From an optimization exercise on the open Yosys and OpenROAD flow, aimed at small area, a short achievable clock period and few clock cycles per item; shortcuts taken in it are not production practice.
RTL that was checked went through simulation tests only; none was proved equivalent to the original.
Not every run is shown, and edits may drop behaviour that the tests do not exercise.
The RTL of runs 3 and 8 was laid out without a check of its function.

**Run 1: wires at chosen ports, followed through buffers**

Scale: 1.5 px per um.
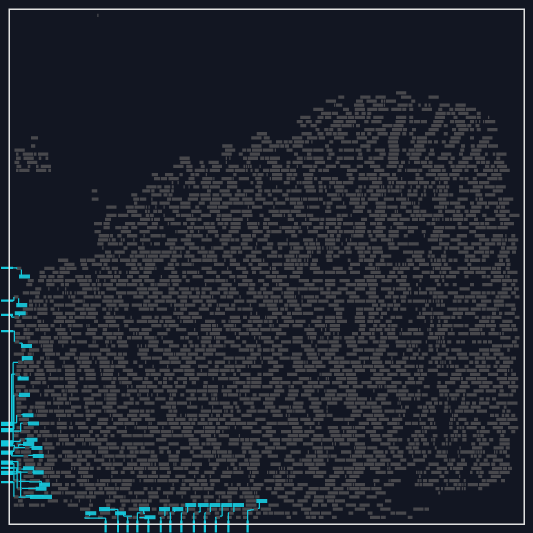
**Run 1: placed cells, one colour a class**

Scale: 1.5 px per um.
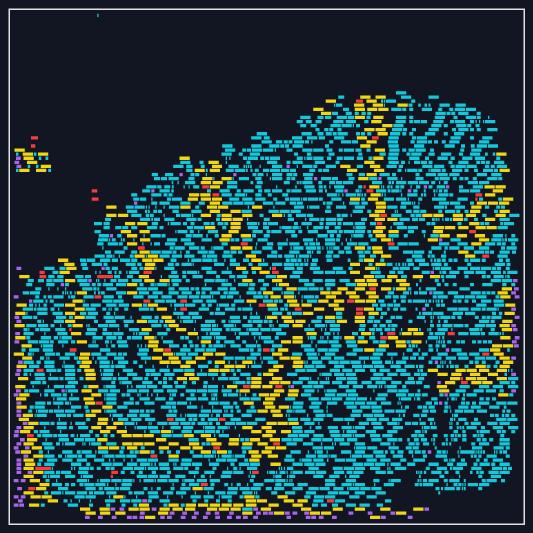
**Run 1: M3 wires**

Scale: 1.5 px per um.
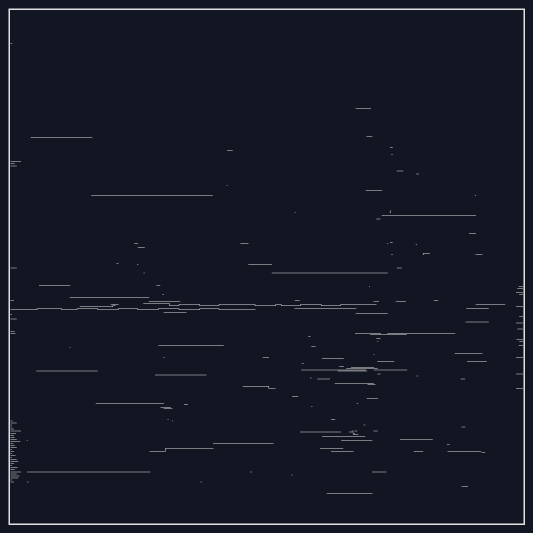
==> flow/design.v, too long to show whole: its modules and the start of the top module <==
// module arctan: 3204 lines
// module arctan_fa: 4 lines
// module arctan_ha: 4 lines
// module arctan_top: 29 lines
module arctan_top(
	input             clk,
	input             rst,
	input             in_valid,
	output            in_ready,
	input      [31:0] inx,
	input      [31:0] iny,
	output reg        out_valid,
	output reg [31:0] out
);
  // ...
==> flow/run.sh <==
#!/bin/bash
# synth_recipe.tcl (not shown) runs the flow's synth.tcl, then flattens the netlist and writes it again
# the make line also repeats each setting of config.mk as NAME=value (left out here)
make -C /OpenROAD-flow-scripts/flow DESIGN_CONFIG=/design/flow/config.mk WORK_HOME=/design/flow/orfs CLKGATE_MAP_FILE= SYNTH_SCRIPT=/design/flow/synth_recipe.tcl finish
==> flow/config.mk <==
export PLATFORM = sky130hd
export DESIGN_NAME = arctan_top
export DESIGN_NICKNAME = arctan_top
export VERILOG_FILES = /design/flow/design.v
export SDC_FILE = /design/flow/constraint.sdc
export NUM_CORES = 4
export LEC_CHECK = 0
export CAP_MARGIN = 20
export CORE_MARGIN = 2
export CORE_UTILIZATION = 40
export CTS_BUF_LIST = sky130_fd_sc_hd__clkbuf_8
export CTS_CLUSTER_DIAMETER = 84
export CTS_CLUSTER_SIZE = 14
export SLEW_MARGIN = 20
export SYNTH_HIERARCHICAL = 1
export SYNTH_MINIMUM_KEEP_SIZE = 0
==> flow/constraint.sdc <==
create_clock -name core_clock -period 200.0 [get_ports {clk}]
set_input_delay 40.0000 -clock core_clock [delete_from_list [all_inputs] [get_ports {clk}]]
set_output_delay 40.0000 -clock core_clock [all_outputs]
set_load 0.01 [all_outputs]
==> reports/qor.yml, run 1 <==
r2r_setup_slack_ns: 158.39
fp.dieW_um: 342.3
cp_max_fo: 23
ant_nets: 0
whs_ns: 0.3249
finalSetupViolations: 0
dieArea_um2: 117100
yosysTopAreaCell: "fa_1"
netlist_area_um2: 45770
cpMostUsedCell: "fa_1"
synth-seq-cells: 500
nets: 4943
antenna_found_initial: 5
final-hold-violation-count: 0
routed_via_density: 4.493
synth-main-ff-cell: "dfxtp_1"
synth-seq-area-share_pct: 21.87
cts_setup_buffers: 0
clock.fmax_ghz: 0.02403
cts_hold_buf: 0
gp_congestion: 0.8335
worstSkewPairLatency_ns: 0.71
area_delta_synth_final_pct: 7.980
maxSlewViolCount: 0
skew_ns: 0.05928
ys_top_cells_by_area: "fa_1 (49%), dfxtp_1 (22%), xnor2_1 (7.9%)"
wire_per_inst_um: 17.12
maxCapViolCount: 0
yosys.cell_count.top_type: "fa_1"
rows: 124
numCtsBuffers: 45
period_share_pct: 20.81
finalNonFillerCells: 4991
synth-warning-count: 8
start_util_pct: 40.19
period_minus_slack_ns: 41.61
cp_slowest_cell: "xnor2_4"
critPathArrivalTime_ns: 42.18
synth_edf_count: 0
rsz0062_at_grt: "false"
cts_tree: "yes"
cts_max_path_buffers: 3
synth_cells: 3369
path_clk_slew_ns: 0.09
grt_pass1_wl_um: 144900
grt_use_total_pct: 15.77
tightestPinTransition_ns: 1.055
grt_pass1_vias: 27270
post_cts_resized: 0
end_kind: "flip-flop"
overflow: 0
hp-class: "reg -> reg"
synth_common_cells: "fa_1 (1,130), dfxtp_1 (500), xnor2_1 (415), inv_1 (391), ha_1 (284)"
slew_headroom_pct: 29.15
reg2reg_depth: 112
htreeDepth: 2
crit_required_ns: 200.57
outcome: "finished clean"
path_class: "reg -> reg"
layout-drive-gt1-share_pct: 3.509
yosysUniqueCellTypes: 60
drt_first_pass_iters: 5
dr.first_iter.drc_count: 718
min_path_cells: 0
placedCellCount: 4927
dpl.hpwl_um: 76010
synth_top_area_share_pct: 49.43
critPathLaunchType: "flip-flop"
cp_slowest_stage_delay_ns: 0.62
async_flop_share_pct: 0
avgSynthCellArea_um2: 13.59
cts_root_buf: "clkbuf_8"
Testbench counts for the RTL of run 1, summed over its fixed seeds: cycles 3,264, items 3,200.
## Picture notes: 'wires at chosen ports, followed through buffers'
inx: in cyan, bits 32, direction input, end cells 32, buffers 32, wire 573 um.
input/output buffers: 99
io pins: 101

## Picture notes: 'placed cells, one colour a class'
remaining buffers and delay cells: in purple, cells 127. registers: in yellow, cells 500. remaining logic cells: in cyan, cells 2,788. clock drivers and dummy loads: in red, cells 62.
fin util: 43.40%
core area: 113,900 um^2

## Picture notes: 'M3 wires'
The wires run mostly horizontal. The longest straight run is 81.9 um. The layer carries 2,040 um of wire.
drt total wl: 85,460 um
met3 Use GR: 1.592%
DR vias: 22.43k

## run 1: layer usage
layer  vias up  GRT usage [%]  wire, um
met4         0          3.545      1766
met1     11770          20.09     36410
met5         -              0         0
met2       237          28.83     45240
met3       100          1.592      2042
li1      10320              -         -
## run 1: layout make-up
cell class / count / area (um^2)
multi-input combinational: 2395 / 34010
sequential: 500 / 10010
timing repair buffer: 127 / 1201
fill: 10490 / 64460
clock inverter: 14 / 166.4
antenna: 2 / 5.005
tap: 1512 / 1892
clock buffer: 48 / 660.6
inverter: 393 / 1476
## run 1: critical path, delay by kind of cell (launching register included)
| family | cells | cell delay [ns] |
|---|---|---|
| and+or+nand+nor | 2 | 0.17 |
| adders and majority gates | 95 | 37.66 |
| AOI/OAI and AO/OA | 1 | 0.10 |
| xor gates and xnor gates | 10 | 2.03 |
| buffers and inverters | 4 | 1.25 |
| DFF | 1 | 0.32 |
## run 1: metrics by stage
| stage | setup slack, ns | cell area [um^2] | util (%) |
|---|---|---|---|
| after floorplan | 157.01 | 45820 | - |
| after global placement | 158.70 | 48580 | 42.66 |
| after detailed placement | 158.39 | 48590 | 42.67 |
| after CTS | 158.35 | 49420 | 43.39 |
| after global routing | 156.83 | 49420 | 43.40 |
| final | 158.39 | 49420 | 43.40 |
## run 1: cell usage in the layout, fill, tap and decap left out, types with 3 or more instances in the layout
cell                n
and2_1              4
nand2_1            44
xnor2_2            22
fa_1             1130
nor2b_1            15
clkdlybuf4s50_1    99
xnor2_1           396
a22o_1              3
nand2b_1           17
inv_1             393
xnor3_1             3
clkinv_2            4
nor3_1             12
nor2_1             48
a21o_1              6
and4_1              4
nand4_1             8
o21ai_0            24
a21oi_1            35
ha_1              284
and3_1             14
buf_4              28
conb_1             15
inv_8               3
a41o_1              6
dfxtp_1           499
a211oi_1            3
clkbuf_8           48
xor2_1            244
nand3_1            12
o21a_1              6
## run 1: kinds of logic (layout without fill, tap and decap cells)
family          Yosys count  after routing  share of synthesized area, %
xor+xnor                667            667                         12.95
fa+ha+maj              1414           1414                         57.19
compound gates          105            105                         1.514
other cells               2             17                       0.01641
mux                       3              3                       0.06834
buf+inv                 487            582                         4.278
flops                   500            500                         21.87
simple gates            191            191                         2.110
**Run 1: CTS result over the die**

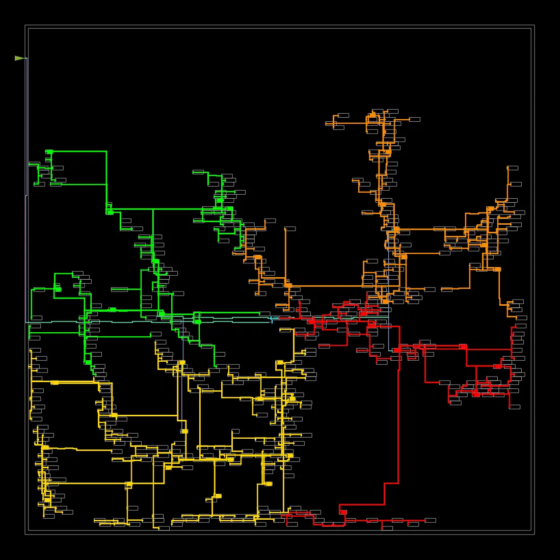

==> run 2, diff against run 1 <==
==> flow/flow/run.sh (new file) <==
#!/bin/bash
# The standard layout (standard.sh), with plain buf_2 cells as the port
# buffers instead of the delay buffer the resizer picks by default.
# make's full output goes to flow_make.log; ORFS keeps each step's log under orfs/logs/.
set -euo pipefail
BUFFER_PORTS_ARGS="-buffer_cell sky130_fd_sc_hd__buf_2" bash standard.sh finish > flow_make.log 2>&1
==> flow/standard.sh (new file) <==
#!/bin/bash
# synth_recipe.tcl (not shown) runs the flow's synth.tcl, then flattens the netlist and writes it again
# the make line also repeats each setting of config.mk as NAME=value (left out here)
make -C /OpenROAD-flow-scripts/flow DESIGN_CONFIG=/design/flow/config.mk WORK_HOME=/design/flow/orfs CLKGATE_MAP_FILE= SYNTH_SCRIPT=/design/flow/synth_recipe.tcl "${@:-finish}"
removed: flow/run.sh
**Run 2: CTS result over the die**

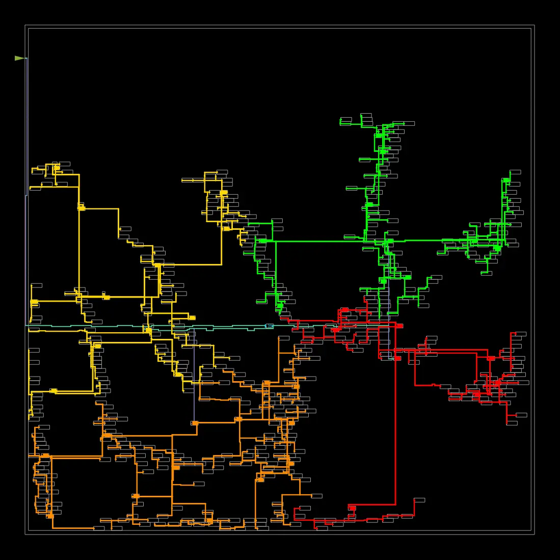
# H-tree levels: 2
Clock Root Buffer: clkbuf_8

==> run 2 against run 1 <==
Setup slack got worse by 0.19 ns. Final cell count about the same. Sequential share of layout area rose by 0.21 points. Synthesized cell count stayed put. Die area is the same. Clock skew decreased by 0.0067 ns. Global-route usage down 0.32 points. Count of clock-buffer cells in the layout rose by 1. First-iteration DRC count fell by 0.42%. Area after synthesis unchanged. Critical endpoint unchanged. Largest cell class unchanged. Highest routed layer is now met5.
==> reports/qor.yml, run 2 <==
period_minus_slack_ns: 41.80  # +0.1890 ns
rsz0062_at_grt: "false"
yosysTopAreaCell: "fa_1"
path_class: "reg -> reg"
cp_max_fo: 23  # unchanged
r2r_setup_slack_ns: 158.20  # -0.19 ns
async_flop_share_pct: 0  # unchanged
nets: 4942  # -0.020%
routed_via_density: 4.508  # +0.32%
synth_edf_count: 0  # unchanged
period_share_pct: 20.90  # +0.094 points
min_path_cells: 0  # unchanged
worstSkewPairLatency_ns: 0.69  # -0.02 ns
cp_slowest_cell: "xnor2_4"
tightestPinTransition_ns: 1.003  # -0.05197 ns
grt_start_max_net_pins: 35
dpl.hpwl_um: 74890  # -1.5%
finalSetupViolations: 0  # unchanged
outcome: "finished clean"
nFillCells: 10670  # +1.7%
coreArea_um2: 113900  # unchanged
grt_pass1_vias: 27130  # -0.50%
area_delta_synth_final_pct: 6.875
placedCellCount: 4926  # -0.020%
synth_common_cells: "fa_1 (1,130), dfxtp_1 (500), xnor2_1 (415), inv_1 (391), ha_1 (284)"
synth-seq-cells: 500  # unchanged
antenna_found_initial: 3  # -2
whs_ns: 0.3207  # -0.004192 ns
slew_headroom_pct: 32.64  # +3.5 points
maxCapViolCount: 0  # unchanged
critPathArrivalTime_ns: 42.35  # +0.17 ns
synth_top_area_share_pct: 49.43  # unchanged
maxSlewViolCount: 0  # unchanged
critPathLaunchType: "flip-flop"
io_buffer_count: 99  # unchanged
dr.first_iter.drc_count: 715  # -0.42%
cts_max_path_buffers: 3  # unchanged
post_cts_resized: 0  # unchanged
wire_per_inst_um: 16.80  # -1.9%
avgSynthCellArea_um2: 13.59  # unchanged
cp_slowest_stage_delay_ns: 0.61  # about the same
final_common_cell: "fa_1"
netlist_area_um2: 45770  # unchanged
cpMostUsedCell: "fa_1"
start_util_pct: 40.19  # unchanged
finalNonFillerCells: 4988  # -0.060%
clock.fmax_ghz: 0.02392  # -0.45%
yosysUniqueCellTypes: 60  # unchanged
synth-main-ff-cell: "dfxtp_1"
synth-warning-count: 8  # unchanged
grt_pass1_wl_um: 142100  # -1.9%
layout-drive-gt1-share_pct: 6.333  # +2.8 points
final_util_pct: 42.95  # -0.44 points
drt_first_pass_iters: 4  # -1
dpl_cell_area_um2: 48090  # -1.0%
ys_top_cells_by_area: "fa_1 (49%), dfxtp_1 (22%), xnor2_1 (7.9%)"
hp-class: "reg -> reg"
ant_nets: 0  # unchanged
gp_congestion: 0.8369  # +0.41%
cts_hold_buf: 0  # unchanged
skew_ns: 0.05261  # -0.006678 ns
final_area_um2: 48920  # -1.0%
grt_use_total_pct: 15.45  # -0.32 points
numCtsBuffers: 45  # unchanged
yosys.cell_count.top_type: "fa_1"
fp.dieW_um: 342.3  # unchanged
cts_setup_buffers: 0  # unchanged
path_clk_slew_ns: 0.10  # about the same
rows: 124  # unchanged
final-hold-violation-count: 0  # unchanged
cts_tree: "yes"
synth-seq-area-share_pct: 21.87  # unchanged
**Run 2: M3 wires**

Scale: 1.5 px per um.
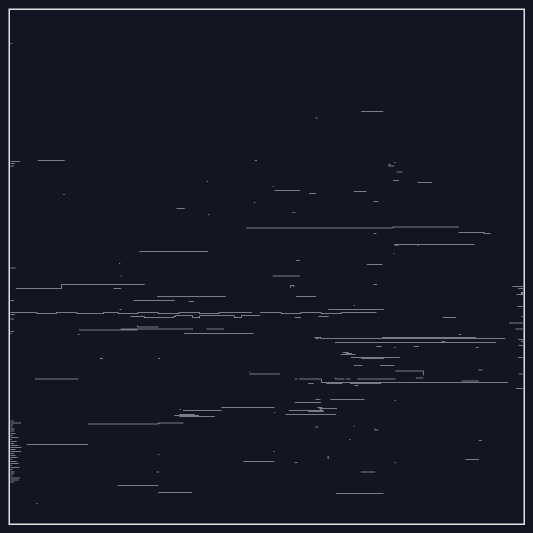
The layer holds 3.0% of the routed length. The layer carries 2,480 um of wire. 120 nets have wire on it. The wires run mostly horizontal. The longest straight run is 124 um.
met3 Use GR: 2.036%
DR vias: 22.48k
drt total wl: 83,780 um

[run 2: worst max-delay path: cells and delay by family (launching register included)]
family                     cells  cell delay [ns]
adders and majority gates     95            37.57
and+or+nand+nor                2             0.18
DFF                            1             0.32
buffers and inverters          4             1.25
xor gates and xnor gates      10             2.26
AOI/OAI and AO/OA              1             0.10
[run 2: metal layers]
metal | vias to the layer above | part of all wire [%] | GRT usage [%]
li1 | 10330 | - | -
met1 | 11810 | 42 | 19.45
met2 | 256 | 53 | 28.12
met3 | 94 | 3.0 | 2.036
met4 | 2 | 2.2 | 3.564
met5 | - | 0.011 | 0
[run 2: cells by family (layout without fill, tap and decap cells)]
family                   after synthesis  after routing  share of synthesized area (%)
multiplexers                           3              3                        0.06834
adder cells (fa/ha/maj)             1414           1414                          57.19
AO/OA/AOI/OAI                        105            105                          1.514
flip-flops                           500            500                          21.87
AND/OR/NAND/NOR                      191            191                          2.110
other                                  2             17                        0.01641
buffers and inverters                487            579                          4.278
XOR/XNOR                             667            667                          12.95
[run 2: final cells by class]
class | instances | area [um^2] | share of cell area (%)
multi-input combinational | 2395 | 34010 | 69.53
sequential | 500 | 10010 | 20.47
tap | 1512 | 1892 | 3.867
inverter | 393 | 1476 | 3.018
timing repair buffer | 126 | 701.9 | 1.435
clock buffer | 49 | 674.4 | 1.379
clock inverter | 11 | 146.4 | 0.2993
antenna | 2 | 5.005 | 0.01023
[run 2: per-stage QoR]
stage	worst slack (ns)
floorplan	157.01
global placement	158.00
detailed placement	158.26
CTS	158.24
global route	156.64
finish	158.20
**Run 2: placement density heat map**

Scale: 1 px per um. 34 x 34 tiles, from white (low) to dark blue (high), 0 to 100% covered.
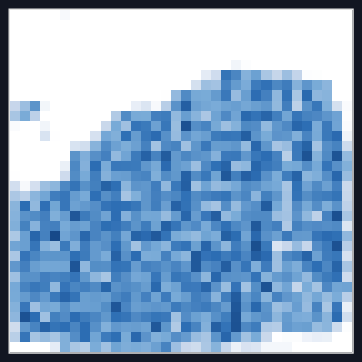

==> run 3, diff against run 2 <==
--- a/flow/design.v
+++ b/flow/design.v
@@ -2043,35 +2043,21 @@
 wire lf_24;
 assign lf_24 = rle_4 | (rlq_4 & lc_24);
-reg [24:0] rd_5;
-always @(posedge clk) rd_5 <= {n_24, n_23, n_22, n_21, n_20, n_19, rd_4[18], rd_4[17], rd_4[16], rd_4[15], rd_4[14], rd_4[13], rd_4[12], rd_4[11], rd_4[10], rd_4[9], rd_4[8], rd_4[7], rd_4[6], rd_4[5], rd_4[4], rd_4[3], rd_4[2], rd_4[1], rd_4[0]};
-reg rf_5;
-always @(posedge clk) rf_5 <= f_24;
-reg [9:0] ru_5;
-always @(posedge clk) ru_5 <= {tn_23[9], tn_23[8], tn_23[7], tn_23[6], tn_23[5], tn_23[4], tn_23[3], tn_23[2], tn_23[1], tn_23[0]};
-reg [33:24] rxf_5;
-always @(posedge clk) rxf_5 <= {rxf_4[33], rxf_4[32], rxf_4[31], rxf_4[30], rxf_4[29], rxf_4[28], rxf_4[27], rxf_4[26], rxf_4[25], rxf_4[24]};
-reg ra_5;
-always @(posedge clk) ra_5 <= ab_24;
-reg [5:0] rl_5;
-always @(posedge clk) rl_5 <= {lc_24, l_24[4], l_24[3], l_24[2], l_24[1], l_24[0]};
-reg rle_5, rlq_5;
-always @(posedge clk) begin rle_5 <= rle_4; rlq_5 <= rlq_4; end
 wire c_24;
-assign c_24 = ra_5 & (rle_5 | (rlq_5 & rl_5[5]));
+assign c_24 = ab_24 & lf_24;
 wire [10:0] v_24;
 wire [11:0] v_24_c;
 assign v_24_c[0] = c_24;
-arctan_fa fa1059(.a(ru_5[0]), .b(rxf_5[24]), .c(v_24_c[0]), .s(v_24[0]), .co(v_24_c[1]));
-arctan_fa fa1060(.a(ru_5[1]), .b(rxf_5[25]), .c(v_24_c[1]), .s(v_24[1]), .co(v_24_c[2]));
-arctan_fa fa1061(.a(ru_5[2]), .b(rxf_5[26]), .c(v_24_c[2]), .s(v_24[2]), .co(v_24_c[3]));
-arctan_fa fa1062(.a(ru_5[3]), .b(rxf_5[27]), .c(v_24_c[3]), .s(v_24[3]), .co(v_24_c[4]));
-arctan_fa fa1063(.a(ru_5[4]), .b(rxf_5[28]), .c(v_24_c[4]), .s(v_24[4]), .co(v_24_c[5]));
-arctan_fa fa1064(.a(ru_5[5]), .b(rxf_5[29]), .c(v_24_c[5]), .s(v_24[5]), .co(v_24_c[6]));
-arctan_fa fa1065(.a(ru_5[6]), .b(rxf_5[30]), .c(v_24_c[6]), .s(v_24[6]), .co(v_24_c[7]));
-arctan_fa fa1066(.a(ru_5[7]), .b(rxf_5[31]), .c(v_24_c[7]), .s(v_24[7]), .co(v_24_c[8]));
-arctan_fa fa1067(.a(ru_5[8]), .b(rxf_5[32]), .c(v_24_c[8]), .s(v_24[8]), .co(v_24_c[9]));
-arctan_fa fa1068(.a(ru_5[9]), .b(rxf_5[33]), .c(v_24_c[9]), .s(v_24[9]), .co(v_24_c[10]));
-assign v_24[10] = ~(rxf_5[33] ^ v_24_c[10]);
-assign v_24_c[11] = rxf_5[33] | v_24_c[10];
+arctan_fa fa1059(.a(tn_23[0]), .b(rxf_4[24]), .c(v_24_c[0]), .s(v_24[0]), .co(v_24_c[1]));
+arctan_fa fa1060(.a(tn_23[1]), .b(rxf_4[25]), .c(v_24_c[1]), .s(v_24[1]), .co(v_24_c[2]));
+arctan_fa fa1061(.a(tn_23[2]), .b(rxf_4[26]), .c(v_24_c[2]), .s(v_24[2]), .co(v_24_c[3]));
+arctan_fa fa1062(.a(tn_23[3]), .b(rxf_4[27]), .c(v_24_c[3]), .s(v_24[3]), .co(v_24_c[4]));
+arctan_fa fa1063(.a(tn_23[4]), .b(rxf_4[28]), .c(v_24_c[4]), .s(v_24[4]), .co(v_24_c[5]));
+arctan_fa fa1064(.a(tn_23[5]), .b(rxf_4[29]), .c(v_24_c[5]), .s(v_24[5]), .co(v_24_c[6]));
+arctan_fa fa1065(.a(tn_23[6]), .b(rxf_4[30]), .c(v_24_c[6]), .s(v_24[6]), .co(v_24_c[7]));
+arctan_fa fa1066(.a(tn_23[7]), .b(rxf_4[31]), .c(v_24_c[7]), .s(v_24[7]), .co(v_24_c[8]));
+arctan_fa fa1067(.a(tn_23[8]), .b(rxf_4[32]), .c(v_24_c[8]), .s(v_24[8]), .co(v_24_c[9]));
+arctan_fa fa1068(.a(tn_23[9]), .b(rxf_4[33]), .c(v_24_c[9]), .s(v_24[9]), .co(v_24_c[10]));
+assign v_24[10] = ~(rxf_4[33] ^ v_24_c[10]);
+assign v_24_c[11] = rxf_4[33] | v_24_c[10];
 wire [9:0] tn_24;
 assign tn_24[0] = ~(v_24[0] ^ v_24[10]);
@@ -2086,36 +2072,50 @@
 assign tn_24[9] = ~(v_24[9] ^ v_24[10]);
 wire n_25;
-assign n_25 = rf_5 ? rd_5[24] : ~(rd_5[24] ^ v_24[10]);
+assign n_25 = f_24 ? n_24 : ~(n_24 ^ v_24[10]);
 wire f_25;
-assign f_25 = rf_5 | ((v_24[9] ^ v_24[10]) | ((v_24[8] ^ v_24[10]) & ((v_24[7] ^ v_24[10]) | (v_24[6] ^ v_24[10]))));
+assign f_25 = f_24 | ((v_24[9] ^ v_24[10]) | ((v_24[8] ^ v_24[10]) & ((v_24[7] ^ v_24[10]) | (v_24[6] ^ v_24[10]))));
 wire ab_25;
-assign ab_25 = ra_5 & rxf_5[24];
+assign ab_25 = ab_24 & rxf_4[24];
 wire lc_25;
-assign lc_25 = rl_5[5] | (rd_5[24] & rl_5[0] & rl_5[1] & rl_5[2] & rl_5[3] & rl_5[4]);
+assign lc_25 = lc_24 | (n_24 & l_24[0] & l_24[1] & l_24[2] & l_24[3] & l_24[4]);
 wire [5:0] l_25;
 wire [6:0] l_25_c;
-assign l_25_c[0] = rd_5[24];
-arctan_ha ha1069(.a(rl_5[0]), .b(l_25_c[0]), .s(l_25[0]), .co(l_25_c[1]));
-arctan_ha ha1070(.a(rl_5[1]), .b(l_25_c[1]), .s(l_25[1]), .co(l_25_c[2]));
-arctan_ha ha1071(.a(rl_5[2]), .b(l_25_c[2]), .s(l_25[2]), .co(l_25_c[3]));
-arctan_ha ha1072(.a(rl_5[3]), .b(l_25_c[3]), .s(l_25[3]), .co(l_25_c[4]));
-arctan_ha ha1073(.a(rl_5[4]), .b(l_25_c[4]), .s(l_25[4]), .co(l_25_c[5]));
-arctan_ha ha1074(.a(rl_5[5]), .b(l_25_c[5]), .s(l_25[5]), .co(l_25_c[6]));
+assign l_25_c[0] = n_24;
+arctan_ha ha1069(.a(l_24[0]), .b(l_25_c[0]), .s(l_25[0]), .co(l_25_c[1]));
+arctan_ha ha1070(.a(l_24[1]), .b(l_25_c[1]), .s(l_25[1]), .co(l_25_c[2]));
+arctan_ha ha1071(.a(l_24[2]), .b(l_25_c[2]), .s(l_25[2]), .co(l_25_c[3]));
+arctan_ha ha1072(.a(l_24[3]), .b(l_25_c[3]), .s(l_25[3]), .co(l_25_c[4]));
+arctan_ha ha1073(.a(l_24[4]), .b(l_25_c[4]), .s(l_25[4]), .co(l_25_c[5]));
+arctan_ha ha1074(.a(lc_24), .b(l_25_c[5]), .s(l_25[5]), .co(l_25_c[6]));
 wire lf_25;
-assign lf_25 = rle_5 | (rlq_5 & lc_25);
+assign lf_25 = rle_4 | (rlq_4 & lc_25);
+reg [25:0] rd_5;
+always @(posedge clk) rd_5 <= {n_25, n_24, n_23, n_22, n_21, n_20, n_19, rd_4[18], rd_4[17], rd_4[16], rd_4[15], rd_4[14], rd_4[13], rd_4[12], rd_4[11], rd_4[10], rd_4[9], rd_4[8], rd_4[7], rd_4[6], rd_4[5], rd_4[4], rd_4[3], rd_4[2], rd_4[1], rd_4[0]};
+reg rf_5;
+always @(posedge clk) rf_5 <= f_25;
+reg [8:0] ru_5;
+always @(posedge clk) ru_5 <= {tn_24[8], tn_24[7], tn_24[6], tn_24[5], tn_24[4], tn_24[3], tn_24[2], tn_24[1], tn_24[0]};
+reg [33:25] rxf_5;
+always @(posedge clk) rxf_5 <= {rxf_4[33], rxf_4[32], rxf_4[31], rxf_4[30], rxf_4[29], rxf_4[28], rxf_4[27], rxf_4[26], rxf_4[25]};
+reg ra_5;
+always @(posedge clk) ra_5 <= ab_25;
+reg [5:0] rl_5;
+always @(posedge clk) rl_5 <= {lc_25, l_25[4], l_25[3], l_25[2], l_25[1], l_25[0]};
+reg rle_5, rlq_5;
+always @(posedge clk) begin rle_5 <= rle_4; rlq_5 <= rlq_4; end
 wire c_25;
-assign c_25 = ab_25 & lf_25;
+assign c_25 = ra_5 & (rle_5 | (rlq_5 & rl_5[5]));
 wire [9:0] v_25;
 wire [10:0] v_25_c;
 assign v_25_c[0] = c_25;
-arctan_fa fa1075(.a(tn_24[0]), .b(rxf_5[25]), .c(v_25_c[0]), .s(v_25[0]), .co(v_25_c[1]));
-arctan_fa fa1076(.a(tn_24[1]), .b(rxf_5[26]), .c(v_25_c[1]), .s(v_25[1]), .co(v_25_c[2]));
-arctan_fa fa1077(.a(tn_24[2]), .b(rxf_5[27]), .c(v_25_c[2]), .s(v_25[2]), .co(v_25_c[3]));
-arctan_fa fa1078(.a(tn_24[3]), .b(rxf_5[28]), .c(v_25_c[3]), .s(v_25[3]), .co(v_25_c[4]));
-arctan_fa fa1079(.a(tn_24[4]), .b(rxf_5[29]), .c(v_25_c[4]), .s(v_25[4]), .co(v_25_c[5]));
-arctan_fa fa1080(.a(tn_24[5]), .b(rxf_5[30]), .c(v_25_c[5]), .s(v_25[5]), .co(v_25_c[6]));
-arctan_fa fa1081(.a(tn_24[6]), .b(rxf_5[31]), .c(v_25_c[6]), .s(v_25[6]), .co(v_25_c[7]));
-arctan_fa fa1082(.a(tn_24[7]), .b(rxf_5[32]), .c(v_25_c[7]), .s(v_25[7]), .co(v_25_c[8]));
-arctan_fa fa1083(.a(tn_24[8]), .b(rxf_5[33]), .c(v_25_c[8]), .s(v_25[8]), .co(v_25_c[9]));
+arctan_fa fa1075(.a(ru_5[0]), .b(rxf_5[25]), .c(v_25_c[0]), .s(v_25[0]), .co(v_25_c[1]));
+arctan_fa fa1076(.a(ru_5[1]), .b(rxf_5[26]), .c(v_25_c[1]), .s(v_25[1]), .co(v_25_c[2]));
+arctan_fa fa1077(.a(ru_5[2]), .b(rxf_5[27]), .c(v_25_c[2]), .s(v_25[2]), .co(v_25_c[3]));
+arctan_fa fa1078(.a(ru_5[3]), .b(rxf_5[28]), .c(v_25_c[3]), .s(v_25[3]), .co(v_25_c[4]));
+arctan_fa fa1079(.a(ru_5[4]), .b(rxf_5[29]), .c(v_25_c[4]), .s(v_25[4]), .co(v_25_c[5]));
+arctan_fa fa1080(.a(ru_5[5]), .b(rxf_5[30]), .c(v_25_c[5]), .s(v_25[5]), .co(v_25_c[6]));
+arctan_fa fa1081(.a(ru_5[6]), .b(rxf_5[31]), .c(v_25_c[6]), .s(v_25[6]), .co(v_25_c[7]));
+arctan_fa fa1082(.a(ru_5[7]), .b(rxf_5[32]), .c(v_25_c[7]), .s(v_25[7]), .co(v_25_c[8]));
+arctan_fa fa1083(.a(ru_5[8]), .b(rxf_5[33]), .c(v_25_c[8]), .s(v_25[8]), .co(v_25_c[9]));
 assign v_25[9] = ~(rxf_5[33] ^ v_25_c[9]);
 assign v_25_c[10] = rxf_5[33] | v_25_c[9];
@@ -2131,20 +2131,20 @@
 assign tn_25[8] = ~(v_25[8] ^ v_25[9]);
 wire n_26;
-assign n_26 = f_25 ? n_25 : ~(n_25 ^ v_25[9]);
+assign n_26 = rf_5 ? rd_5[25] : ~(rd_5[25] ^ v_25[9]);
 wire f_26;
-assign f_26 = f_25 | ((v_25[8] ^ v_25[9]) | ((v_25[7] ^ v_25[9]) & ((v_25[6] ^ v_25[9]) | (v_25[5] ^ v_25[9]))));
+assign f_26 = rf_5 | ((v_25[8] ^ v_25[9]) | ((v_25[7] ^ v_25[9]) & ((v_25[6] ^ v_25[9]) | (v_25[5] ^ v_25[9]))));
 wire ab_26;
-assign ab_26 = ab_25 & rxf_5[25];
+assign ab_26 = ra_5 & rxf_5[25];
 wire lc_26;
-assign lc_26 = lc_25 | (n_25 & l_25[0] & l_25[1] & l_25[2] & l_25[3] & l_25[4]);
+assign lc_26 = rl_5[5] | (rd_5[25] & rl_5[0] & rl_5[1] & rl_5[2] & rl_5[3] & rl_5[4]);
 wire [5:0] l_26;
 wire [6:0] l_26_c;
-assign l_26_c[0] = n_25;
-arctan_ha ha1084(.a(l_25[0]), .b(l_26_c[0]), .s(l_26[0]), .co(l_26_c[1]));
-arctan_ha ha1085(.a(l_25[1]), .b(l_26_c[1]), .s(l_26[1]), .co(l_26_c[2]));
-arctan_ha ha1086(.a(l_25[2]), .b(l_26_c[2]), .s(l_26[2]), .co(l_26_c[3]));
-arctan_ha ha1087(.a(l_25[3]), .b(l_26_c[3]), .s(l_26[3]), .co(l_26_c[4]));
-arctan_ha ha1088(.a(l_25[4]), .b(l_26_c[4]), .s(l_26[4]), .co(l_26_c[5]));
-arctan_ha ha1089(.a(lc_25), .b(l_26_c[5]), .s(l_26[5]), .co(l_26_c[6]));
+assign l_26_c[0] = rd_5[25];
+arctan_ha ha1084(.a(rl_5[0]), .b(l_26_c[0]), .s(l_26[0]), .co(l_26_c[1]));
+arctan_ha ha1085(.a(rl_5[1]), .b(l_26_c[1]), .s(l_26[1]), .co(l_26_c[2]));
+arctan_ha ha1086(.a(rl_5[2]), .b(l_26_c[2]), .s(l_26[2]), .co(l_26_c[3]));
+arctan_ha ha1087(.a(rl_5[3]), .b(l_26_c[3]), .s(l_26[3]), .co(l_26_c[4]));
+arctan_ha ha1088(.a(rl_5[4]), .b(l_26_c[4]), .s(l_26[4]), .co(l_26_c[5]));
+arctan_ha ha1089(.a(rl_5[5]), .b(l_26_c[5]), .s(l_26[5]), .co(l_26_c[6]));
 wire lf_26;
 assign lf_26 = rle_5 | (rlq_5 & lc_26);
@@ -2437,5 +2437,5 @@
 wire zs1179;
 wire zc1180;
-arctan_fa fa1181(.a(rd_5[23]), .b(rd_5[24]), .c(~n_25), .s(zs1179), .co(zc1180));
+arctan_fa fa1181(.a(rd_5[23]), .b(rd_5[24]), .c(~rd_5[25]), .s(zs1179), .co(zc1180));
 wire zs1182;
 wire zc1183;
@@ -2458,5 +2458,5 @@
 wire zs1200;
 wire zc1201;
-arctan_fa fa1202(.a(~n_25), .b(~n_28), .c(~n_30), .s(zs1200), .co(zc1201));
+arctan_fa fa1202(.a(~rd_5[25]), .b(~n_28), .c(~n_30), .s(zs1200), .co(zc1201));
 wire zs1203;
 wire zc1204;
@@ -2485,5 +2485,5 @@
 wire zs1227;
 wire zc1228;
-arctan_fa fa1229(.a(rd_5[21]), .b(~rd_5[23]), .c(~n_25), .s(zs1227), .co(zc1228));
+arctan_fa fa1229(.a(rd_5[21]), .b(~rd_5[23]), .c(~rd_5[25]), .s(zs1227), .co(zc1228));
 wire zs1230;
 wire zc1231;
@@ -2510,5 +2510,5 @@
 wire zs1250;
 wire zc1251;
-arctan_fa fa1252(.a(~rd_5[21]), .b(~rd_5[23]), .c(~n_25), .s(zs1250), .co(zc1251));
+arctan_fa fa1252(.a(~rd_5[21]), .b(~rd_5[23]), .c(~rd_5[25]), .s(zs1250), .co(zc1251));
 wire zs1253;
 wire zc1254;
@@ -2544,5 +2544,5 @@
 wire zs1282;
 wire zc1283;
-arctan_fa fa1284(.a(~rd_5[20]), .b(~rd_5[22]), .c(n_25), .s(zs1282), .co(zc1283));
+arctan_fa fa1284(.a(~rd_5[20]), .b(~rd_5[22]), .c(rd_5[25]), .s(zs1282), .co(zc1283));
 wire zs1285;
 wire zc1286;
@@ -2574,6 +2574,6 @@
 wire zs1312;
 wire zc1313;
-assign zs1312 = ~(rd_5[22] ^ ~n_25);
-assign zc1313 = rd_5[22] | ~n_25;
+assign zs1312 = ~(rd_5[22] ^ ~rd_5[25]);
+assign zc1313 = rd_5[22] | ~rd_5[25];
 wire zs1314;
 wire zc1315;
==> flow/run.sh (new file) <==
#!/bin/bash
# synth_recipe.tcl (not shown) runs the flow's synth.tcl, then flattens the netlist and writes it again
# the make line also repeats each setting of config.mk as NAME=value (left out here)
make -C /OpenROAD-flow-scripts/flow DESIGN_CONFIG=/design/flow/config.mk WORK_HOME=/design/flow/orfs CLKGATE_MAP_FILE= SYNTH_SCRIPT=/design/flow/synth_recipe.tcl finish
removed: flow/flow/run.sh
removed: flow/standard.sh
**Run 3: placement density heat map**

Scale: 1 px per um. 34 x 34 tiles, from white (low) to dark blue (high), 0 to 100% covered.
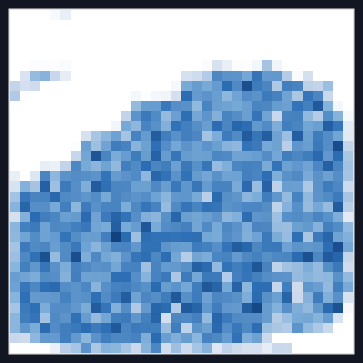
The emptiest ninth of the die: north-west. 28% of the tiles are nearly empty. 7.1% of the tiles are over 75% full.
core area: 114,200 um^2
initial core utilization: 40.23%
fin util: 43.40%

==> run 3 against run 2 <==
Setup slack got worse by 0.28 ns. Sequential cell count fell by 1. Die area rose by 0.36%. Utilization rose by 0.44 points. Via count rose by 1.7%. Highest routed layer is now met4.
==> reports/qor.yml, run 3 <==
outcome: "finished clean"
placedCellCount: 4968  # +0.85%
die_h_um: 342.9
antenna_found_initial: 9  # +6
min_path_cells: 0  # unchanged
period_minus_slack_ns: 42.08  # +0.2850 ns
dieArea_um2: 117600
synth_common_cells: "fa_1 (1,130), dfxtp_1 (499), xnor2_1 (419), inv_1 (396), ha_1 (284)"
final_common_cell: "fa_1"
yosysTopAreaCell: "fa_1"
dpl.hpwl_um: 75140  # +0.33%
netlist_area_um2: 45930  # +0.36%
yosysUniqueCellTypes: 60  # unchanged
async_flop_share_pct: 0  # unchanged
critPathLaunchType: "flip-flop"
synth-main-ff-cell: "dfxtp_1"
overflow: 0
final-hold-violation-count: 0  # unchanged
path_class: "reg -> reg"
whs_ns: 0.3238  # +0.003157 ns
yosys.cell_count.top_type: "fa_1"
synth-seq-cells: 499  # -0.20%
cts_root_buf: "clkbuf_8"
ys_top_cells_by_area: "fa_1 (49%), dfxtp_1 (22%), xnor2_1 (8.0%)"
finalSetupTns_ns: 0
cts_tree: "yes"
place_ws_ns: 157.93  # -0.3320 ns
htreeDepth: 2  # unchanged
period_share_pct: 21.04  # +0.14 points
synth-seq-area-share_pct: 21.75  # -0.12 points
crit_required_ns: 200.54
routed_via_density: 4.543  # +0.79%
gp_congestion: 0.8440  # +0.85%
critPathArrivalTime_ns: 42.62  # +0.27 ns
wire_per_inst_um: 16.88  # +0.49%
maxSlewViolCount: 0  # unchanged
cpMostUsedCell: "fa_1"
layout_common_cells: "fa_1 (1,130), dfxtp_1 (498), xnor2_1 (400), inv_1 (396), ha_1 (284)"
area_delta_synth_final_pct: 7.883
drc: 0
vias: 22870  # +1.7%
cts_hold_buf: 0  # unchanged
maxCapViolCount: 0  # unchanged
dr.first_iter.drc_count: 710  # -0.70%
nets: 4985  # +0.87%
synth_edf_count: 0  # unchanged
clock.fmax_ghz: 0.02376  # -0.68%
drt_first_pass_iters: 4  # unchanged
grt_start_max_net_pins: 35  # unchanged
numCtsBuffers: 46  # +2.2%
fp.dieW_um: 342.9  # +0.18%
slew_headroom_pct: 32.27  # -0.37 points
tightestPinTransition_ns: 1.015  # +0.01138 ns
skew_ns: 0.03967  # -0.01294 ns
cp_max_fo: 24  # +4.3%
io_pins: 101
grt_pass1_wl_um: 144200  # +1.5%
rsz0062_at_grt: "false"
post_cts_resized: 0  # unchanged
cts_setup_buffers: 0  # unchanged
dr_wl_met3_um: 2019  # -19%
rows: 124  # unchanged
synth_cells: 3414
synth_top_area_share_pct: 49.25  # -0.18 points
reg2reg_depth: 111
ant_nets: 0  # unchanged
cp_slowest_stage_delay_ns: 0.60  # about the same
path_clk_slew_ns: 0.09  # about the same
cts.sink_count: 499
finalSetupViolations: 0  # unchanged
worstSkewPairLatency_ns: 0.68  # about the same
grt_pass1_vias: 27420  # +1.1%
top_layer: "met4"
cts_max_path_buffers: 3  # unchanged
setup_slack_ns: 157.92  # -0.2850 ns
io_buffer_count: 99  # unchanged
dpl_cell_area_um2: 48750  # +1.4%
r2r_setup_slack_ns: 157.92  # -0.28 ns
grt_use_total_pct: 15.61  # +0.15 points
wirelength_um: 84970  # +1.4%
layout-drive-gt1-share_pct: 3.383  # -3.0 points
avgSynthCellArea_um2: 13.45  # -0.96%
wl_met1_um: 35700  # +1.4%
final_area_um2: 49560  # +1.3%
end_kind: "flip-flop"
finalNonFillerCells: 5034  # +0.92%
synth-warning-count: 8  # unchanged
wl_met2_um: 45890  # +3.7%
hp-class: "reg -> reg"
cp_slowest_cell: "xnor2_4"
**Run 3: wires at chosen ports, followed through buffers**

Scale: 1.5 px per um.
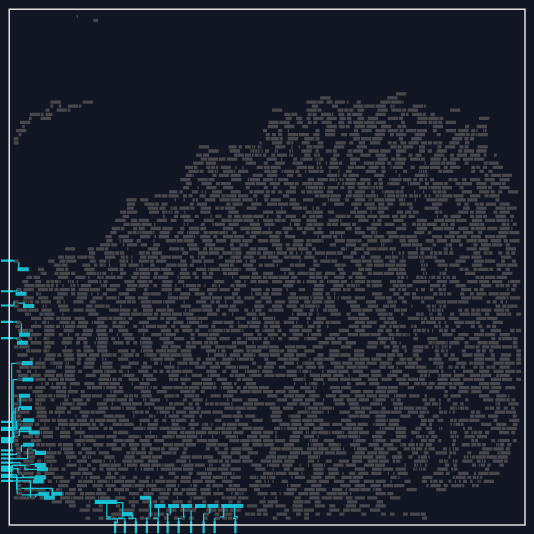
inx: in cyan, bits 32, direction input, end cells 32, buffers 32, wire 635 um.

[run 3: kinds of logic (layout without fill, tap and decap cells)]
kind of cell    Yosys count  after routing  share of synthesized area [%]
fa+ha+maj              1414           1414                          56.98
compound gates          130            130                          1.841
mux                       3              3                        0.09533
simple gates            209            209                          2.288
other cells               2             19                        0.01635
xor+xnor                661            661                          12.70
flops                   499            499                          21.75
buf+inv                 496            587                          4.331
[run 3: worst max-delay path, delay by kind of cell (launching register included)]
kind | cells | cell delay (ns)
compound gates | 1 | 0.10
flops | 1 | 0.32
buf+inv | 4 | 1.26
simple gates | 1 | 0.35
fa+ha+maj | 95 | 37.70
xor+xnor | 10 | 2.22
[run 3: metrics by stage]
stage	util (%)
4_1_cts	43.39
5_1_grt	43.39
6_report	43.40
3_5_place_dp	42.69
2_1_floorplan	-
3_3_place_gp	42.66
[run 3: per-layer routing]
metal	track usage [%]	up-vias
met2	29.03	207
li1	-	10510
met5	0	-
met1	19.64	12080
met4	3.002	0
met3	1.623	78
[run 3: cell type report]
type                       instances  area (um^2)
timing repair buffer             128         1212
antenna                            4        10.01
multi-input combinational       2432        34160
inverter                         397         1490
sequential                       499         9991
tap                             1512         1892
fill                           10670        64630
clock inverter                    13        122.6
clock buffer                      49        674.4
**Run 3: M3 wires**

Scale: 1.5 px per um.
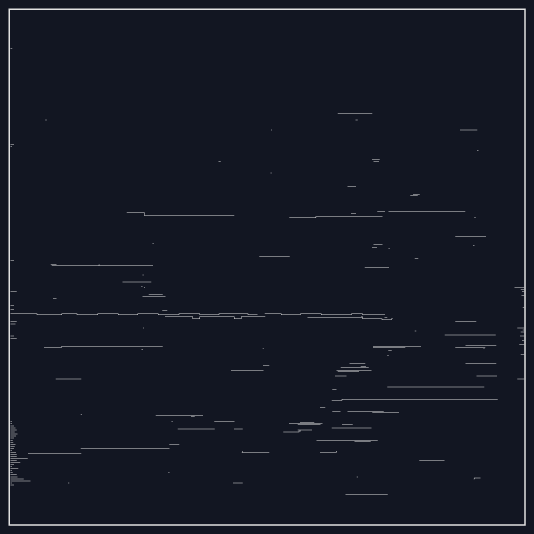

==> run 4: too many edits to list; what changed since run 3 <==
flow/design.v: 3241 -> 3241 lines; modules unchanged: 3
  arctan: edited, 3204 -> 3204 lines
**Run 4: M3 wires**

Scale: 1.5 px per um.
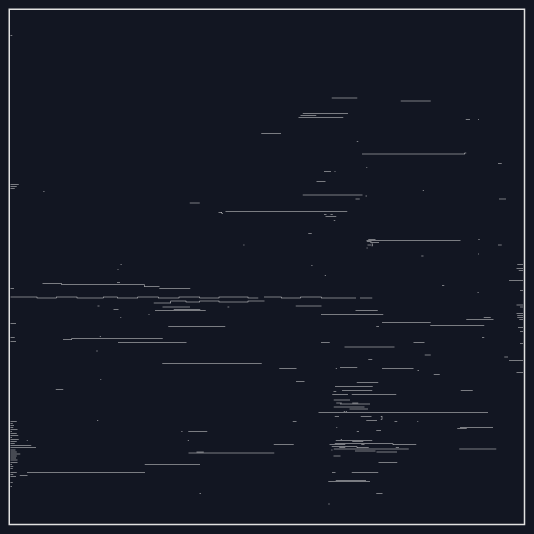
The layer holds 2.9% of the routed length. 132 nets have wire on it.
drt total wl: 86,060 um
DR vias: 22.45k
met3 Use GR: 1.945%

**Run 4: CTS result over the die**

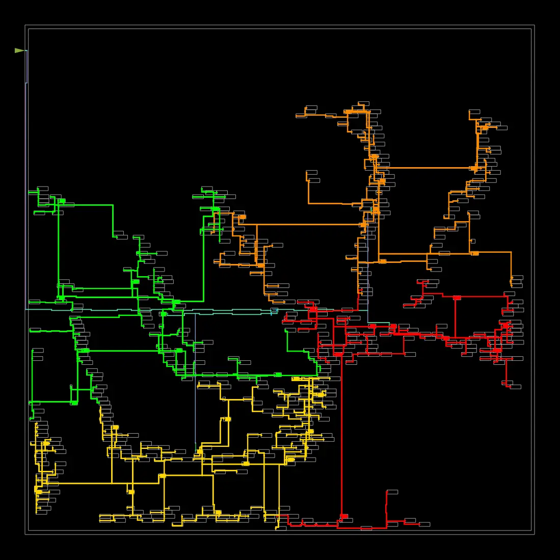
num sequential: 502
CTS buffer count: 44
Sink Count: 502

==> run 4 against run 3 <==
Still clean. Final cell count is 1.0% lower. Register-to-register slack improved by 1.4 ns. Via count shrank 1.9%. Clock skew grew 0.013 ns. Setup slack gained 0.55 ns. Non-clock buffer count increased by 2. Utilization fell by 0.061 points. Maximum frequency is 1.3% higher. Sequential share of layout area is 0.18 points higher. Largest cell class unchanged.
==> reports/qor.yml, run 4 <==
tightestPinTransition_ns: 1.024  # +0.009654 ns
grt_use_total_pct: 15.79  # +0.19 points
r2r_setup_slack_ns: 159.30  # +1.38 ns
netlist_area_um2: 45850  # -0.18%
final_common_cell: "fa_1"
outcome: "finished clean"
post_cts_resized: 0  # unchanged
die_h_um: 342.6  # about the same
finalNonFillerCells: 4982  # -1.0%
grt_start_max_net_pins: 35  # unchanged
layout_common_cells: "fa_1 (1,130), dfxtp_1 (500), xnor2_1 (398), inv_1 (392), ha_1 (284)"
top_usage_layer: "met2"
dieArea_um2: 117400  # -0.18%
antenna_found_initial: 3  # -6
ys_top_cells_by_area: "fa_1 (49%), dfxtp_1 (22%), xnor2_1 (7.9%)"
end_kind: "primary output"
finalSetupTns_ns: 0  # unchanged
critPathBufInv: 1  # -3
cts_root_buf: "clkbuf_8"
dpl.hpwl_um: 77040  # +2.5%
yosys.cell_count.top_type: "fa_1"
yosysUniqueCellTypes: 63  # +5.0%
avgSynthCellArea_um2: 13.63  # +1.3%
period_share_pct: 20.77  # -0.28 points
grt_pass1_wl_um: 144000  # -0.14%
gp_congestion: 0.8886  # +5.3%
ff_latch_area_um2: 10050  # +0.61%
cts_max_path_buffers: 3  # unchanged
clock.fmax_ghz: 0.02408  # +1.3%
routed_via_density: 4.505  # -0.83%
nets: 4938  # -0.94%
synth-warning-count: 8  # unchanged
path_clk_slew_ns: 0.09  # about the same
drt_first_pass_iters: 7  # +3
worstSkewPairLatency_ns: 0.69  # about the same
yosysTopAreaCell: "fa_1"
cpLargestDelayFamily: "buffers and inverters"
grt_pass1_vias: 26910  # -1.9%
critPathArrivalTime_ns: 1.53  # -41.09 ns
final-hold-violation-count: 0  # unchanged
drc: 0  # unchanged
start_util_pct: 40.21  # about the same
synth-seq-area-share_pct: 21.92  # +0.17 points
coreArea_um2: 114000  # -0.14%
finalSetupViolations: 0  # unchanged
dr.first_iter.drc_count: 719  # +1.3%
ant_nets: 0  # unchanged
cts_setup_buffers: 0  # unchanged
maxSlewViolCount: 0  # unchanged
critPathLaunchType: "flip-flop"
wire_per_inst_um: 17.27  # +2.3%
placedCellCount: 4923  # -0.91%
io_buffer_count: 99  # unchanged
met2_usage_pct: 28.76  # -0.27 points
synth_edf_count: 0  # unchanged
fp.dieW_um: 342.6  # about the same
slew_headroom_pct: 31.63  # -0.64 points
cp_slowest_stage_delay_ns: 0.53  # -0.07 ns
htreeDepth: 2  # unchanged
async_flop_share_pct: 0  # unchanged
overflow: 0  # unchanged
skew_ns: 0.05293  # +0.01326 ns
met1_usage_pct: 19.99  # +0.35 points
path_class: "reg -> out"
crit_required_ns: 160.00  # -40.54 ns
synth_cells: 3365  # -1.4%
Testbench counts for the RTL of run 4, summed over its fixed seeds: cycles 3,264, items 3,200.
## run 4: changes by cell type after synthesis, sizes merged, moves of 6 or more
| cell | delta |
|---|---|
| nor2 | -11 |
| inv | -6 |
| nor3 | -12 |
| o21a | -6 |
| clkbuf | -10 |
| xor2 | +6 |
| nand2b | +7 |
| buf | +8 |
## run 4: final cells by class
cell class,instances,area share (%)
diodes,1,0.005064
repair buffers,130,2.476
inverters,391,2.975
flip-flops and latches,502,20.34
clock buffers,47,1.309
multi-input cells,2388,68.85
clock inverters,11,0.2177
well taps,1512,3.828
## run 4: through the flow
stage	util (%)	hold slack, ns	cell area (um^2)	setup slack, ns
2_1_floorplan	-	0.3096	45900	158.17
3_3_place_gp	42.67	0.3097	48650	159.18
3_5_place_dp	42.67	0.3121	48650	159.16
4_1_cts	43.33	0.3260	49410	158.37
5_1_grt	43.34	0.3320	49420	157.84
6_report	43.34	0.3246	49420	158.47
## run 4: metal layers
layer / up-vias / part of all wire (%)
met3: 108 / 2.9
met5: - / 0.014
met1: 11760 / 42
li1: 10300 / -
met4: 2 / 2.2
met2: 279 / 53
## run 4: kinds of logic after synthesis
kind of cell,share of synthesized area (%)
flip-flops,21.92
other,0.01638
AND/OR/NAND/NOR,2.077
buffers and inverters,4.284
multiplexers,0.04366
AO/OA/AOI/OAI,1.517
adder cells (fa/ha/maj),57.09
XOR/XNOR,13.06
**Run 4: wires at chosen ports, followed through buffers**

Scale: 1.5 px per um.
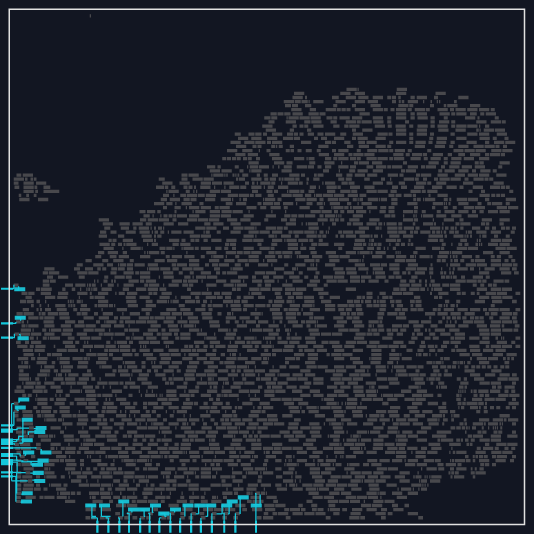

==> run 5, diff against run 4 <==
==> flow/flow/run.sh (new file) <==
#!/bin/bash
# The standard layout (standard.sh), with plain buf_2 cells as the port
# buffers instead of the delay buffer the resizer picks by default.
# make's full output goes to flow_make.log; ORFS keeps each step's log under orfs/logs/.
set -euo pipefail
BUFFER_PORTS_ARGS="-buffer_cell sky130_fd_sc_hd__buf_2" bash standard.sh finish > flow_make.log 2>&1
==> flow/standard.sh (new file) <==
#!/bin/bash
# synth_recipe.tcl (not shown) runs the flow's synth.tcl, then flattens the netlist and writes it again
# the make line also repeats each setting of config.mk as NAME=value (left out here)
make -C /OpenROAD-flow-scripts/flow DESIGN_CONFIG=/design/flow/config.mk WORK_HOME=/design/flow/orfs CLKGATE_MAP_FILE= SYNTH_SCRIPT=/design/flow/synth_recipe.tcl "${@:-finish}"
removed: flow/run.sh
**Run 5: wires at chosen ports, followed through buffers**

Scale: 1.5 px per um.
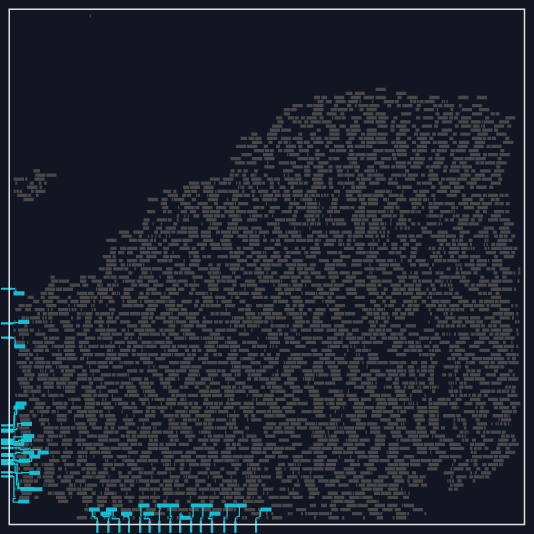
inx: in cyan, bits 32, direction input, end cells 32, buffers 32, wire 423 um.

**Run 5: M3 wires**

Scale: 1.5 px per um.
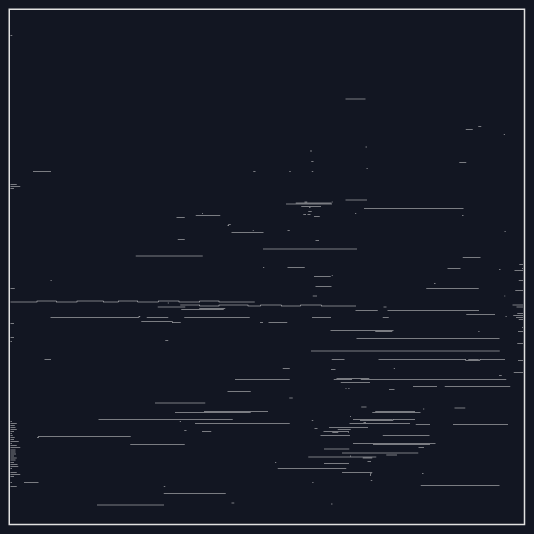
The layer carries 3,060 um of wire. The longest straight run is 126 um. 136 nets have wire on it. The layer holds 3.6% of the routed length. The wires run mostly horizontal.
met3 Use GR: 2.322%
drt total wl: 84,960 um

==> run 5 against run 4 <==
Highest routed layer unchanged. Synthesized cell count did not move. Sequential cell count is the same. Die area stayed put.
==> reports/qor.yml, run 5 <==
outcome: "finished clean"
yosysTopAreaCell: "fa_1"
cts_max_path_buffers: 3  # unchanged
path_class: "reg -> out"
hp-class: "reg -> reg"
synth-seq-cells: 502
yosys.cell_count.top_type: "fa_1"
antenna_found_initial: 4  # +1
drc: 0  # unchanged
r2r_setup_slack_ns: 159.12  # -0.18 ns
cts_hold_buf: 0
ys_top_cells_by_area: "fa_1 (49%), dfxtp_1 (22%), xnor2_1 (7.9%)"
routed_via_density: 4.497  # -0.19%
cp_slowest_cell: "dfxtp_1"
cp_max_fo: 1
layout_common_cells: "fa_1 (1,130), dfxtp_1 (500), xnor2_1 (399), inv_1 (394), ha_1 (284)"
final-hold-violation-count: 0  # unchanged
post_cts_resized: 0  # unchanged
synth_cells: 3365  # unchanged
netlist_area_um2: 45850  # unchanged
path_clk_slew_ns: 0.09  # about the same
maxCapViolCount: 0
tightestPinTransition_ns: 0.9935  # -0.03073 ns
cts.sink_count: 502  # unchanged
die_h_um: 342.6  # unchanged
cpLargestDelayFamily: "flip-flops"
finalSetupTns_ns: 0  # unchanged
period_share_pct: 20.57  # -0.20 points
setup_slack_ns: 158.87  # +0.3960 ns
grt_pass1_vias: 26720  # -0.69%
finalSetupViolations: 0  # unchanged
dieArea_um2: 117400  # unchanged
critPathBufInv: 1  # unchanged
end_kind: "primary output"
synth-seq-area-share_pct: 21.92  # unchanged
cts_root_buf: "clkbuf_8"
worstSkewPairLatency_ns: 0.68  # about the same
dr.first_iter.drc_count: 641  # -11%
critPathLaunchType: "flip-flop"
htreeDepth: 2  # unchanged
async_flop_share_pct: 0  # unchanged
nets: 4936  # -0.041%
maxSlewViolCount: 0  # unchanged
layout-drive-gt1-share_pct: 6.425
drt_first_pass_iters: 4  # -3
slew_headroom_pct: 33.68  # +2.1 points
coreArea_um2: 114000  # unchanged
vias: 22420  # -0.11%
crit_required_ns: 160.00  # about the same
dpl.hpwl_um: 76360  # -0.89%
dpl_cell_area_um2: 48130  # -1.1%
synth-warning-count: 8  # unchanged
cp_num_cells: 1
yosysUniqueCellTypes: 63  # unchanged
final_area_um2: 48980  # -0.90%
skew_ns: 0.03720  # -0.01573 ns
numCtsBuffers: 45  # +2.3%
clock.fmax_ghz: 0.02431  # +0.96%
area_delta_synth_final_pct: 6.814
start_util_pct: 40.21  # unchanged
fp.dieW_um: 342.6  # unchanged
place_ws_ns: 159.12  # -0.03400 ns
cts_setup_buffers: 0  # unchanged
ant_nets: 0  # unchanged
io_buffer_count: 99  # unchanged
grt_use_total_pct: 15.60  # -0.19 points
overflow: 0  # unchanged
synth_edf_count: 0  # unchanged
cp_slowest_stage_delay_ns: 0.33  # -0.20 ns
critPathArrivalTime_ns: 1.13  # -0.40 ns
avgSynthCellArea_um2: 13.63  # unchanged
grt_start_max_net_pins: 35  # unchanged
gp_congestion: 0.9166  # +3.2%
wire_per_inst_um: 17.04  # -1.4%
synth_common_cells: "fa_1 (1,130), dfxtp_1 (502), xnor2_1 (415), inv_1 (390), ha_1 (284)"
final_util_pct: 42.95  # -0.39 points
final_common_cell: "fa_1"
io_pins: 101
grt_pass1_wl_um: 142400  # -1.1%
cts_tree: "yes"
rows: 124
## run 5: per-layer routing
metal	global-route usage (%)	up-vias	routed length (um)
met2	28.13	274	44610
met1	19.54	11730	35280
met5	0	-	12
met3	2.322	101	3061
li1	-	10320	-
met4	3.993	2	1996
## run 5: final cells by class
class	count	area, um^2	share of cell area, %
tap	1512	1892	3.863
timing repair buffer	127	703.2	1.436
clock buffer	49	674.4	1.377
clock inverter	14	160.2	0.3270
antenna	3	7.507	0.01533
sequential	502	10050	20.52
inverter	391	1470	3.002
multi-input combinational	2388	34020	69.46
## run 5: cells by family (layout without fill, tap and decap cells)
family	Yosys count	after routing	synth area share, %
AOI/OAI and AO/OA	104	104	1.517
xor gates and xnor gates	668	668	13.06
adders and majority gates	1414	1414	57.09
buffers and inverters	488	581	4.284
DFF	502	502	21.92
muxes	2	2	0.04366
other	2	18	0.01638
and+or+nand+nor	185	185	2.077
## run 5: through the flow
stage	std cells	hold slack, ns
after detailed placement	4920	0.3121
after global routing	4985	0.3370
final	4986	0.3229
after floorplan	3378	0.3096
after global placement	4919	0.3095
after CTS	4983	0.3230
**Run 5: CTS result over the die**

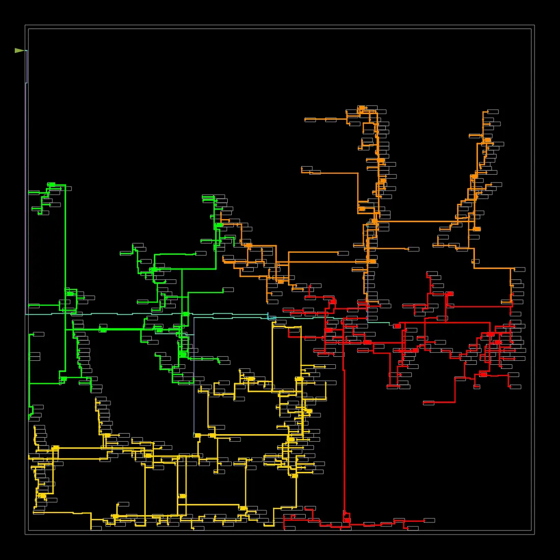

--- run 6: outline of the changes from run 5 ---
flow/design.v: 3241 -> 3223 lines; modules unchanged: 3
  arctan: edited, 3204 -> 3186 lines
==> flow/run.sh (new file) <==
#!/bin/bash
# synth_recipe.tcl (not shown) runs the flow's synth.tcl, then flattens the netlist and writes it again
# the make line also repeats each setting of config.mk as NAME=value (left out here)
make -C /OpenROAD-flow-scripts/flow DESIGN_CONFIG=/design/flow/config.mk WORK_HOME=/design/flow/orfs CLKGATE_MAP_FILE= SYNTH_SCRIPT=/design/flow/synth_recipe.tcl finish
removed: flow/flow/run.sh
removed: flow/standard.sh
**Run 6: CTS result over the die**

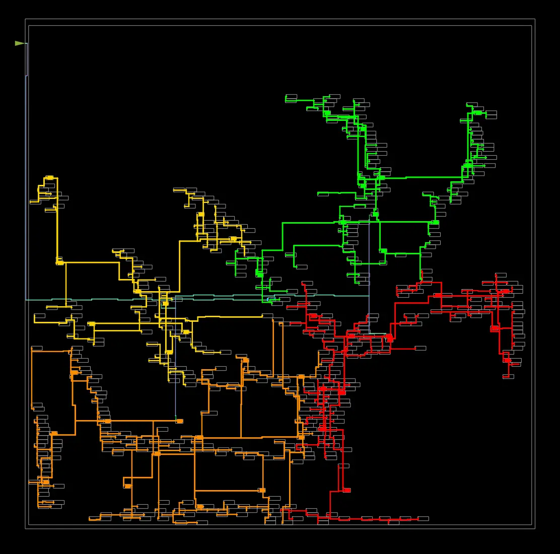
CTS buffer count: 46

**Run 6: wires at chosen ports, followed through buffers**

Scale: 1.5 px per um.
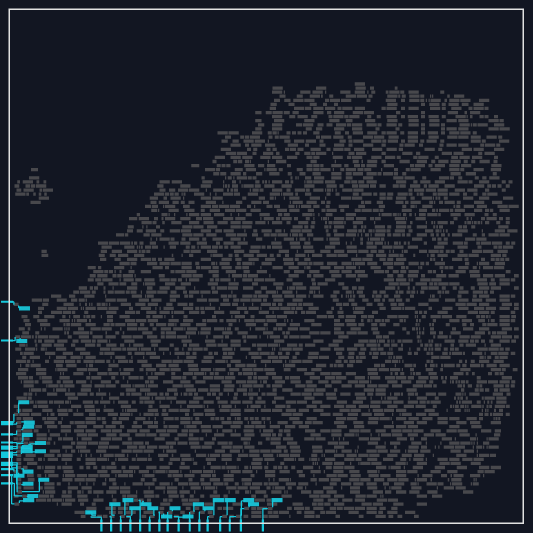
inx: in cyan, bits 32, direction input, end cells 32, buffers 32, wire 458 um.

==> run 6 against run 5 <==
Final cell count grew 0.26%. Sequential cell count is the same. Register-to-register slack gained 0.12 ns. Setup slack lost 0.42 ns. Critical endpoint unchanged. Sequential share of layout area shrank 0.20 points. Critical path type unchanged. Routed wire length grew 1.1%. Global-route usage grew 0.20 points. Still clean on timing, DRC and antenna. Synthesized cell count is essentially flat. Final area grew 1.0%. Highest routed layer is now met4. Via count grew 1.0%. Maximum frequency shrank 1.0%.
==> reports/qor.yml, run 6 <==
path_class: "reg -> out"
slew_headroom_pct: 34.76  # +1.1 points
cts_hold_buf: 0  # unchanged
critPathBufInv: 1  # unchanged
grt_pass1_vias: 26850  # +0.48%
hp-class: "reg -> reg"
rows: 123  # -0.81%
crit_path_cell_trace: "clkdlybuf4s50_1"
rsz0062_at_grt: "false"
final-hold-violation-count: 0  # unchanged
overflow: 0  # unchanged
start_util_pct: 40.44  # +0.24 points
clock.fmax_ghz: 0.02407  # -1.0%
dr.first_iter.drc_count: 714  # +11%
finalSetupTns_ns: 0  # unchanged
synth_simple_gate_area_share_pct: 2.227  # +0.15 points
final_util_pct: 43.85  # +0.90 points
io_pins: 101  # unchanged
crit_required_ns: 160.00  # about the same
dpl.hpwl_um: 77090  # +0.95%
synth-seq-area-share_pct: 22.03  # +0.11 points
cts_tree: "yes"
async_flop_share_pct: 0  # unchanged
path_clk_slew_ns: 0.09  # about the same
cpLargestDelayFamily: "buffers and inverters"
synth_common_cells: "fa_1 (1,124), dfxtp_1 (502), xnor2_1 (419), inv_1 (392), ha_1 (288)"
finalSetupViolations: 0  # unchanged
grt_use_total_pct: 15.80  # +0.20 points
reg2reg_depth: 108
netlist_area_um2: 45620  # -0.50%
avgSynthCellArea_um2: 13.57  # -0.41%
final_common_cell: "fa_1"
outcome: "finished clean"
cp_slowest_cell: "clkdlybuf4s50_1"
worstSkewPairLatency_ns: 0.70  # +0.02 ns
yosys.cell_count.top_type: "fa_1"
cts_root_buf: "clkbuf_8"
synth_top_family_by_area: "adder cells"
drc: 0  # unchanged
cp_max_fo: 1  # unchanged
yosysUniqueCellTypes: 61  # -3.2%
vias: 22650  # +1.0%
synth_fa_ha_area_share_pct: 57.22  # +0.13 points
synth.area.mux_share_pct: 0.07679  # +0.033 points
fp.dieW_um: 341.7  # -0.25%
finalNonFillerCells: 4999  # +0.26%
yosysTopAreaCell: "fa_1"
dieArea_um2: 116800  # -0.49%
skew_ns: 0.05602  # +0.01882 ns
io_buffer_count: 99  # unchanged
maxCapViolCount: 0  # unchanged
min_path_cells: 0
cp_num_cells: 1  # unchanged
synth_edf_count: 0  # unchanged
cp_slowest_stage_delay_ns: 0.54  # +0.21 ns
critPathLaunchType: "flip-flop"
layout-drive-gt1-share_pct: 3.774  # -2.7 points
synth-seq-cells: 502  # unchanged
post_cts_resized: 0  # unchanged
synth-warning-count: 8  # unchanged
maxSlewViolCount: 0  # unchanged
wire_per_inst_um: 17.18  # +0.83%
ys_top_cells_by_area: "fa_1 (49%), dfxtp_1 (22%), xnor2_1 (8.0%)"
drt_first_pass_iters: 5  # +1
grt_pass1_wl_um: 143900  # +1.0%
cts_max_path_buffers: 3  # unchanged
r2r_setup_slack_ns: 159.24  # +0.12 ns
antenna_found_initial: 2  # -2
routed_via_density: 4.530  # +0.74%
synth_top_area_share_pct: 49.32
synth-main-ff-cell: "dfxtp_1"
tightestPinTransition_ns: 0.9711  # -0.02240 ns
cts_setup_buffers: 0  # unchanged
synth_cells: 3362  # -0.089%
wirelength_um: 85890  # +1.1%
htreeDepth: 2  # unchanged
synth_xor_xnor_area_share_pct: 12.91  # -0.15 points
layout_common_cells: "fa_1 (1,124), dfxtp_1 (500), xnor2_1 (402), inv_1 (393), ha_1 (288)"
nets: 4962  # +0.53%
gp_congestion: 0.8839  # -3.6%
area_delta_synth_final_pct: 8.425
die_h_um: 341.7  # -0.25%
cts.sink_count: 502  # unchanged
critPathArrivalTime_ns: 1.55  # +0.42 ns
synth_compound_area_share_pct: 1.659  # +0.14 points
placedCellCount: 4935  # +0.30%
end_kind: "primary output"
whs_ns: 0.3043  # -0.01855 ns
coreArea_um2: 112800  # -1.1%
grt_start_max_net_pins: 35  # unchanged
period_minus_slack_ns: 41.55
nFillCells: 10400
ant_nets: 0  # unchanged
period_share_pct: 20.78  # +0.21 points
Testbench counts for the RTL of run 6, summed over its fixed seeds: cycles 3,264, items 3,200.
==> run 6: cell types whose count changed in the layout (fill, tap and decap cells not counted), sizes merged, moves of 6 or more <==
cell           delta
buf              -97
clkdlybuf4s50    +99
fa                -6
nand2b            -6
o21ai            +11
xor2              -6
==> run 6: cell families after synthesis <==
group	Yosys count
adders and majority gates	1412
other	2
and+or+nand+nor	198
DFF	502
muxes	3
xor gates and xnor gates	665
buffers and inverters	463
AOI/OAI and AO/OA	117
==> run 6: area by class of cell <==
cell class                      count  area [um^2]  share of cell area (%)
Antenna cell                        1        2.502                0.005059
Clock buffer                       50        688.2                   1.391
Clock inverter                     13        155.1                  0.3136
Inverter                          394         1479                   2.990
Multi-Input combinational cell   2410        34000                   68.73
Sequential cell                   502        10050                   20.32
Tap cell                         1500         1877                   3.794
Timing Repair Buffer              129         1216                   2.459
==> run 6: layer usage <==
layer	wire length [um]	up-vias	part of all wire, %	track usage (%)
met4	1547	0	1.8	3.194
li1	-	10430	-	-
met3	2825	84	3.3	2.083
met5	0	-	0	0
met1	37230	11850	43	20.54
met2	44290	278	52	28.21
==> run 6: per-stage QoR <==
| step | setup slack (ns) | area, um^2 |
|---|---|---|
| 6_report | 158.45 | 49470 |
| 5_1_grt | 157.78 | 49470 |
| 4_1_cts | 158.36 | 49460 |
| 3_5_place_dp | 159.16 | 48620 |
| 3_3_place_gp | 159.18 | 48620 |
| 2_1_floorplan | 158.17 | 45670 |
**Run 6: M3 wires**

Scale: 1.5 px per um.
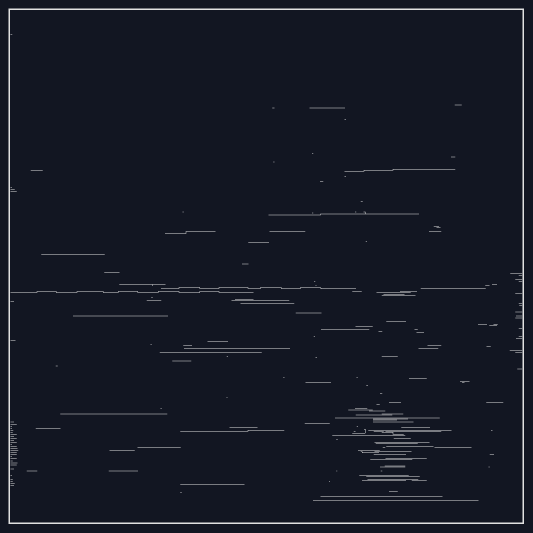

==> run 7, diff against run 6 <==
==> flow/flow/run.sh (new file) <==
#!/bin/bash
# The standard layout (standard.sh), with plain buf_2 cells as the port
# buffers instead of the delay buffer the resizer picks by default.
# make's full output goes to flow_make.log; ORFS keeps each step's log under orfs/logs/.
set -euo pipefail
BUFFER_PORTS_ARGS="-buffer_cell sky130_fd_sc_hd__buf_2" bash standard.sh finish > flow_make.log 2>&1
==> flow/standard.sh (new file) <==
#!/bin/bash
# synth_recipe.tcl (not shown) runs the flow's synth.tcl, then flattens the netlist and writes it again
# the make line also repeats each setting of config.mk as NAME=value (left out here)
make -C /OpenROAD-flow-scripts/flow DESIGN_CONFIG=/design/flow/config.mk WORK_HOME=/design/flow/orfs CLKGATE_MAP_FILE= SYNTH_SCRIPT=/design/flow/synth_recipe.tcl "${@:-finish}"
removed: flow/run.sh
**Run 7: M3 wires**

Scale: 1.5 px per um.
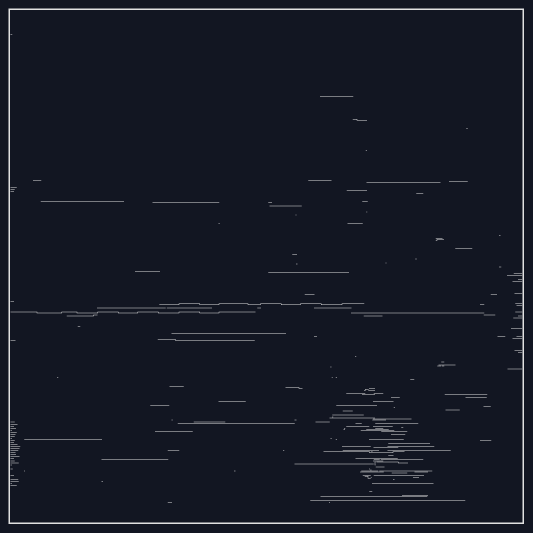
The layer carries 2,690 um of wire. The wires run mostly horizontal. The layer holds 3.1% of the routed length. The longest straight run is 103 um. 133 nets have wire on it.
met3 Use GR: 1.933%
DR vias: 22.88k

==> run 7 against run 6 <==
Count of clock-buffer cells in the layout shrank 3. Register-to-register slack lost 0.24 ns. Critical endpoint is now out[26]. Final cell count is essentially flat. Non-clock buffer count grew 3. Maximum frequency grew 1.1%. Routed wire length grew 0.14%. Final area shrank 1.1%. Area after synthesis is the same. Die area is the same. Setup slack gained 0.43 ns.
==> reports/qor.yml, run 7 <==
reg2reg_depth: 109  # +0.93%
maxSlewViolCount: 0  # unchanged
drc: 0  # unchanged
critPathLaunchType: "flip-flop"
io_buffer_count: 99  # unchanged
grt_use_total_pct: 15.97  # +0.17 points
grt_start_max_net_pins: 35  # unchanged
path_class: "reg -> out"
grt_pass1_wl_um: 145900  # +1.4%
yosysTopAreaCell: "fa_1"
cp_slowest_stage_delay_ns: 0.32  # -0.22 ns
dpl.hpwl_um: 77180  # +0.11%
min_path_cells: 0  # unchanged
ys_top_cells_by_area: "fa_1 (49%), dfxtp_1 (22%), xnor2_1 (8.0%)"
dieArea_um2: 116800  # unchanged
synth_common_cells: "fa_1 (1,124), dfxtp_1 (502), xnor2_1 (419), inv_1 (392), ha_1 (288)"
layout_common_cells: "fa_1 (1,124), dfxtp_1 (500), xnor2_1 (402), inv_1 (394), ha_1 (288)"
critPathArrivalTime_ns: 1.12  # -0.43 ns
end_kind: "primary output"
coreArea_um2: 112800  # unchanged
cp_num_cells: 1  # unchanged
met2_usage_pct: 28.18  # -0.034 points
finalSetupTns_ns: 0  # unchanged
synth-warning-count: 8  # unchanged
fp.dieW_um: 341.7  # unchanged
wirelength_um: 86010  # +0.14%
worstSkewPairLatency_ns: 0.69  # about the same
gp_congestion: 0.8903  # +0.72%
htreeDepth: 2  # unchanged
start_util_pct: 40.44  # unchanged
top_usage_layer: "met2"
slew_headroom_pct: 32.74  # -2.0 points
period_share_pct: 20.56  # -0.22 points
crit_path_cell_trace: "buf_2"
antenna_found_initial: 3  # +1
finalSetupViolations: 0  # unchanged
drt_first_pass_iters: 5  # unchanged
layout-drive-gt1-share_pct: 6.548  # +2.8 points
synth_cells: 3362  # unchanged
overflow: 0  # unchanged
tightestPinTransition_ns: 1.001  # +0.03011 ns
cpLargestDelayFamily: "flip-flops"
area_delta_synth_final_pct: 7.213
cp_max_fo: 1  # unchanged
nets: 4964  # +0.040%
yosysUniqueCellTypes: 61  # unchanged
cts.sink_count: 502  # unchanged
post_cts_resized: 0  # unchanged
yosys.cell_count.top_type: "fa_1"
r2r_setup_slack_ns: 159.00  # -0.24 ns
rsz0062_at_grt: "false"
met1_usage_pct: 21.23  # +0.68 points
synth-main-ff-cell: "dfxtp_1"
synth-seq-cells: 502  # unchanged
cts_max_path_buffers: 3  # unchanged
setup_slack_ns: 158.88  # +0.4330 ns
critPathBufInv: 1  # unchanged
final_common_cell: "fa_1"
rows: 123  # unchanged
ant_nets: 0  # unchanged
routed_via_density: 4.577  # +1.0%
clock.fmax_ghz: 0.02432  # +1.1%
cts_hold_buf: 0  # unchanged
synth_edf_count: 0  # unchanged
synth_top_area_share_pct: 49.32  # unchanged
io_pins: 101  # unchanged
final-hold-violation-count: 0  # unchanged
crit_required_ns: 160.00  # about the same
die_h_um: 341.7  # unchanged
cts_root_buf: "clkbuf_8"
path_clk_slew_ns: 0.09  # about the same
place_ws_ns: 159.06  # -0.09600 ns
avgSynthCellArea_um2: 13.57  # unchanged
netlist_area_um2: 45620  # unchanged
whs_ns: 0.3156  # +0.01128 ns
maxCapViolCount: 0  # unchanged
synth-seq-area-share_pct: 22.03  # unchanged
period_minus_slack_ns: 41.12  # -0.4330 ns
cp_slowest_cell: "dfxtp_1"
grt_pass1_vias: 27050  # +0.73%
skew_ns: 0.06045  # +0.004428 ns
wire_per_inst_um: 17.20  # +0.12%
nFillCells: 10420  # +0.17%
outcome: "finished clean"
dr.first_iter.drc_count: 948  # +33%
hp-class: "reg -> reg"
cts_setup_buffers: 0  # unchanged
async_flop_share_pct: 0  # unchanged
cts_tree: "yes"
**Run 7: CTS result over the die**

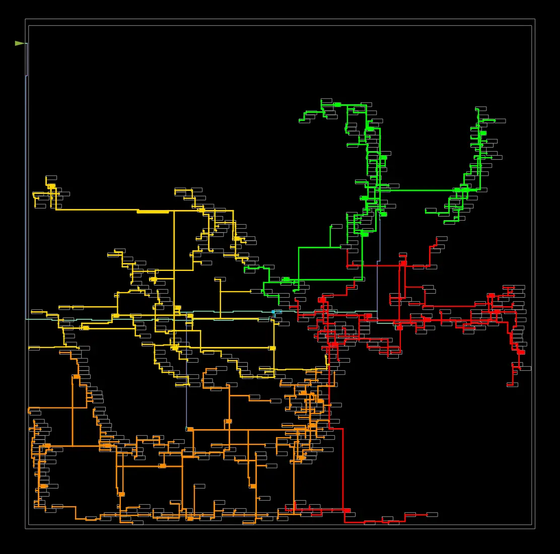
CTS buffer count: 45

==> run 7: cell counts after synthesis <==
Identical to the previous run, type by type.
==> run 7: stage by stage <==
| stage | util, % | cells | cell area (um^2) |
|---|---|---|---|
| after floorplan | - | 3375 | 45670 |
| after global routing | 43.36 | 5000 | 48910 |
| after CTS | 43.35 | 4997 | 48910 |
| final | 43.36 | 5000 | 48910 |
| after detailed placement | 42.68 | 4938 | 48150 |
| after global placement | 42.68 | 4938 | 48150 |
==> run 7: layout make-up <==
type	count	area (um^2)	share of cell area [%]
antenna	3	7.507	0.01535
timing repair buffer	132	743.2	1.519
tap	1500	1877	3.837
clock buffer	47	646.9	1.322
multi-input combinational	2410	34000	69.50
clock inverter	12	111.4	0.2277
sequential	502	10050	20.55
inverter	394	1479	3.023
==> run 7: cells by family (layout without fill, tap and decap cells) <==
kind of cell,after synthesis,count (layout),share of synthesized area [%]
muxes,3,3,0.07678
buffers and inverters,463,585,3.864
xor gates and xnor gates,665,665,12.91
DFF,502,502,22.03
AOI/OAI and AO/OA,117,117,1.659
other,2,18,0.01646
adders and majority gates,1412,1412,57.22
and+or+nand+nor,198,198,2.227
==> run 7: layer usage <==
metal / wire length [um] / vias up / part of all wire [%]
met1: 37570 / 12100 / 44
li1: - / 10420 / -
met3: 2690 / 91 / 3.1
met5: 19 / - / 0.022
met4: 1498 / 2 / 1.7
met2: 44230 / 275 / 51
**Run 7: placed cells, one colour a class**

Scale: 1.5 px per um.
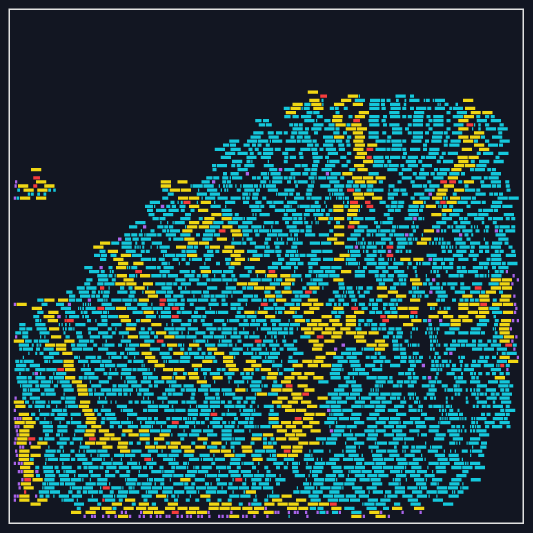

--- run 8: outline of the changes from run 7 ---
flow/design.v: 3223 -> 3235 lines; modules unchanged: 3
  arctan: edited, 3186 -> 3198 lines
==> flow/run.sh (new file) <==
#!/bin/bash
# synth_recipe.tcl (not shown) runs the flow's synth.tcl, then flattens the netlist and writes it again
# the make line also repeats each setting of config.mk as NAME=value (left out here)
make -C /OpenROAD-flow-scripts/flow DESIGN_CONFIG=/design/flow/config.mk WORK_HOME=/design/flow/orfs CLKGATE_MAP_FILE= SYNTH_SCRIPT=/design/flow/synth_recipe.tcl finish
removed: flow/flow/run.sh
removed: flow/standard.sh
**Run 8: placed cells, one colour a class**

Scale: 1.5 px per um.
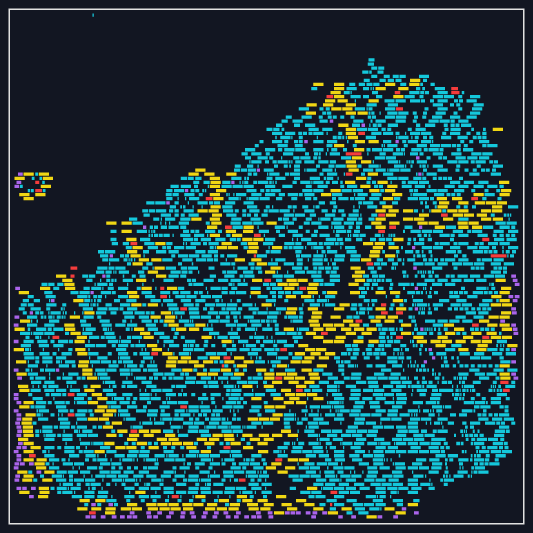
remaining logic cells: in cyan, cells 2,788. remaining buffers and delay cells: in purple, cells 125. registers: in yellow, cells 500. clock drivers and dummy loads: in red, cells 59.
design area: 49,280 um^2
fin util: 43.27%
sequential cell area share: 20.31%
core area: 113,900 um^2
Site Rows: 124

**Run 8: CTS result over the die**

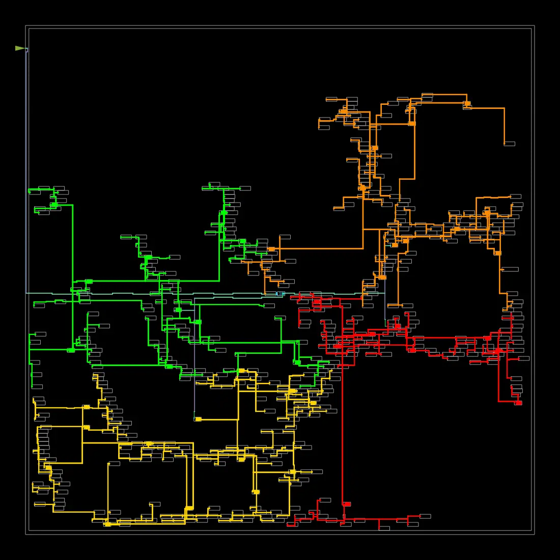
Sink Count: 500
num sequential: 500

==> run 8 against run 7 <==
Non-clock buffer count fell by 7. Critical endpoint is now u_arctan.rf_4. Sequential cell count fell by 2. Largest cell class unchanged. Via count fell by 1.2%. Final area rose by 0.75%. Global-route usage barely moved. Critical path depth rose by 112. Routed wire length rose by 1.2%. Final cell count fell by 0.30%.
==> reports/qor.yml, run 8 <==
critPathLaunchType: "flip-flop"
path_class: "reg -> reg"
period_minus_slack_ns: 41.62  # +0.5070 ns
numCtsBuffers: 45  # unchanged
min_path_cells: 0  # unchanged
critPathArrivalTime_ns: 42.20  # +41.08 ns
grt_pass1_wl_um: 146200  # +0.19%
ff_latch_area_um2: 10010  # -0.41%
rsz0062_at_grt: "false"
io_buffer_count: 99  # unchanged
slew_headroom_pct: 32.59  # -0.15 points
worstSkewPairLatency_ns: 0.69  # about the same
end_kind: "flip-flop"
synth-warning-count: 8  # unchanged
cp_slowest_stage_delay_ns: 0.61  # +0.29 ns
cpMostUsedCell: "fa_1"
cp_max_fo: 23  # +22
vias: 22600  # -1.2%
io_pins: 101  # unchanged
synth_common_cells: "fa_1 (1,130), dfxtp_1 (500), xnor2_1 (413), inv_1 (391), ha_1 (270)"
cpLargestDelayFamily: "adder cells"
fp.dieW_um: 342.0  # about the same
dieArea_um2: 117000  # +0.18%
skew_ns: 0.04544  # -0.01500 ns
htreeDepth: 2  # unchanged
grt_pass1_vias: 27020  # -0.085%
critPathBufInv: 4  # +3
path_clk_slew_ns: 0.10  # about the same
wire_per_inst_um: 17.46  # +1.5%
multi_input_area_um2: 33910  # -0.26%
final_common_cell: "fa_1"
clock.fmax_ghz: 0.02402  # -1.2%
drc: 0  # unchanged
synth-main-ff-cell: "dfxtp_1"
netlist_area_um2: 45710  # +0.19%
cts_setup_buffers: 0  # unchanged
synth_cells: 3373  # +0.33%
ant_nets: 0  # unchanged
nFillCells: 10600  # +1.8%
yosysUniqueCellTypes: 66  # +8.2%
overflow: 0  # unchanged
period_share_pct: 20.81  # +0.25 points
maxSlewViolCount: 0  # unchanged
nets: 4927  # -0.75%
synth_top_area_share_pct: 49.49  # +0.17 points
cts_tree: "yes"
synth-seq-area-share_pct: 21.90  # -0.13 points
outcome: "finished clean"
reg2reg_depth: 113  # +3.7%
gp_congestion: 0.8868  # -0.39%
yosys.cell_count.top_type: "fa_1"
ys_top_cells_by_area: "fa_1 (49%), dfxtp_1 (22%), xnor2_1 (7.9%)"
hp-class: "reg -> reg"
async_flop_share_pct: 0  # unchanged
tightestPinTransition_ns: 0.9984  # -0.002750 ns
maxCapViolCount: 0  # unchanged
cp_slowest_cell: "xnor2_4"
die_h_um: 342.0  # about the same
layout_common_cells: "fa_1 (1,130), dfxtp_1 (499), xnor2_1 (395), inv_1 (393), ha_1 (270)"
start_util_pct: 40.14  # -0.31 points
finalSetupTns_ns: 0  # unchanged
cts_hold_buf: 0  # unchanged
r2r_setup_slack_ns: 158.38  # -0.62 ns
antenna_found_initial: 5  # +2
synth-seq-cells: 500  # -0.40%
grt_start_max_net_pins: 35  # unchanged
cp_num_cells: 113  # +112
drt_first_pass_iters: 5  # unchanged
grt_use_total_pct: 16.02  # +0.049 points
post_cts_resized: 0  # unchanged
cts_max_path_buffers: 3  # unchanged
wirelength_um: 87060  # +1.2%
finalSetupViolations: 0  # unchanged
avgSynthCellArea_um2: 13.55  # -0.14%
routed_via_density: 4.534  # -0.93%
yosysTopAreaCell: "fa_1"
crit_required_ns: 200.57  # +40.57 ns
layout-drive-gt1-share_pct: 3.514  # -3.0 points
cts_root_buf: "clkbuf_8"
synth_edf_count: 0  # unchanged
final-hold-violation-count: 0  # unchanged
dr.first_iter.drc_count: 817  # -14%
area_delta_synth_final_pct: 7.812
dpl.hpwl_um: 77790  # +0.79%
[run 8: kinds of logic (layout without fill, tap and decap cells)]
logic type / Yosys count / after routing / synth area share (%)
and+or+nand+nor: 203 / 203 / 2.316
other: 2 / 15 / 0.01643
adders and majority gates: 1400 / 1400 / 56.88
DFF: 500 / 500 / 21.90
muxes: 3 / 3 / 0.06843
xor gates and xnor gates: 665 / 665 / 12.92
AOI/OAI and AO/OA: 110 / 110 / 1.555
buffers and inverters: 490 / 577 / 4.344
[run 8: metal layers]
layer	vias up	wire length, um	global-route usage, %	part of all wire [%]
met4	0	1277	2.796	1.5
met3	73	2447	1.676	2.8
li1	10320	-	-	-
met2	268	45810	29.18	53
met5	-	0	0	0
met1	11940	37520	20.81	43
[run 8: metrics by stage]
| step | util (%) | cell area [um^2] | worst slack (ns) | cells | hold slack (ns) |
|---|---|---|---|---|---|
| after global routing | 43.27 | 49280 | 156.91 | 4985 | 0.3280 |
| final | 43.27 | 49280 | 158.38 | 4985 | 0.3102 |
| after CTS | 43.27 | 49280 | 158.35 | 4984 | 0.3164 |
| after detailed placement | 42.57 | 48480 | 158.34 | 4925 | 0.3121 |
| after floorplan | - | 45750 | 156.90 | 3385 | 0.3096 |
| after global placement | 42.56 | 48470 | 158.81 | 4925 | 0.3096 |
[run 8: layout make-up]
class | count | share of cell area [%]
clock inverters | 12 | 0.3123
repair buffers | 125 | 2.407
well taps | 1512 | 3.839
multi-input cells | 2395 | 68.81
clock buffers | 47 | 1.313
flip-flops and latches | 500 | 20.31
diodes | 1 | 0.005078
inverters | 393 | 2.999
[run 8: worst reg2reg max path: cells and delay by family, from the launching register on]
| family | cells | cell delay [ns] |
|---|---|---|
| DFF | 1 | 0.33 |
| and+or+nand+nor | 3 | 0.34 |
| buffers and inverters | 4 | 1.25 |
| adders and majority gates | 95 | 37.50 |
| xor gates and xnor gates | 10 | 2.01 |
| AOI/OAI and AO/OA | 1 | 0.10 |
**Run 8: M3 wires**

Scale: 1.5 px per um.
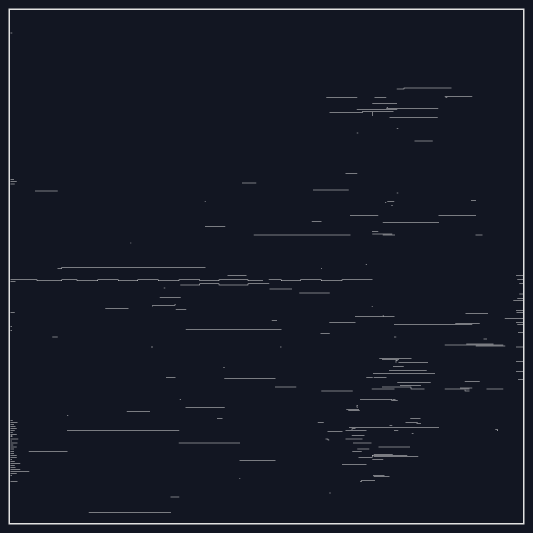

==> run 9: too many edits to list; what changed since run 8 <==
flow/design.v: 3235 -> 3217 lines; modules unchanged: 3
  arctan: edited, 3198 -> 3180 lines
==> flow/flow/run.sh (new file) <==
#!/bin/bash
# The standard layout (standard.sh), with plain buf_2 cells as the port
# buffers instead of the delay buffer the resizer picks by default.
# make's full output goes to flow_make.log; ORFS keeps each step's log under orfs/logs/.
set -euo pipefail
BUFFER_PORTS_ARGS="-buffer_cell sky130_fd_sc_hd__buf_2" bash standard.sh finish > flow_make.log 2>&1
==> flow/standard.sh (new file) <==
#!/bin/bash
# synth_recipe.tcl (not shown) runs the flow's synth.tcl, then flattens the netlist and writes it again
# the make line also repeats each setting of config.mk as NAME=value (left out here)
make -C /OpenROAD-flow-scripts/flow DESIGN_CONFIG=/design/flow/config.mk WORK_HOME=/design/flow/orfs CLKGATE_MAP_FILE= SYNTH_SCRIPT=/design/flow/synth_recipe.tcl "${@:-finish}"
removed: flow/run.sh
**Run 9: M3 wires**

Scale: 1.5 px per um.
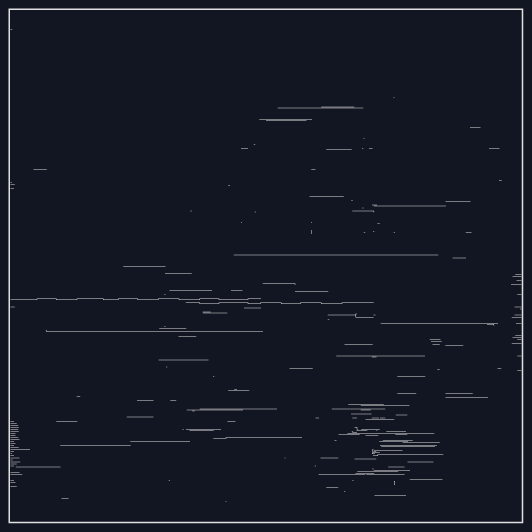
The longest straight run is 144 um. 135 nets have wire on it. The wires run mostly horizontal. The layer holds 3.2% of the routed length. The layer carries 2,730 um of wire.
drt total wl: 85,900 um
met3 Use GR: 1.799%
DR vias: 22.69k

==> run 9 against run 8 <==
Still clean. Clock skew down 0.00064 ns. Routed wire length down 1.3%. Synthesized cell count down 0.77%. Via count up 0.36%. Critical endpoint is now out[29]. Largest cell class unchanged. Highest routed layer is now met5.
==> reports/qor.yml, run 9 <==
outcome: "finished clean"
overflow: 0  # unchanged
skew_ns: 0.04480  # -0.0006434 ns
period_share_pct: 20.56  # -0.25 points
maxCapViolCount: 0  # unchanged
ys_top_cells_by_area: "fa_1 (50%), dfxtp_1 (22%), xnor2_1 (8.1%)"
synth_fa_ha_area_share_pct: 57.05  # +0.17 points
synth-seq-area-share_pct: 22.11  # +0.21 points
htreeDepth: 2  # unchanged
finalSetupTns_ns: 0  # unchanged
clock.fmax_ghz: 0.02432  # +1.2%
slew_headroom_pct: 32.61  # about the same
yosysTopAreaCell: "fa_1"
ant_nets: 0  # unchanged
dr.first_iter.drc_count: 920  # +13%
antenna_found_initial: 2  # -3
layout-drive-gt1-share_pct: 6.554  # +3.0 points
cts.sink_count: 502  # +0.40%
end_kind: "primary output"
period_minus_slack_ns: 41.12  # -0.5070 ns
synth_simple_gate_area_share_pct: 2.315  # about the same
path_clk_slew_ns: 0.10  # about the same
grt_pass1_wl_um: 145100  # -0.78%
setup_slack_ns: 158.88  # +0.5070 ns
path_class: "reg -> out"
drc: 0  # unchanged
synth_top_area_share_pct: 49.50  # about the same
cts_root_buf: "clkbuf_8"
async_flop_share_pct: 0  # unchanged
yosysUniqueCellTypes: 59  # -11%
grt_start_max_net_pins: 35  # unchanged
rows: 123  # -0.81%
cp_slowest_stage_delay_ns: 0.33  # -0.28 ns
routed_via_density: 4.554  # +0.42%
avgSynthCellArea_um2: 13.58  # +0.21%
area_delta_synth_final_pct: 7.317
io_buffer_count: 99  # unchanged
nFillCells: 10450  # -1.5%
placedCellCount: 4919  # -0.12%
final-hold-violation-count: 0  # unchanged
cts_max_path_buffers: 3  # unchanged
layout_common_cells: "fa_1 (1,124), dfxtp_1 (500), xnor2_1 (402), inv_1 (392), ha_1 (274)"
grt_use_total_pct: 16.00  # -0.022 points
cts_setup_buffers: 0  # unchanged
drt_first_pass_iters: 5  # unchanged
hp-class: "reg -> reg"
finalNonFillerCells: 4982  # -0.060%
worstSkewPairLatency_ns: 0.68  # about the same
synth_top_family_by_area: "adder cells"
yosys.cell_count.top_type: "fa_1"
dieArea_um2: 116300  # -0.55%
synth_compound_area_share_pct: 1.566  # +0.011 points
critPathBufInv: 1  # -3
grt_pass1_vias: 26980  # -0.16%
synth-seq-cells: 502  # +0.40%
ff_latch_area_um2: 10050  # +0.41%
synth_edf_count: 0  # unchanged
netlist_area_um2: 45450  # -0.56%
maxSlewViolCount: 0  # unchanged
io_pins: 101  # unchanged
cts_hold_buf: 0  # unchanged
final_common_cell: "fa_1"
start_util_pct: 40.35  # +0.21 points
post_cts_resized: 0  # unchanged
fp.dieW_um: 341.1  # -0.28%
synth_cells: 3347  # -0.77%
reg2reg_depth: 109  # -3.5%
synth_common_cells: "fa_1 (1,124), dfxtp_1 (502), xnor2_1 (418), inv_1 (388), ha_1 (274)"
cp_max_fo: 1  # -96%
synth_xor_xnor_area_share_pct: 12.97  # +0.053 points
tightestPinTransition_ns: 1.011  # +0.01240 ns
finalSetupViolations: 0  # unchanged
die_h_um: 341.1  # -0.28%
place_ws_ns: 159.07  # +0.7270 ns
critPathLaunchType: "flip-flop"
cts_tree: "yes"
dpl.hpwl_um: 77070  # -0.92%
cpLargestDelayFamily: "flip-flops"
wire_per_inst_um: 17.24  # -1.3%
numCtsBuffers: 45  # unchanged
cp_slowest_cell: "dfxtp_1"
Testbench counts for the RTL of run 9, summed over its fixed seeds: cycles 3,264, items 3,200.
**Run 9: placed cells, one colour a class**

Scale: 1.5 px per um.
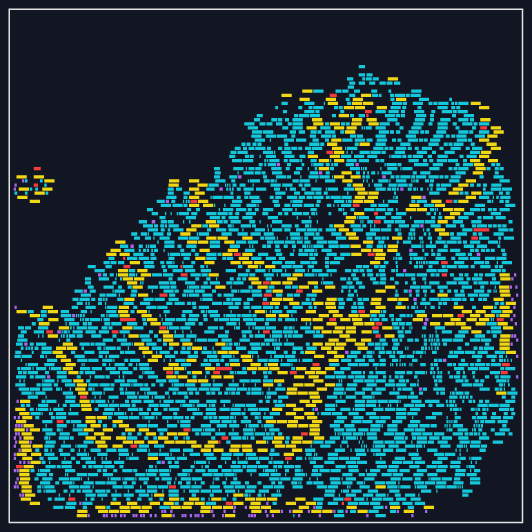
clock drivers and dummy loads: in red, cells 60. remaining buffers and delay cells: in purple, cells 129. registers: in yellow, cells 502. remaining logic cells: in cyan, cells 2,788.
core area: 112,700 um^2
sequential cell area share: 20.61%
design area: 48,780 um^2

==> run 9: metal layers <==
| metal | track usage, % | wire length [um] |
|---|---|---|
| met1 | 21.43 | 37700 |
| met2 | 28.02 | 43820 |
| met3 | 1.799 | 2727 |
| met4 | 3.423 | 1631 |
| met5 | 0 | 13 |
==> run 9: stage by stage <==
stage	utilization, %	area [um^2]	hold slack, ns
after global placement	42.56	47940	0.3096
after global routing	43.30	48780	0.3204
after CTS	43.29	48770	0.3104
final	43.30	48780	0.3135
after detailed placement	42.57	47950	0.3121
after floorplan	-	45500	0.3096
==> run 9: cells by family after synthesis <==
kind of cell               after synthesis
AOI/OAI and AO/OA                      113
xor gates and xnor gates               666
adders and majority gates             1398
buffers and inverters                  459
DFF                                    502
muxes                                    4
other                                    2
and+or+nand+nor                        203
==> run 9: layout make-up <==
| class | instances | area share, % |
|---|---|---|
| repair buffers | 129 | 1.477 |
| well taps | 1500 | 3.848 |
| flip-flops and latches | 502 | 20.61 |
| clock inverters | 15 | 0.4078 |
| clock buffers | 45 | 1.270 |
| multi-input cells | 2398 | 69.37 |
| inverters | 390 | 3.001 |
| diodes | 3 | 0.01539 |
**Run 9: CTS result over the die**

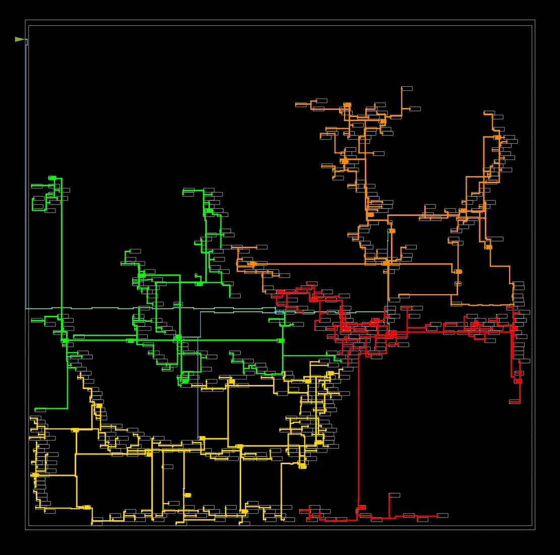

==> run 10, diff against run 9 <==
==> flow/flow/run.sh (replaced) <==
#!/bin/bash
# The standard layout (standard.sh), with plain buf_1 cells as the port
# buffers instead of the delay buffer the resizer picks by default.
# make's full output goes to flow_make.log; ORFS keeps each step's log under orfs/logs/.
set -euo pipefail
BUFFER_PORTS_ARGS="-buffer_cell sky130_fd_sc_hd__buf_1" bash standard.sh finish > flow_make.log 2>&1
**Run 10: CTS result over the die**

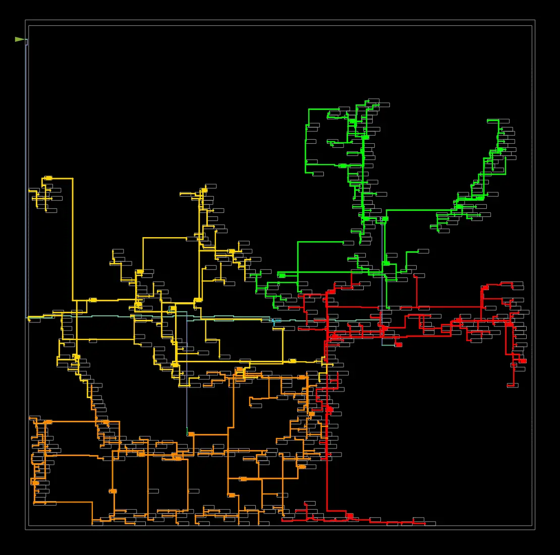
num sequential: 502
Sink Count: 502

**Run 10: M3 wires**

Scale: 1.5 px per um.
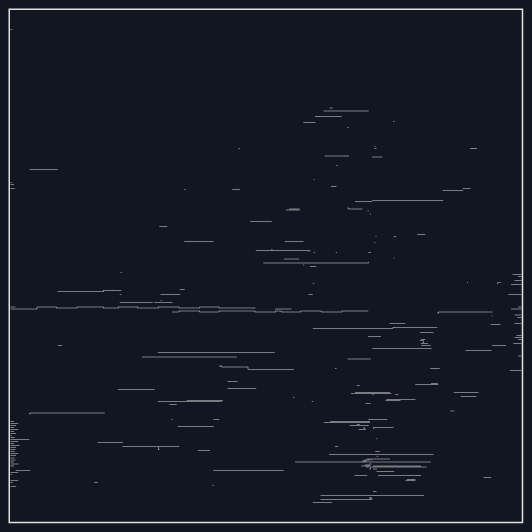
The longest straight run is 90.2 um. The layer carries 2,460 um of wire. The layer holds 2.9% of the routed length. The wires run mostly horizontal.
drt total wl: 85,300 um
DR vias: 22.79k
met3 Use GR: 1.744%

==> run 10 against run 9 <==
Still clean on timing, DRC and antenna. Critical path depth unchanged. Via count is 0.45% higher. Count of clock-buffer cells in the layout up 3. Critical endpoint is now out[30]. Largest cell class unchanged.
==> reports/qor.yml, run 10 <==
fp.dieW_um: 341.1  # unchanged
clock.fmax_ghz: 0.02430  # -0.10%
synth-main-ff-cell: "dfxtp_1"
area_delta_synth_final_pct: 7.036
grt_pass1_wl_um: 144200  # -0.63%
placedCellCount: 4921  # +0.041%
final-hold-violation-count: 0  # unchanged
crit_path_cell_trace: "buf_1"
cts_hold_buf: 0  # unchanged
dpl.hpwl_um: 76520  # -0.71%
critPathBufInv: 1  # unchanged
htreeDepth: 2  # unchanged
cts_root_buf: "clkbuf_8"
yosysUniqueCellTypes: 59  # unchanged
end_kind: "primary output"
start_util_pct: 40.35  # unchanged
antenna_found_initial: 3  # +1
path_clk_slew_ns: 0.09  # about the same
cts_tree: "yes"
overflow: 0  # unchanged
synth-warning-count: 8
skew_ns: 0.06684  # +0.02204 ns
cts_max_path_buffers: 3  # unchanged
synth-seq-area-share_pct: 22.11  # unchanged
async_flop_share_pct: 0  # unchanged
cp_slowest_stage_delay_ns: 0.34  # about the same
dr.first_iter.drc_count: 846  # -8.0%
grt_start_max_net_pins: 35  # unchanged
cts_setup_buffers: 0  # unchanged
dpl_cell_area_um2: 47830  # -0.25%
gp_congestion: 0.8876
layout_common_cells: "fa_1 (1,124), dfxtp_1 (500), xnor2_1 (402), inv_1 (390), ha_1 (274)"
final_util_pct: 43.19  # -0.11 points
finalSetupViolations: 0  # unchanged
die_h_um: 341.1  # unchanged
critPathArrivalTime_ns: 1.16
worstSkewPairLatency_ns: 0.70  # +0.02 ns
synth_top_area_share_pct: 49.50  # unchanged
final_area_um2: 48650  # -0.26%
cp_slowest_cell: "dfxtp_1"
rows: 123  # unchanged
crit_required_ns: 160.00
netlist_area_um2: 45450  # unchanged
min_path_cells: 0
rsz0062_at_grt: "false"
critPathLaunchType: "flip-flop"
drc: 0  # unchanged
finalSetupTns_ns: 0  # unchanged
period_minus_slack_ns: 41.16  # +0.04200 ns
synth-seq-cells: 502  # unchanged
hp-class: "reg -> reg"
yosys.cell_count.top_type: "fa_1"
synth_common_cells: "fa_1 (1,124), dfxtp_1 (502), xnor2_1 (418), inv_1 (388), ha_1 (274)"
period_share_pct: 20.58  # +0.021 points
slew_headroom_pct: 33.77  # +1.2 points
tightestPinTransition_ns: 0.9935  # -0.01733 ns
wire_per_inst_um: 17.11  # -0.76%
finalNonFillerCells: 4985  # +0.060%
grt_pass1_vias: 26670  # -1.1%
cpLargestDelayFamily: "flip-flops"
ant_nets: 0  # unchanged
grt_use_total_pct: 15.89  # -0.10 points
final_common_cell: "fa_1"
maxSlewViolCount: 0  # unchanged
avgSynthCellArea_um2: 13.58  # unchanged
io_pins: 101  # unchanged
numCtsBuffers: 45  # unchanged
synth_edf_count: 0  # unchanged
outcome: "finished clean"
reg2reg_depth: 109  # unchanged
yosysTopAreaCell: "fa_1"
dieArea_um2: 116300  # unchanged
synth_cells: 3347  # unchanged
path_class: "reg -> out"
cp_max_fo: 1  # unchanged
layout-drive-gt1-share_pct: 3.848  # -2.7 points
drt_first_pass_iters: 5  # unchanged
cp_num_cells: 1
coreArea_um2: 112700  # unchanged
r2r_setup_slack_ns: 159.09
io_buffer_count: 99  # unchanged
maxCapViolCount: 0  # unchanged
post_cts_resized: 0  # unchanged
ys_top_cells_by_area: "fa_1 (50%), dfxtp_1 (22%), xnor2_1 (8.1%)"
routed_via_density: 4.571  # +0.39%
nets: 4933
==> run 10: cell counts after synthesis <==
No cell type changed its count.
==> run 10: metrics by stage <==
| stage | setup WS, ns | hold slack (ns) |
|---|---|---|
| after global placement | 159.54 | 0.3098 |
| after CTS | 158.77 | 0.2878 |
| final | 158.84 | 0.3002 |
| after floorplan | 158.05 | 0.3096 |
| after global routing | 157.62 | 0.3084 |
| after detailed placement | 159.12 | 0.3121 |
==> run 10: final cells by class <==
cell class                      count  area (um^2)
Inverter                          390         1464
Antenna cell                        3        7.507
Tap cell                         1500         1877
Fill cell                       10530        64000
Timing Repair Buffer              131        611.8
Clock inverter                     13        150.1
Sequential cell                   502        10050
Clock buffer                       48        660.6
Multi-Input combinational cell   2398        33830
==> run 10: metal layers <==
metal / share of wire, % / wire length [um] / global-route usage (%) / up-vias
li1: - / - / - / 10360
met1: 44 / 37910 / 21.39 / 12040
met2: 51 / 43120 / 27.68 / 288
met3: 2.9 / 2464 / 1.744 / 93
met4: 2.1 / 1809 / 3.579 / 0
met5: 0 / 0 / 0 / -
==> run 10: logic make-up (layout without fill, tap and decap cells) <==
family                     after synthesis  in the layout  share of synthesized area [%]
adders and majority gates             1398           1398                          57.05
xor gates and xnor gates               666            666                          12.97
DFF                                    502            502                          22.11
buffers and inverters                  459            582                          3.851
and+or+nand+nor                        203            203                          2.315
AOI/OAI and AO/OA                      113            113                          1.566
muxes                                    4              4                         0.1211
other                                    2             17                        0.01652
**Run 10: placed cells, one colour a class**

Scale: 1.5 px per um.
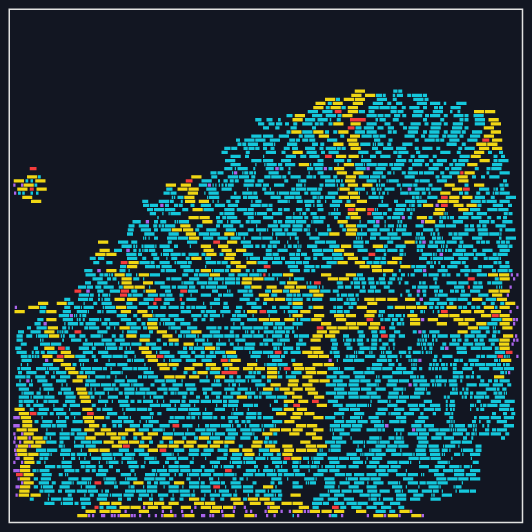

==> run 11, diff against run 10 <==
--- a/flow/config.mk
+++ b/flow/config.mk
@@ -10,5 +10,5 @@
 export CORE_UTILIZATION = 40
 export CTS_BUF_LIST = sky130_fd_sc_hd__clkbuf_8
-export CTS_CLUSTER_DIAMETER = 84
+export CTS_CLUSTER_DIAMETER = 60
 export CTS_CLUSTER_SIZE = 14
 export SLEW_MARGIN = 20
**Run 11: placed cells, one colour a class**

Scale: 1.5 px per um.
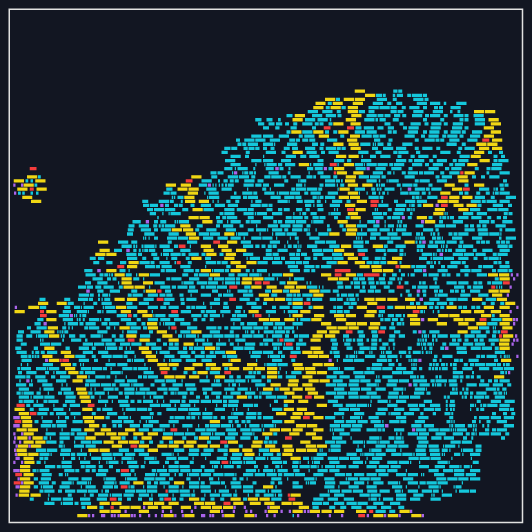
remaining buffers and delay cells: in purple, cells 131. registers: in yellow, cells 502. clock drivers and dummy loads: in red, cells 79. remaining logic cells: in cyan, cells 2,788.
fin util: 43.38%
design area: 48,870 um^2

==> run 11 against run 10 <==
Sequential share of layout area is 0.090 points lower. Maximum frequency about the same. Critical path type unchanged. Routed wire length decreased by 0.15%. Non-clock buffer count stayed put. Critical endpoint unchanged. Critical path depth unchanged. Clock skew up 0.0097 ns. Worst hold slack gained 0.020 ns. Via count about the same. Sequential cell count unchanged. Global-route usage about the same.
==> reports/qor.yml, run 11 <==
dr_wl_met3_um: 2460  # -0.16%
cts.sink_count: 502  # unchanged
synth_xor_xnor_area_share_pct: 12.97  # unchanged
end_kind: "primary output"
cts_max_path_buffers: 3  # unchanged
nFillCells: 10530  # unchanged
synth.area.mux_share_pct: 0.1211  # unchanged
dpl.hpwl_um: 76520  # unchanged
die_h_um: 341.1  # unchanged
final-hold-violation-count: 0  # unchanged
synth-warning-count: 8  # unchanged
rsz0062_at_grt: "false"
finalSetupTns_ns: 0  # unchanged
skew_ns: 0.07652  # +0.009682 ns
synth-main-ff-cell: "dfxtp_1"
fp.dieW_um: 341.1  # unchanged
io_pins: 101  # unchanged
async_flop_share_pct: 0  # unchanged
critPathBufInv: 1  # unchanged
layout_common_cells: "fa_1 (1,124), dfxtp_1 (500), xnor2_1 (402), inv_1 (389), ha_1 (274)"
yosysTopAreaCell: "fa_1"
critPathLaunchType: "flip-flop"
setup_slack_ns: 158.81  # -0.03200 ns
period_share_pct: 20.60  # about the same
period_minus_slack_ns: 41.19  # +0.03200 ns
dr.first_iter.drc_count: 803  # -5.1%
r2r_setup_slack_ns: 159.08  # about the same
grt_pass1_wl_um: 144100  # about the same
finalSetupViolations: 0  # unchanged
tightestPinTransition_ns: 1.001  # +0.007835 ns
cts_hold_buf: 0  # unchanged
synth_fa_ha_area_share_pct: 57.05  # unchanged
synth_common_cells: "fa_1 (1,124), dfxtp_1 (502), xnor2_1 (418), inv_1 (388), ha_1 (274)"
wirelength_um: 85170  # -0.15%
synth-seq-cells: 502  # unchanged
coreArea_um2: 112700  # unchanged
synth_cells: 3347  # unchanged
synth-seq-area-share_pct: 22.11  # unchanged
grt_pass1_vias: 26700  # +0.10%
start_util_pct: 40.35  # unchanged
gp_congestion: 0.8876  # unchanged
outcome: "finished clean"
htreeDepth: 2  # unchanged
wl_met1_um: 37820  # -0.24%
place_ws_ns: 159.12  # unchanged
reg2reg_depth: 109  # unchanged
grt_start_max_net_pins: 35  # unchanged
drt_first_pass_iters: 5  # unchanged
synth_edf_count: 0  # unchanged
cp_max_fo: 1  # unchanged
io_buffer_count: 99  # unchanged
grt_use_total_pct: 15.86  # -0.032 points
ant_nets: 0  # unchanged
cts_tree: "yes"
worstSkewPairLatency_ns: 0.72  # +0.02 ns
cpLargestDelayFamily: "flip-flops"
synth_compound_area_share_pct: 1.566  # unchanged
routed_via_density: 4.558  # -0.28%
avgSynthCellArea_um2: 13.58  # unchanged
yosys.cell_count.top_type: "fa_1"
cp_slowest_stage_delay_ns: 0.33  # about the same
layout-drive-gt1-share_pct: 4.371  # +0.52 points
overflow: 0  # unchanged
antenna_found_initial: 3  # unchanged
maxSlewViolCount: 0  # unchanged
clock.fmax_ghz: 0.02428  # about the same
multi_input_area_um2: 33830  # unchanged
min_path_cells: 0  # unchanged
maxCapViolCount: 0  # unchanged
**Run 11: CTS result over the die**

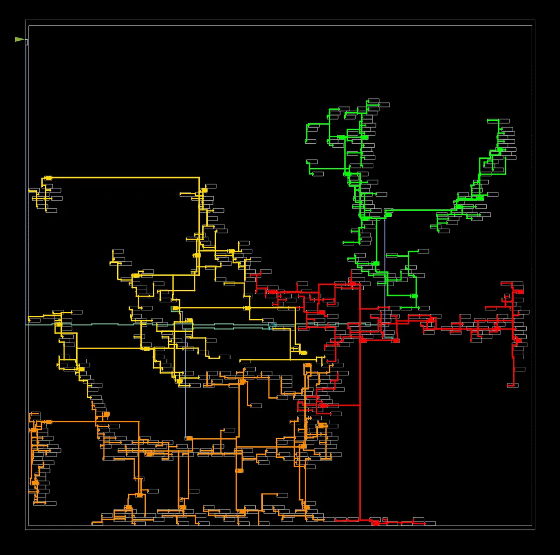
CTS buffer count: 51

[run 11: cell counts after synthesis]
Identical to the previous run, type by type.
[run 11: logic make-up (layout without fill, tap and decap cells)]
| group | Yosys count | count (layout) |
|---|---|---|
| AND/OR/NAND/NOR | 203 | 203 |
| buffers and inverters | 459 | 600 |
| other | 2 | 15 |
| adder cells (fa/ha/maj) | 1398 | 1398 |
| flip-flops | 502 | 502 |
| multiplexers | 4 | 4 |
| AO/OA/AOI/OAI | 113 | 113 |
| XOR/XNOR | 666 | 666 |
[run 11: per-layer routing]
| layer | vias to the layer above | track usage, % |
|---|---|---|
| met4 | 0 | 3.671 |
| met2 | 269 | 27.57 |
| met5 | - | 0 |
| met1 | 12040 | 21.29 |
| li1 | 10390 | - |
| met3 | 94 | 1.827 |
[run 11: stage by stage]
| step | std cells | cell area, um^2 | hold WS, ns |
|---|---|---|---|
| floorplan | 3359 | 45500 | 0.3096 |
| detailed placement | 4921 | 47830 | 0.3121 |
| global placement | 4921 | 47830 | 0.3098 |
| global route | 5001 | 48870 | 0.3266 |
| CTS | 5000 | 48860 | 0.2985 |
| finish | 5001 | 48870 | 0.3199 |
[run 11: area by class of cell]
class | instances | share of cell area [%]
well taps | 1500 | 3.841
flip-flops and latches | 502 | 20.57
inverters | 390 | 2.996
multi-input cells | 2398 | 69.23
clock inverters | 24 | 0.5582
repair buffers | 131 | 1.252
clock buffers | 55 | 1.549
diodes | 1 | 0.005121

## re-timing with driven ports
Ports are ideal in the flow. The routed layouts listed here were re-timed in OpenROAD.
Step 1, drivers: a clkbuf_16 drives clk and a buf_2 each remaining input, both assumed.
Step 2 also shifts input and output timing later by t, the mid clock arrival at the registers, as if the neighbouring blocks saw the same clock.
a / b / c = ideal / step 1 / step 2; a / b = the first two.
run | shift t [ns] | setup slack, ns | worst setup path after step 2 | slew at the worst register clock pin (ns)
run 1 | 0.740 | 158.390 / 158.390 / 158.390 | register to register | 0.10 / 0.10
run 2 | 0.730 | 158.201 / 158.201 / 158.201 | register to register | 0.10 / 0.10
run 3 | 0.728 | 157.916 / 157.916 / 157.916 | register to register | 0.10 / 0.10
run 4 | 0.731 | 158.470 / 158.406 / 159.137 | register to output | 0.10 / 0.10
run 5 | 0.724 | 158.866 / 158.801 / 159.122 | register to register | 0.10 / 0.10
run 6 | 0.734 | 158.450 / 158.386 / 159.120 | register to output | 0.10 / 0.10
run 7 | 0.730 | 158.883 / 158.813 / 158.996 | register to register | 0.12 / 0.12
run 8 | 0.718 | 158.376 / 158.376 / 158.376 | register to register | 0.11 / 0.11
run 9 | 0.726 | 158.883 / 158.818 / 159.052 | register to register | 0.10 / 0.10
run 10 | 0.736 | 158.841 / 158.772 / 159.089 | register to register | 0.12 / 0.12
run 11 | 0.745 | 158.809 / 158.743 / 159.081 | register to register | 0.09 / 0.09
After both steps every run listed still meets setup and hold.
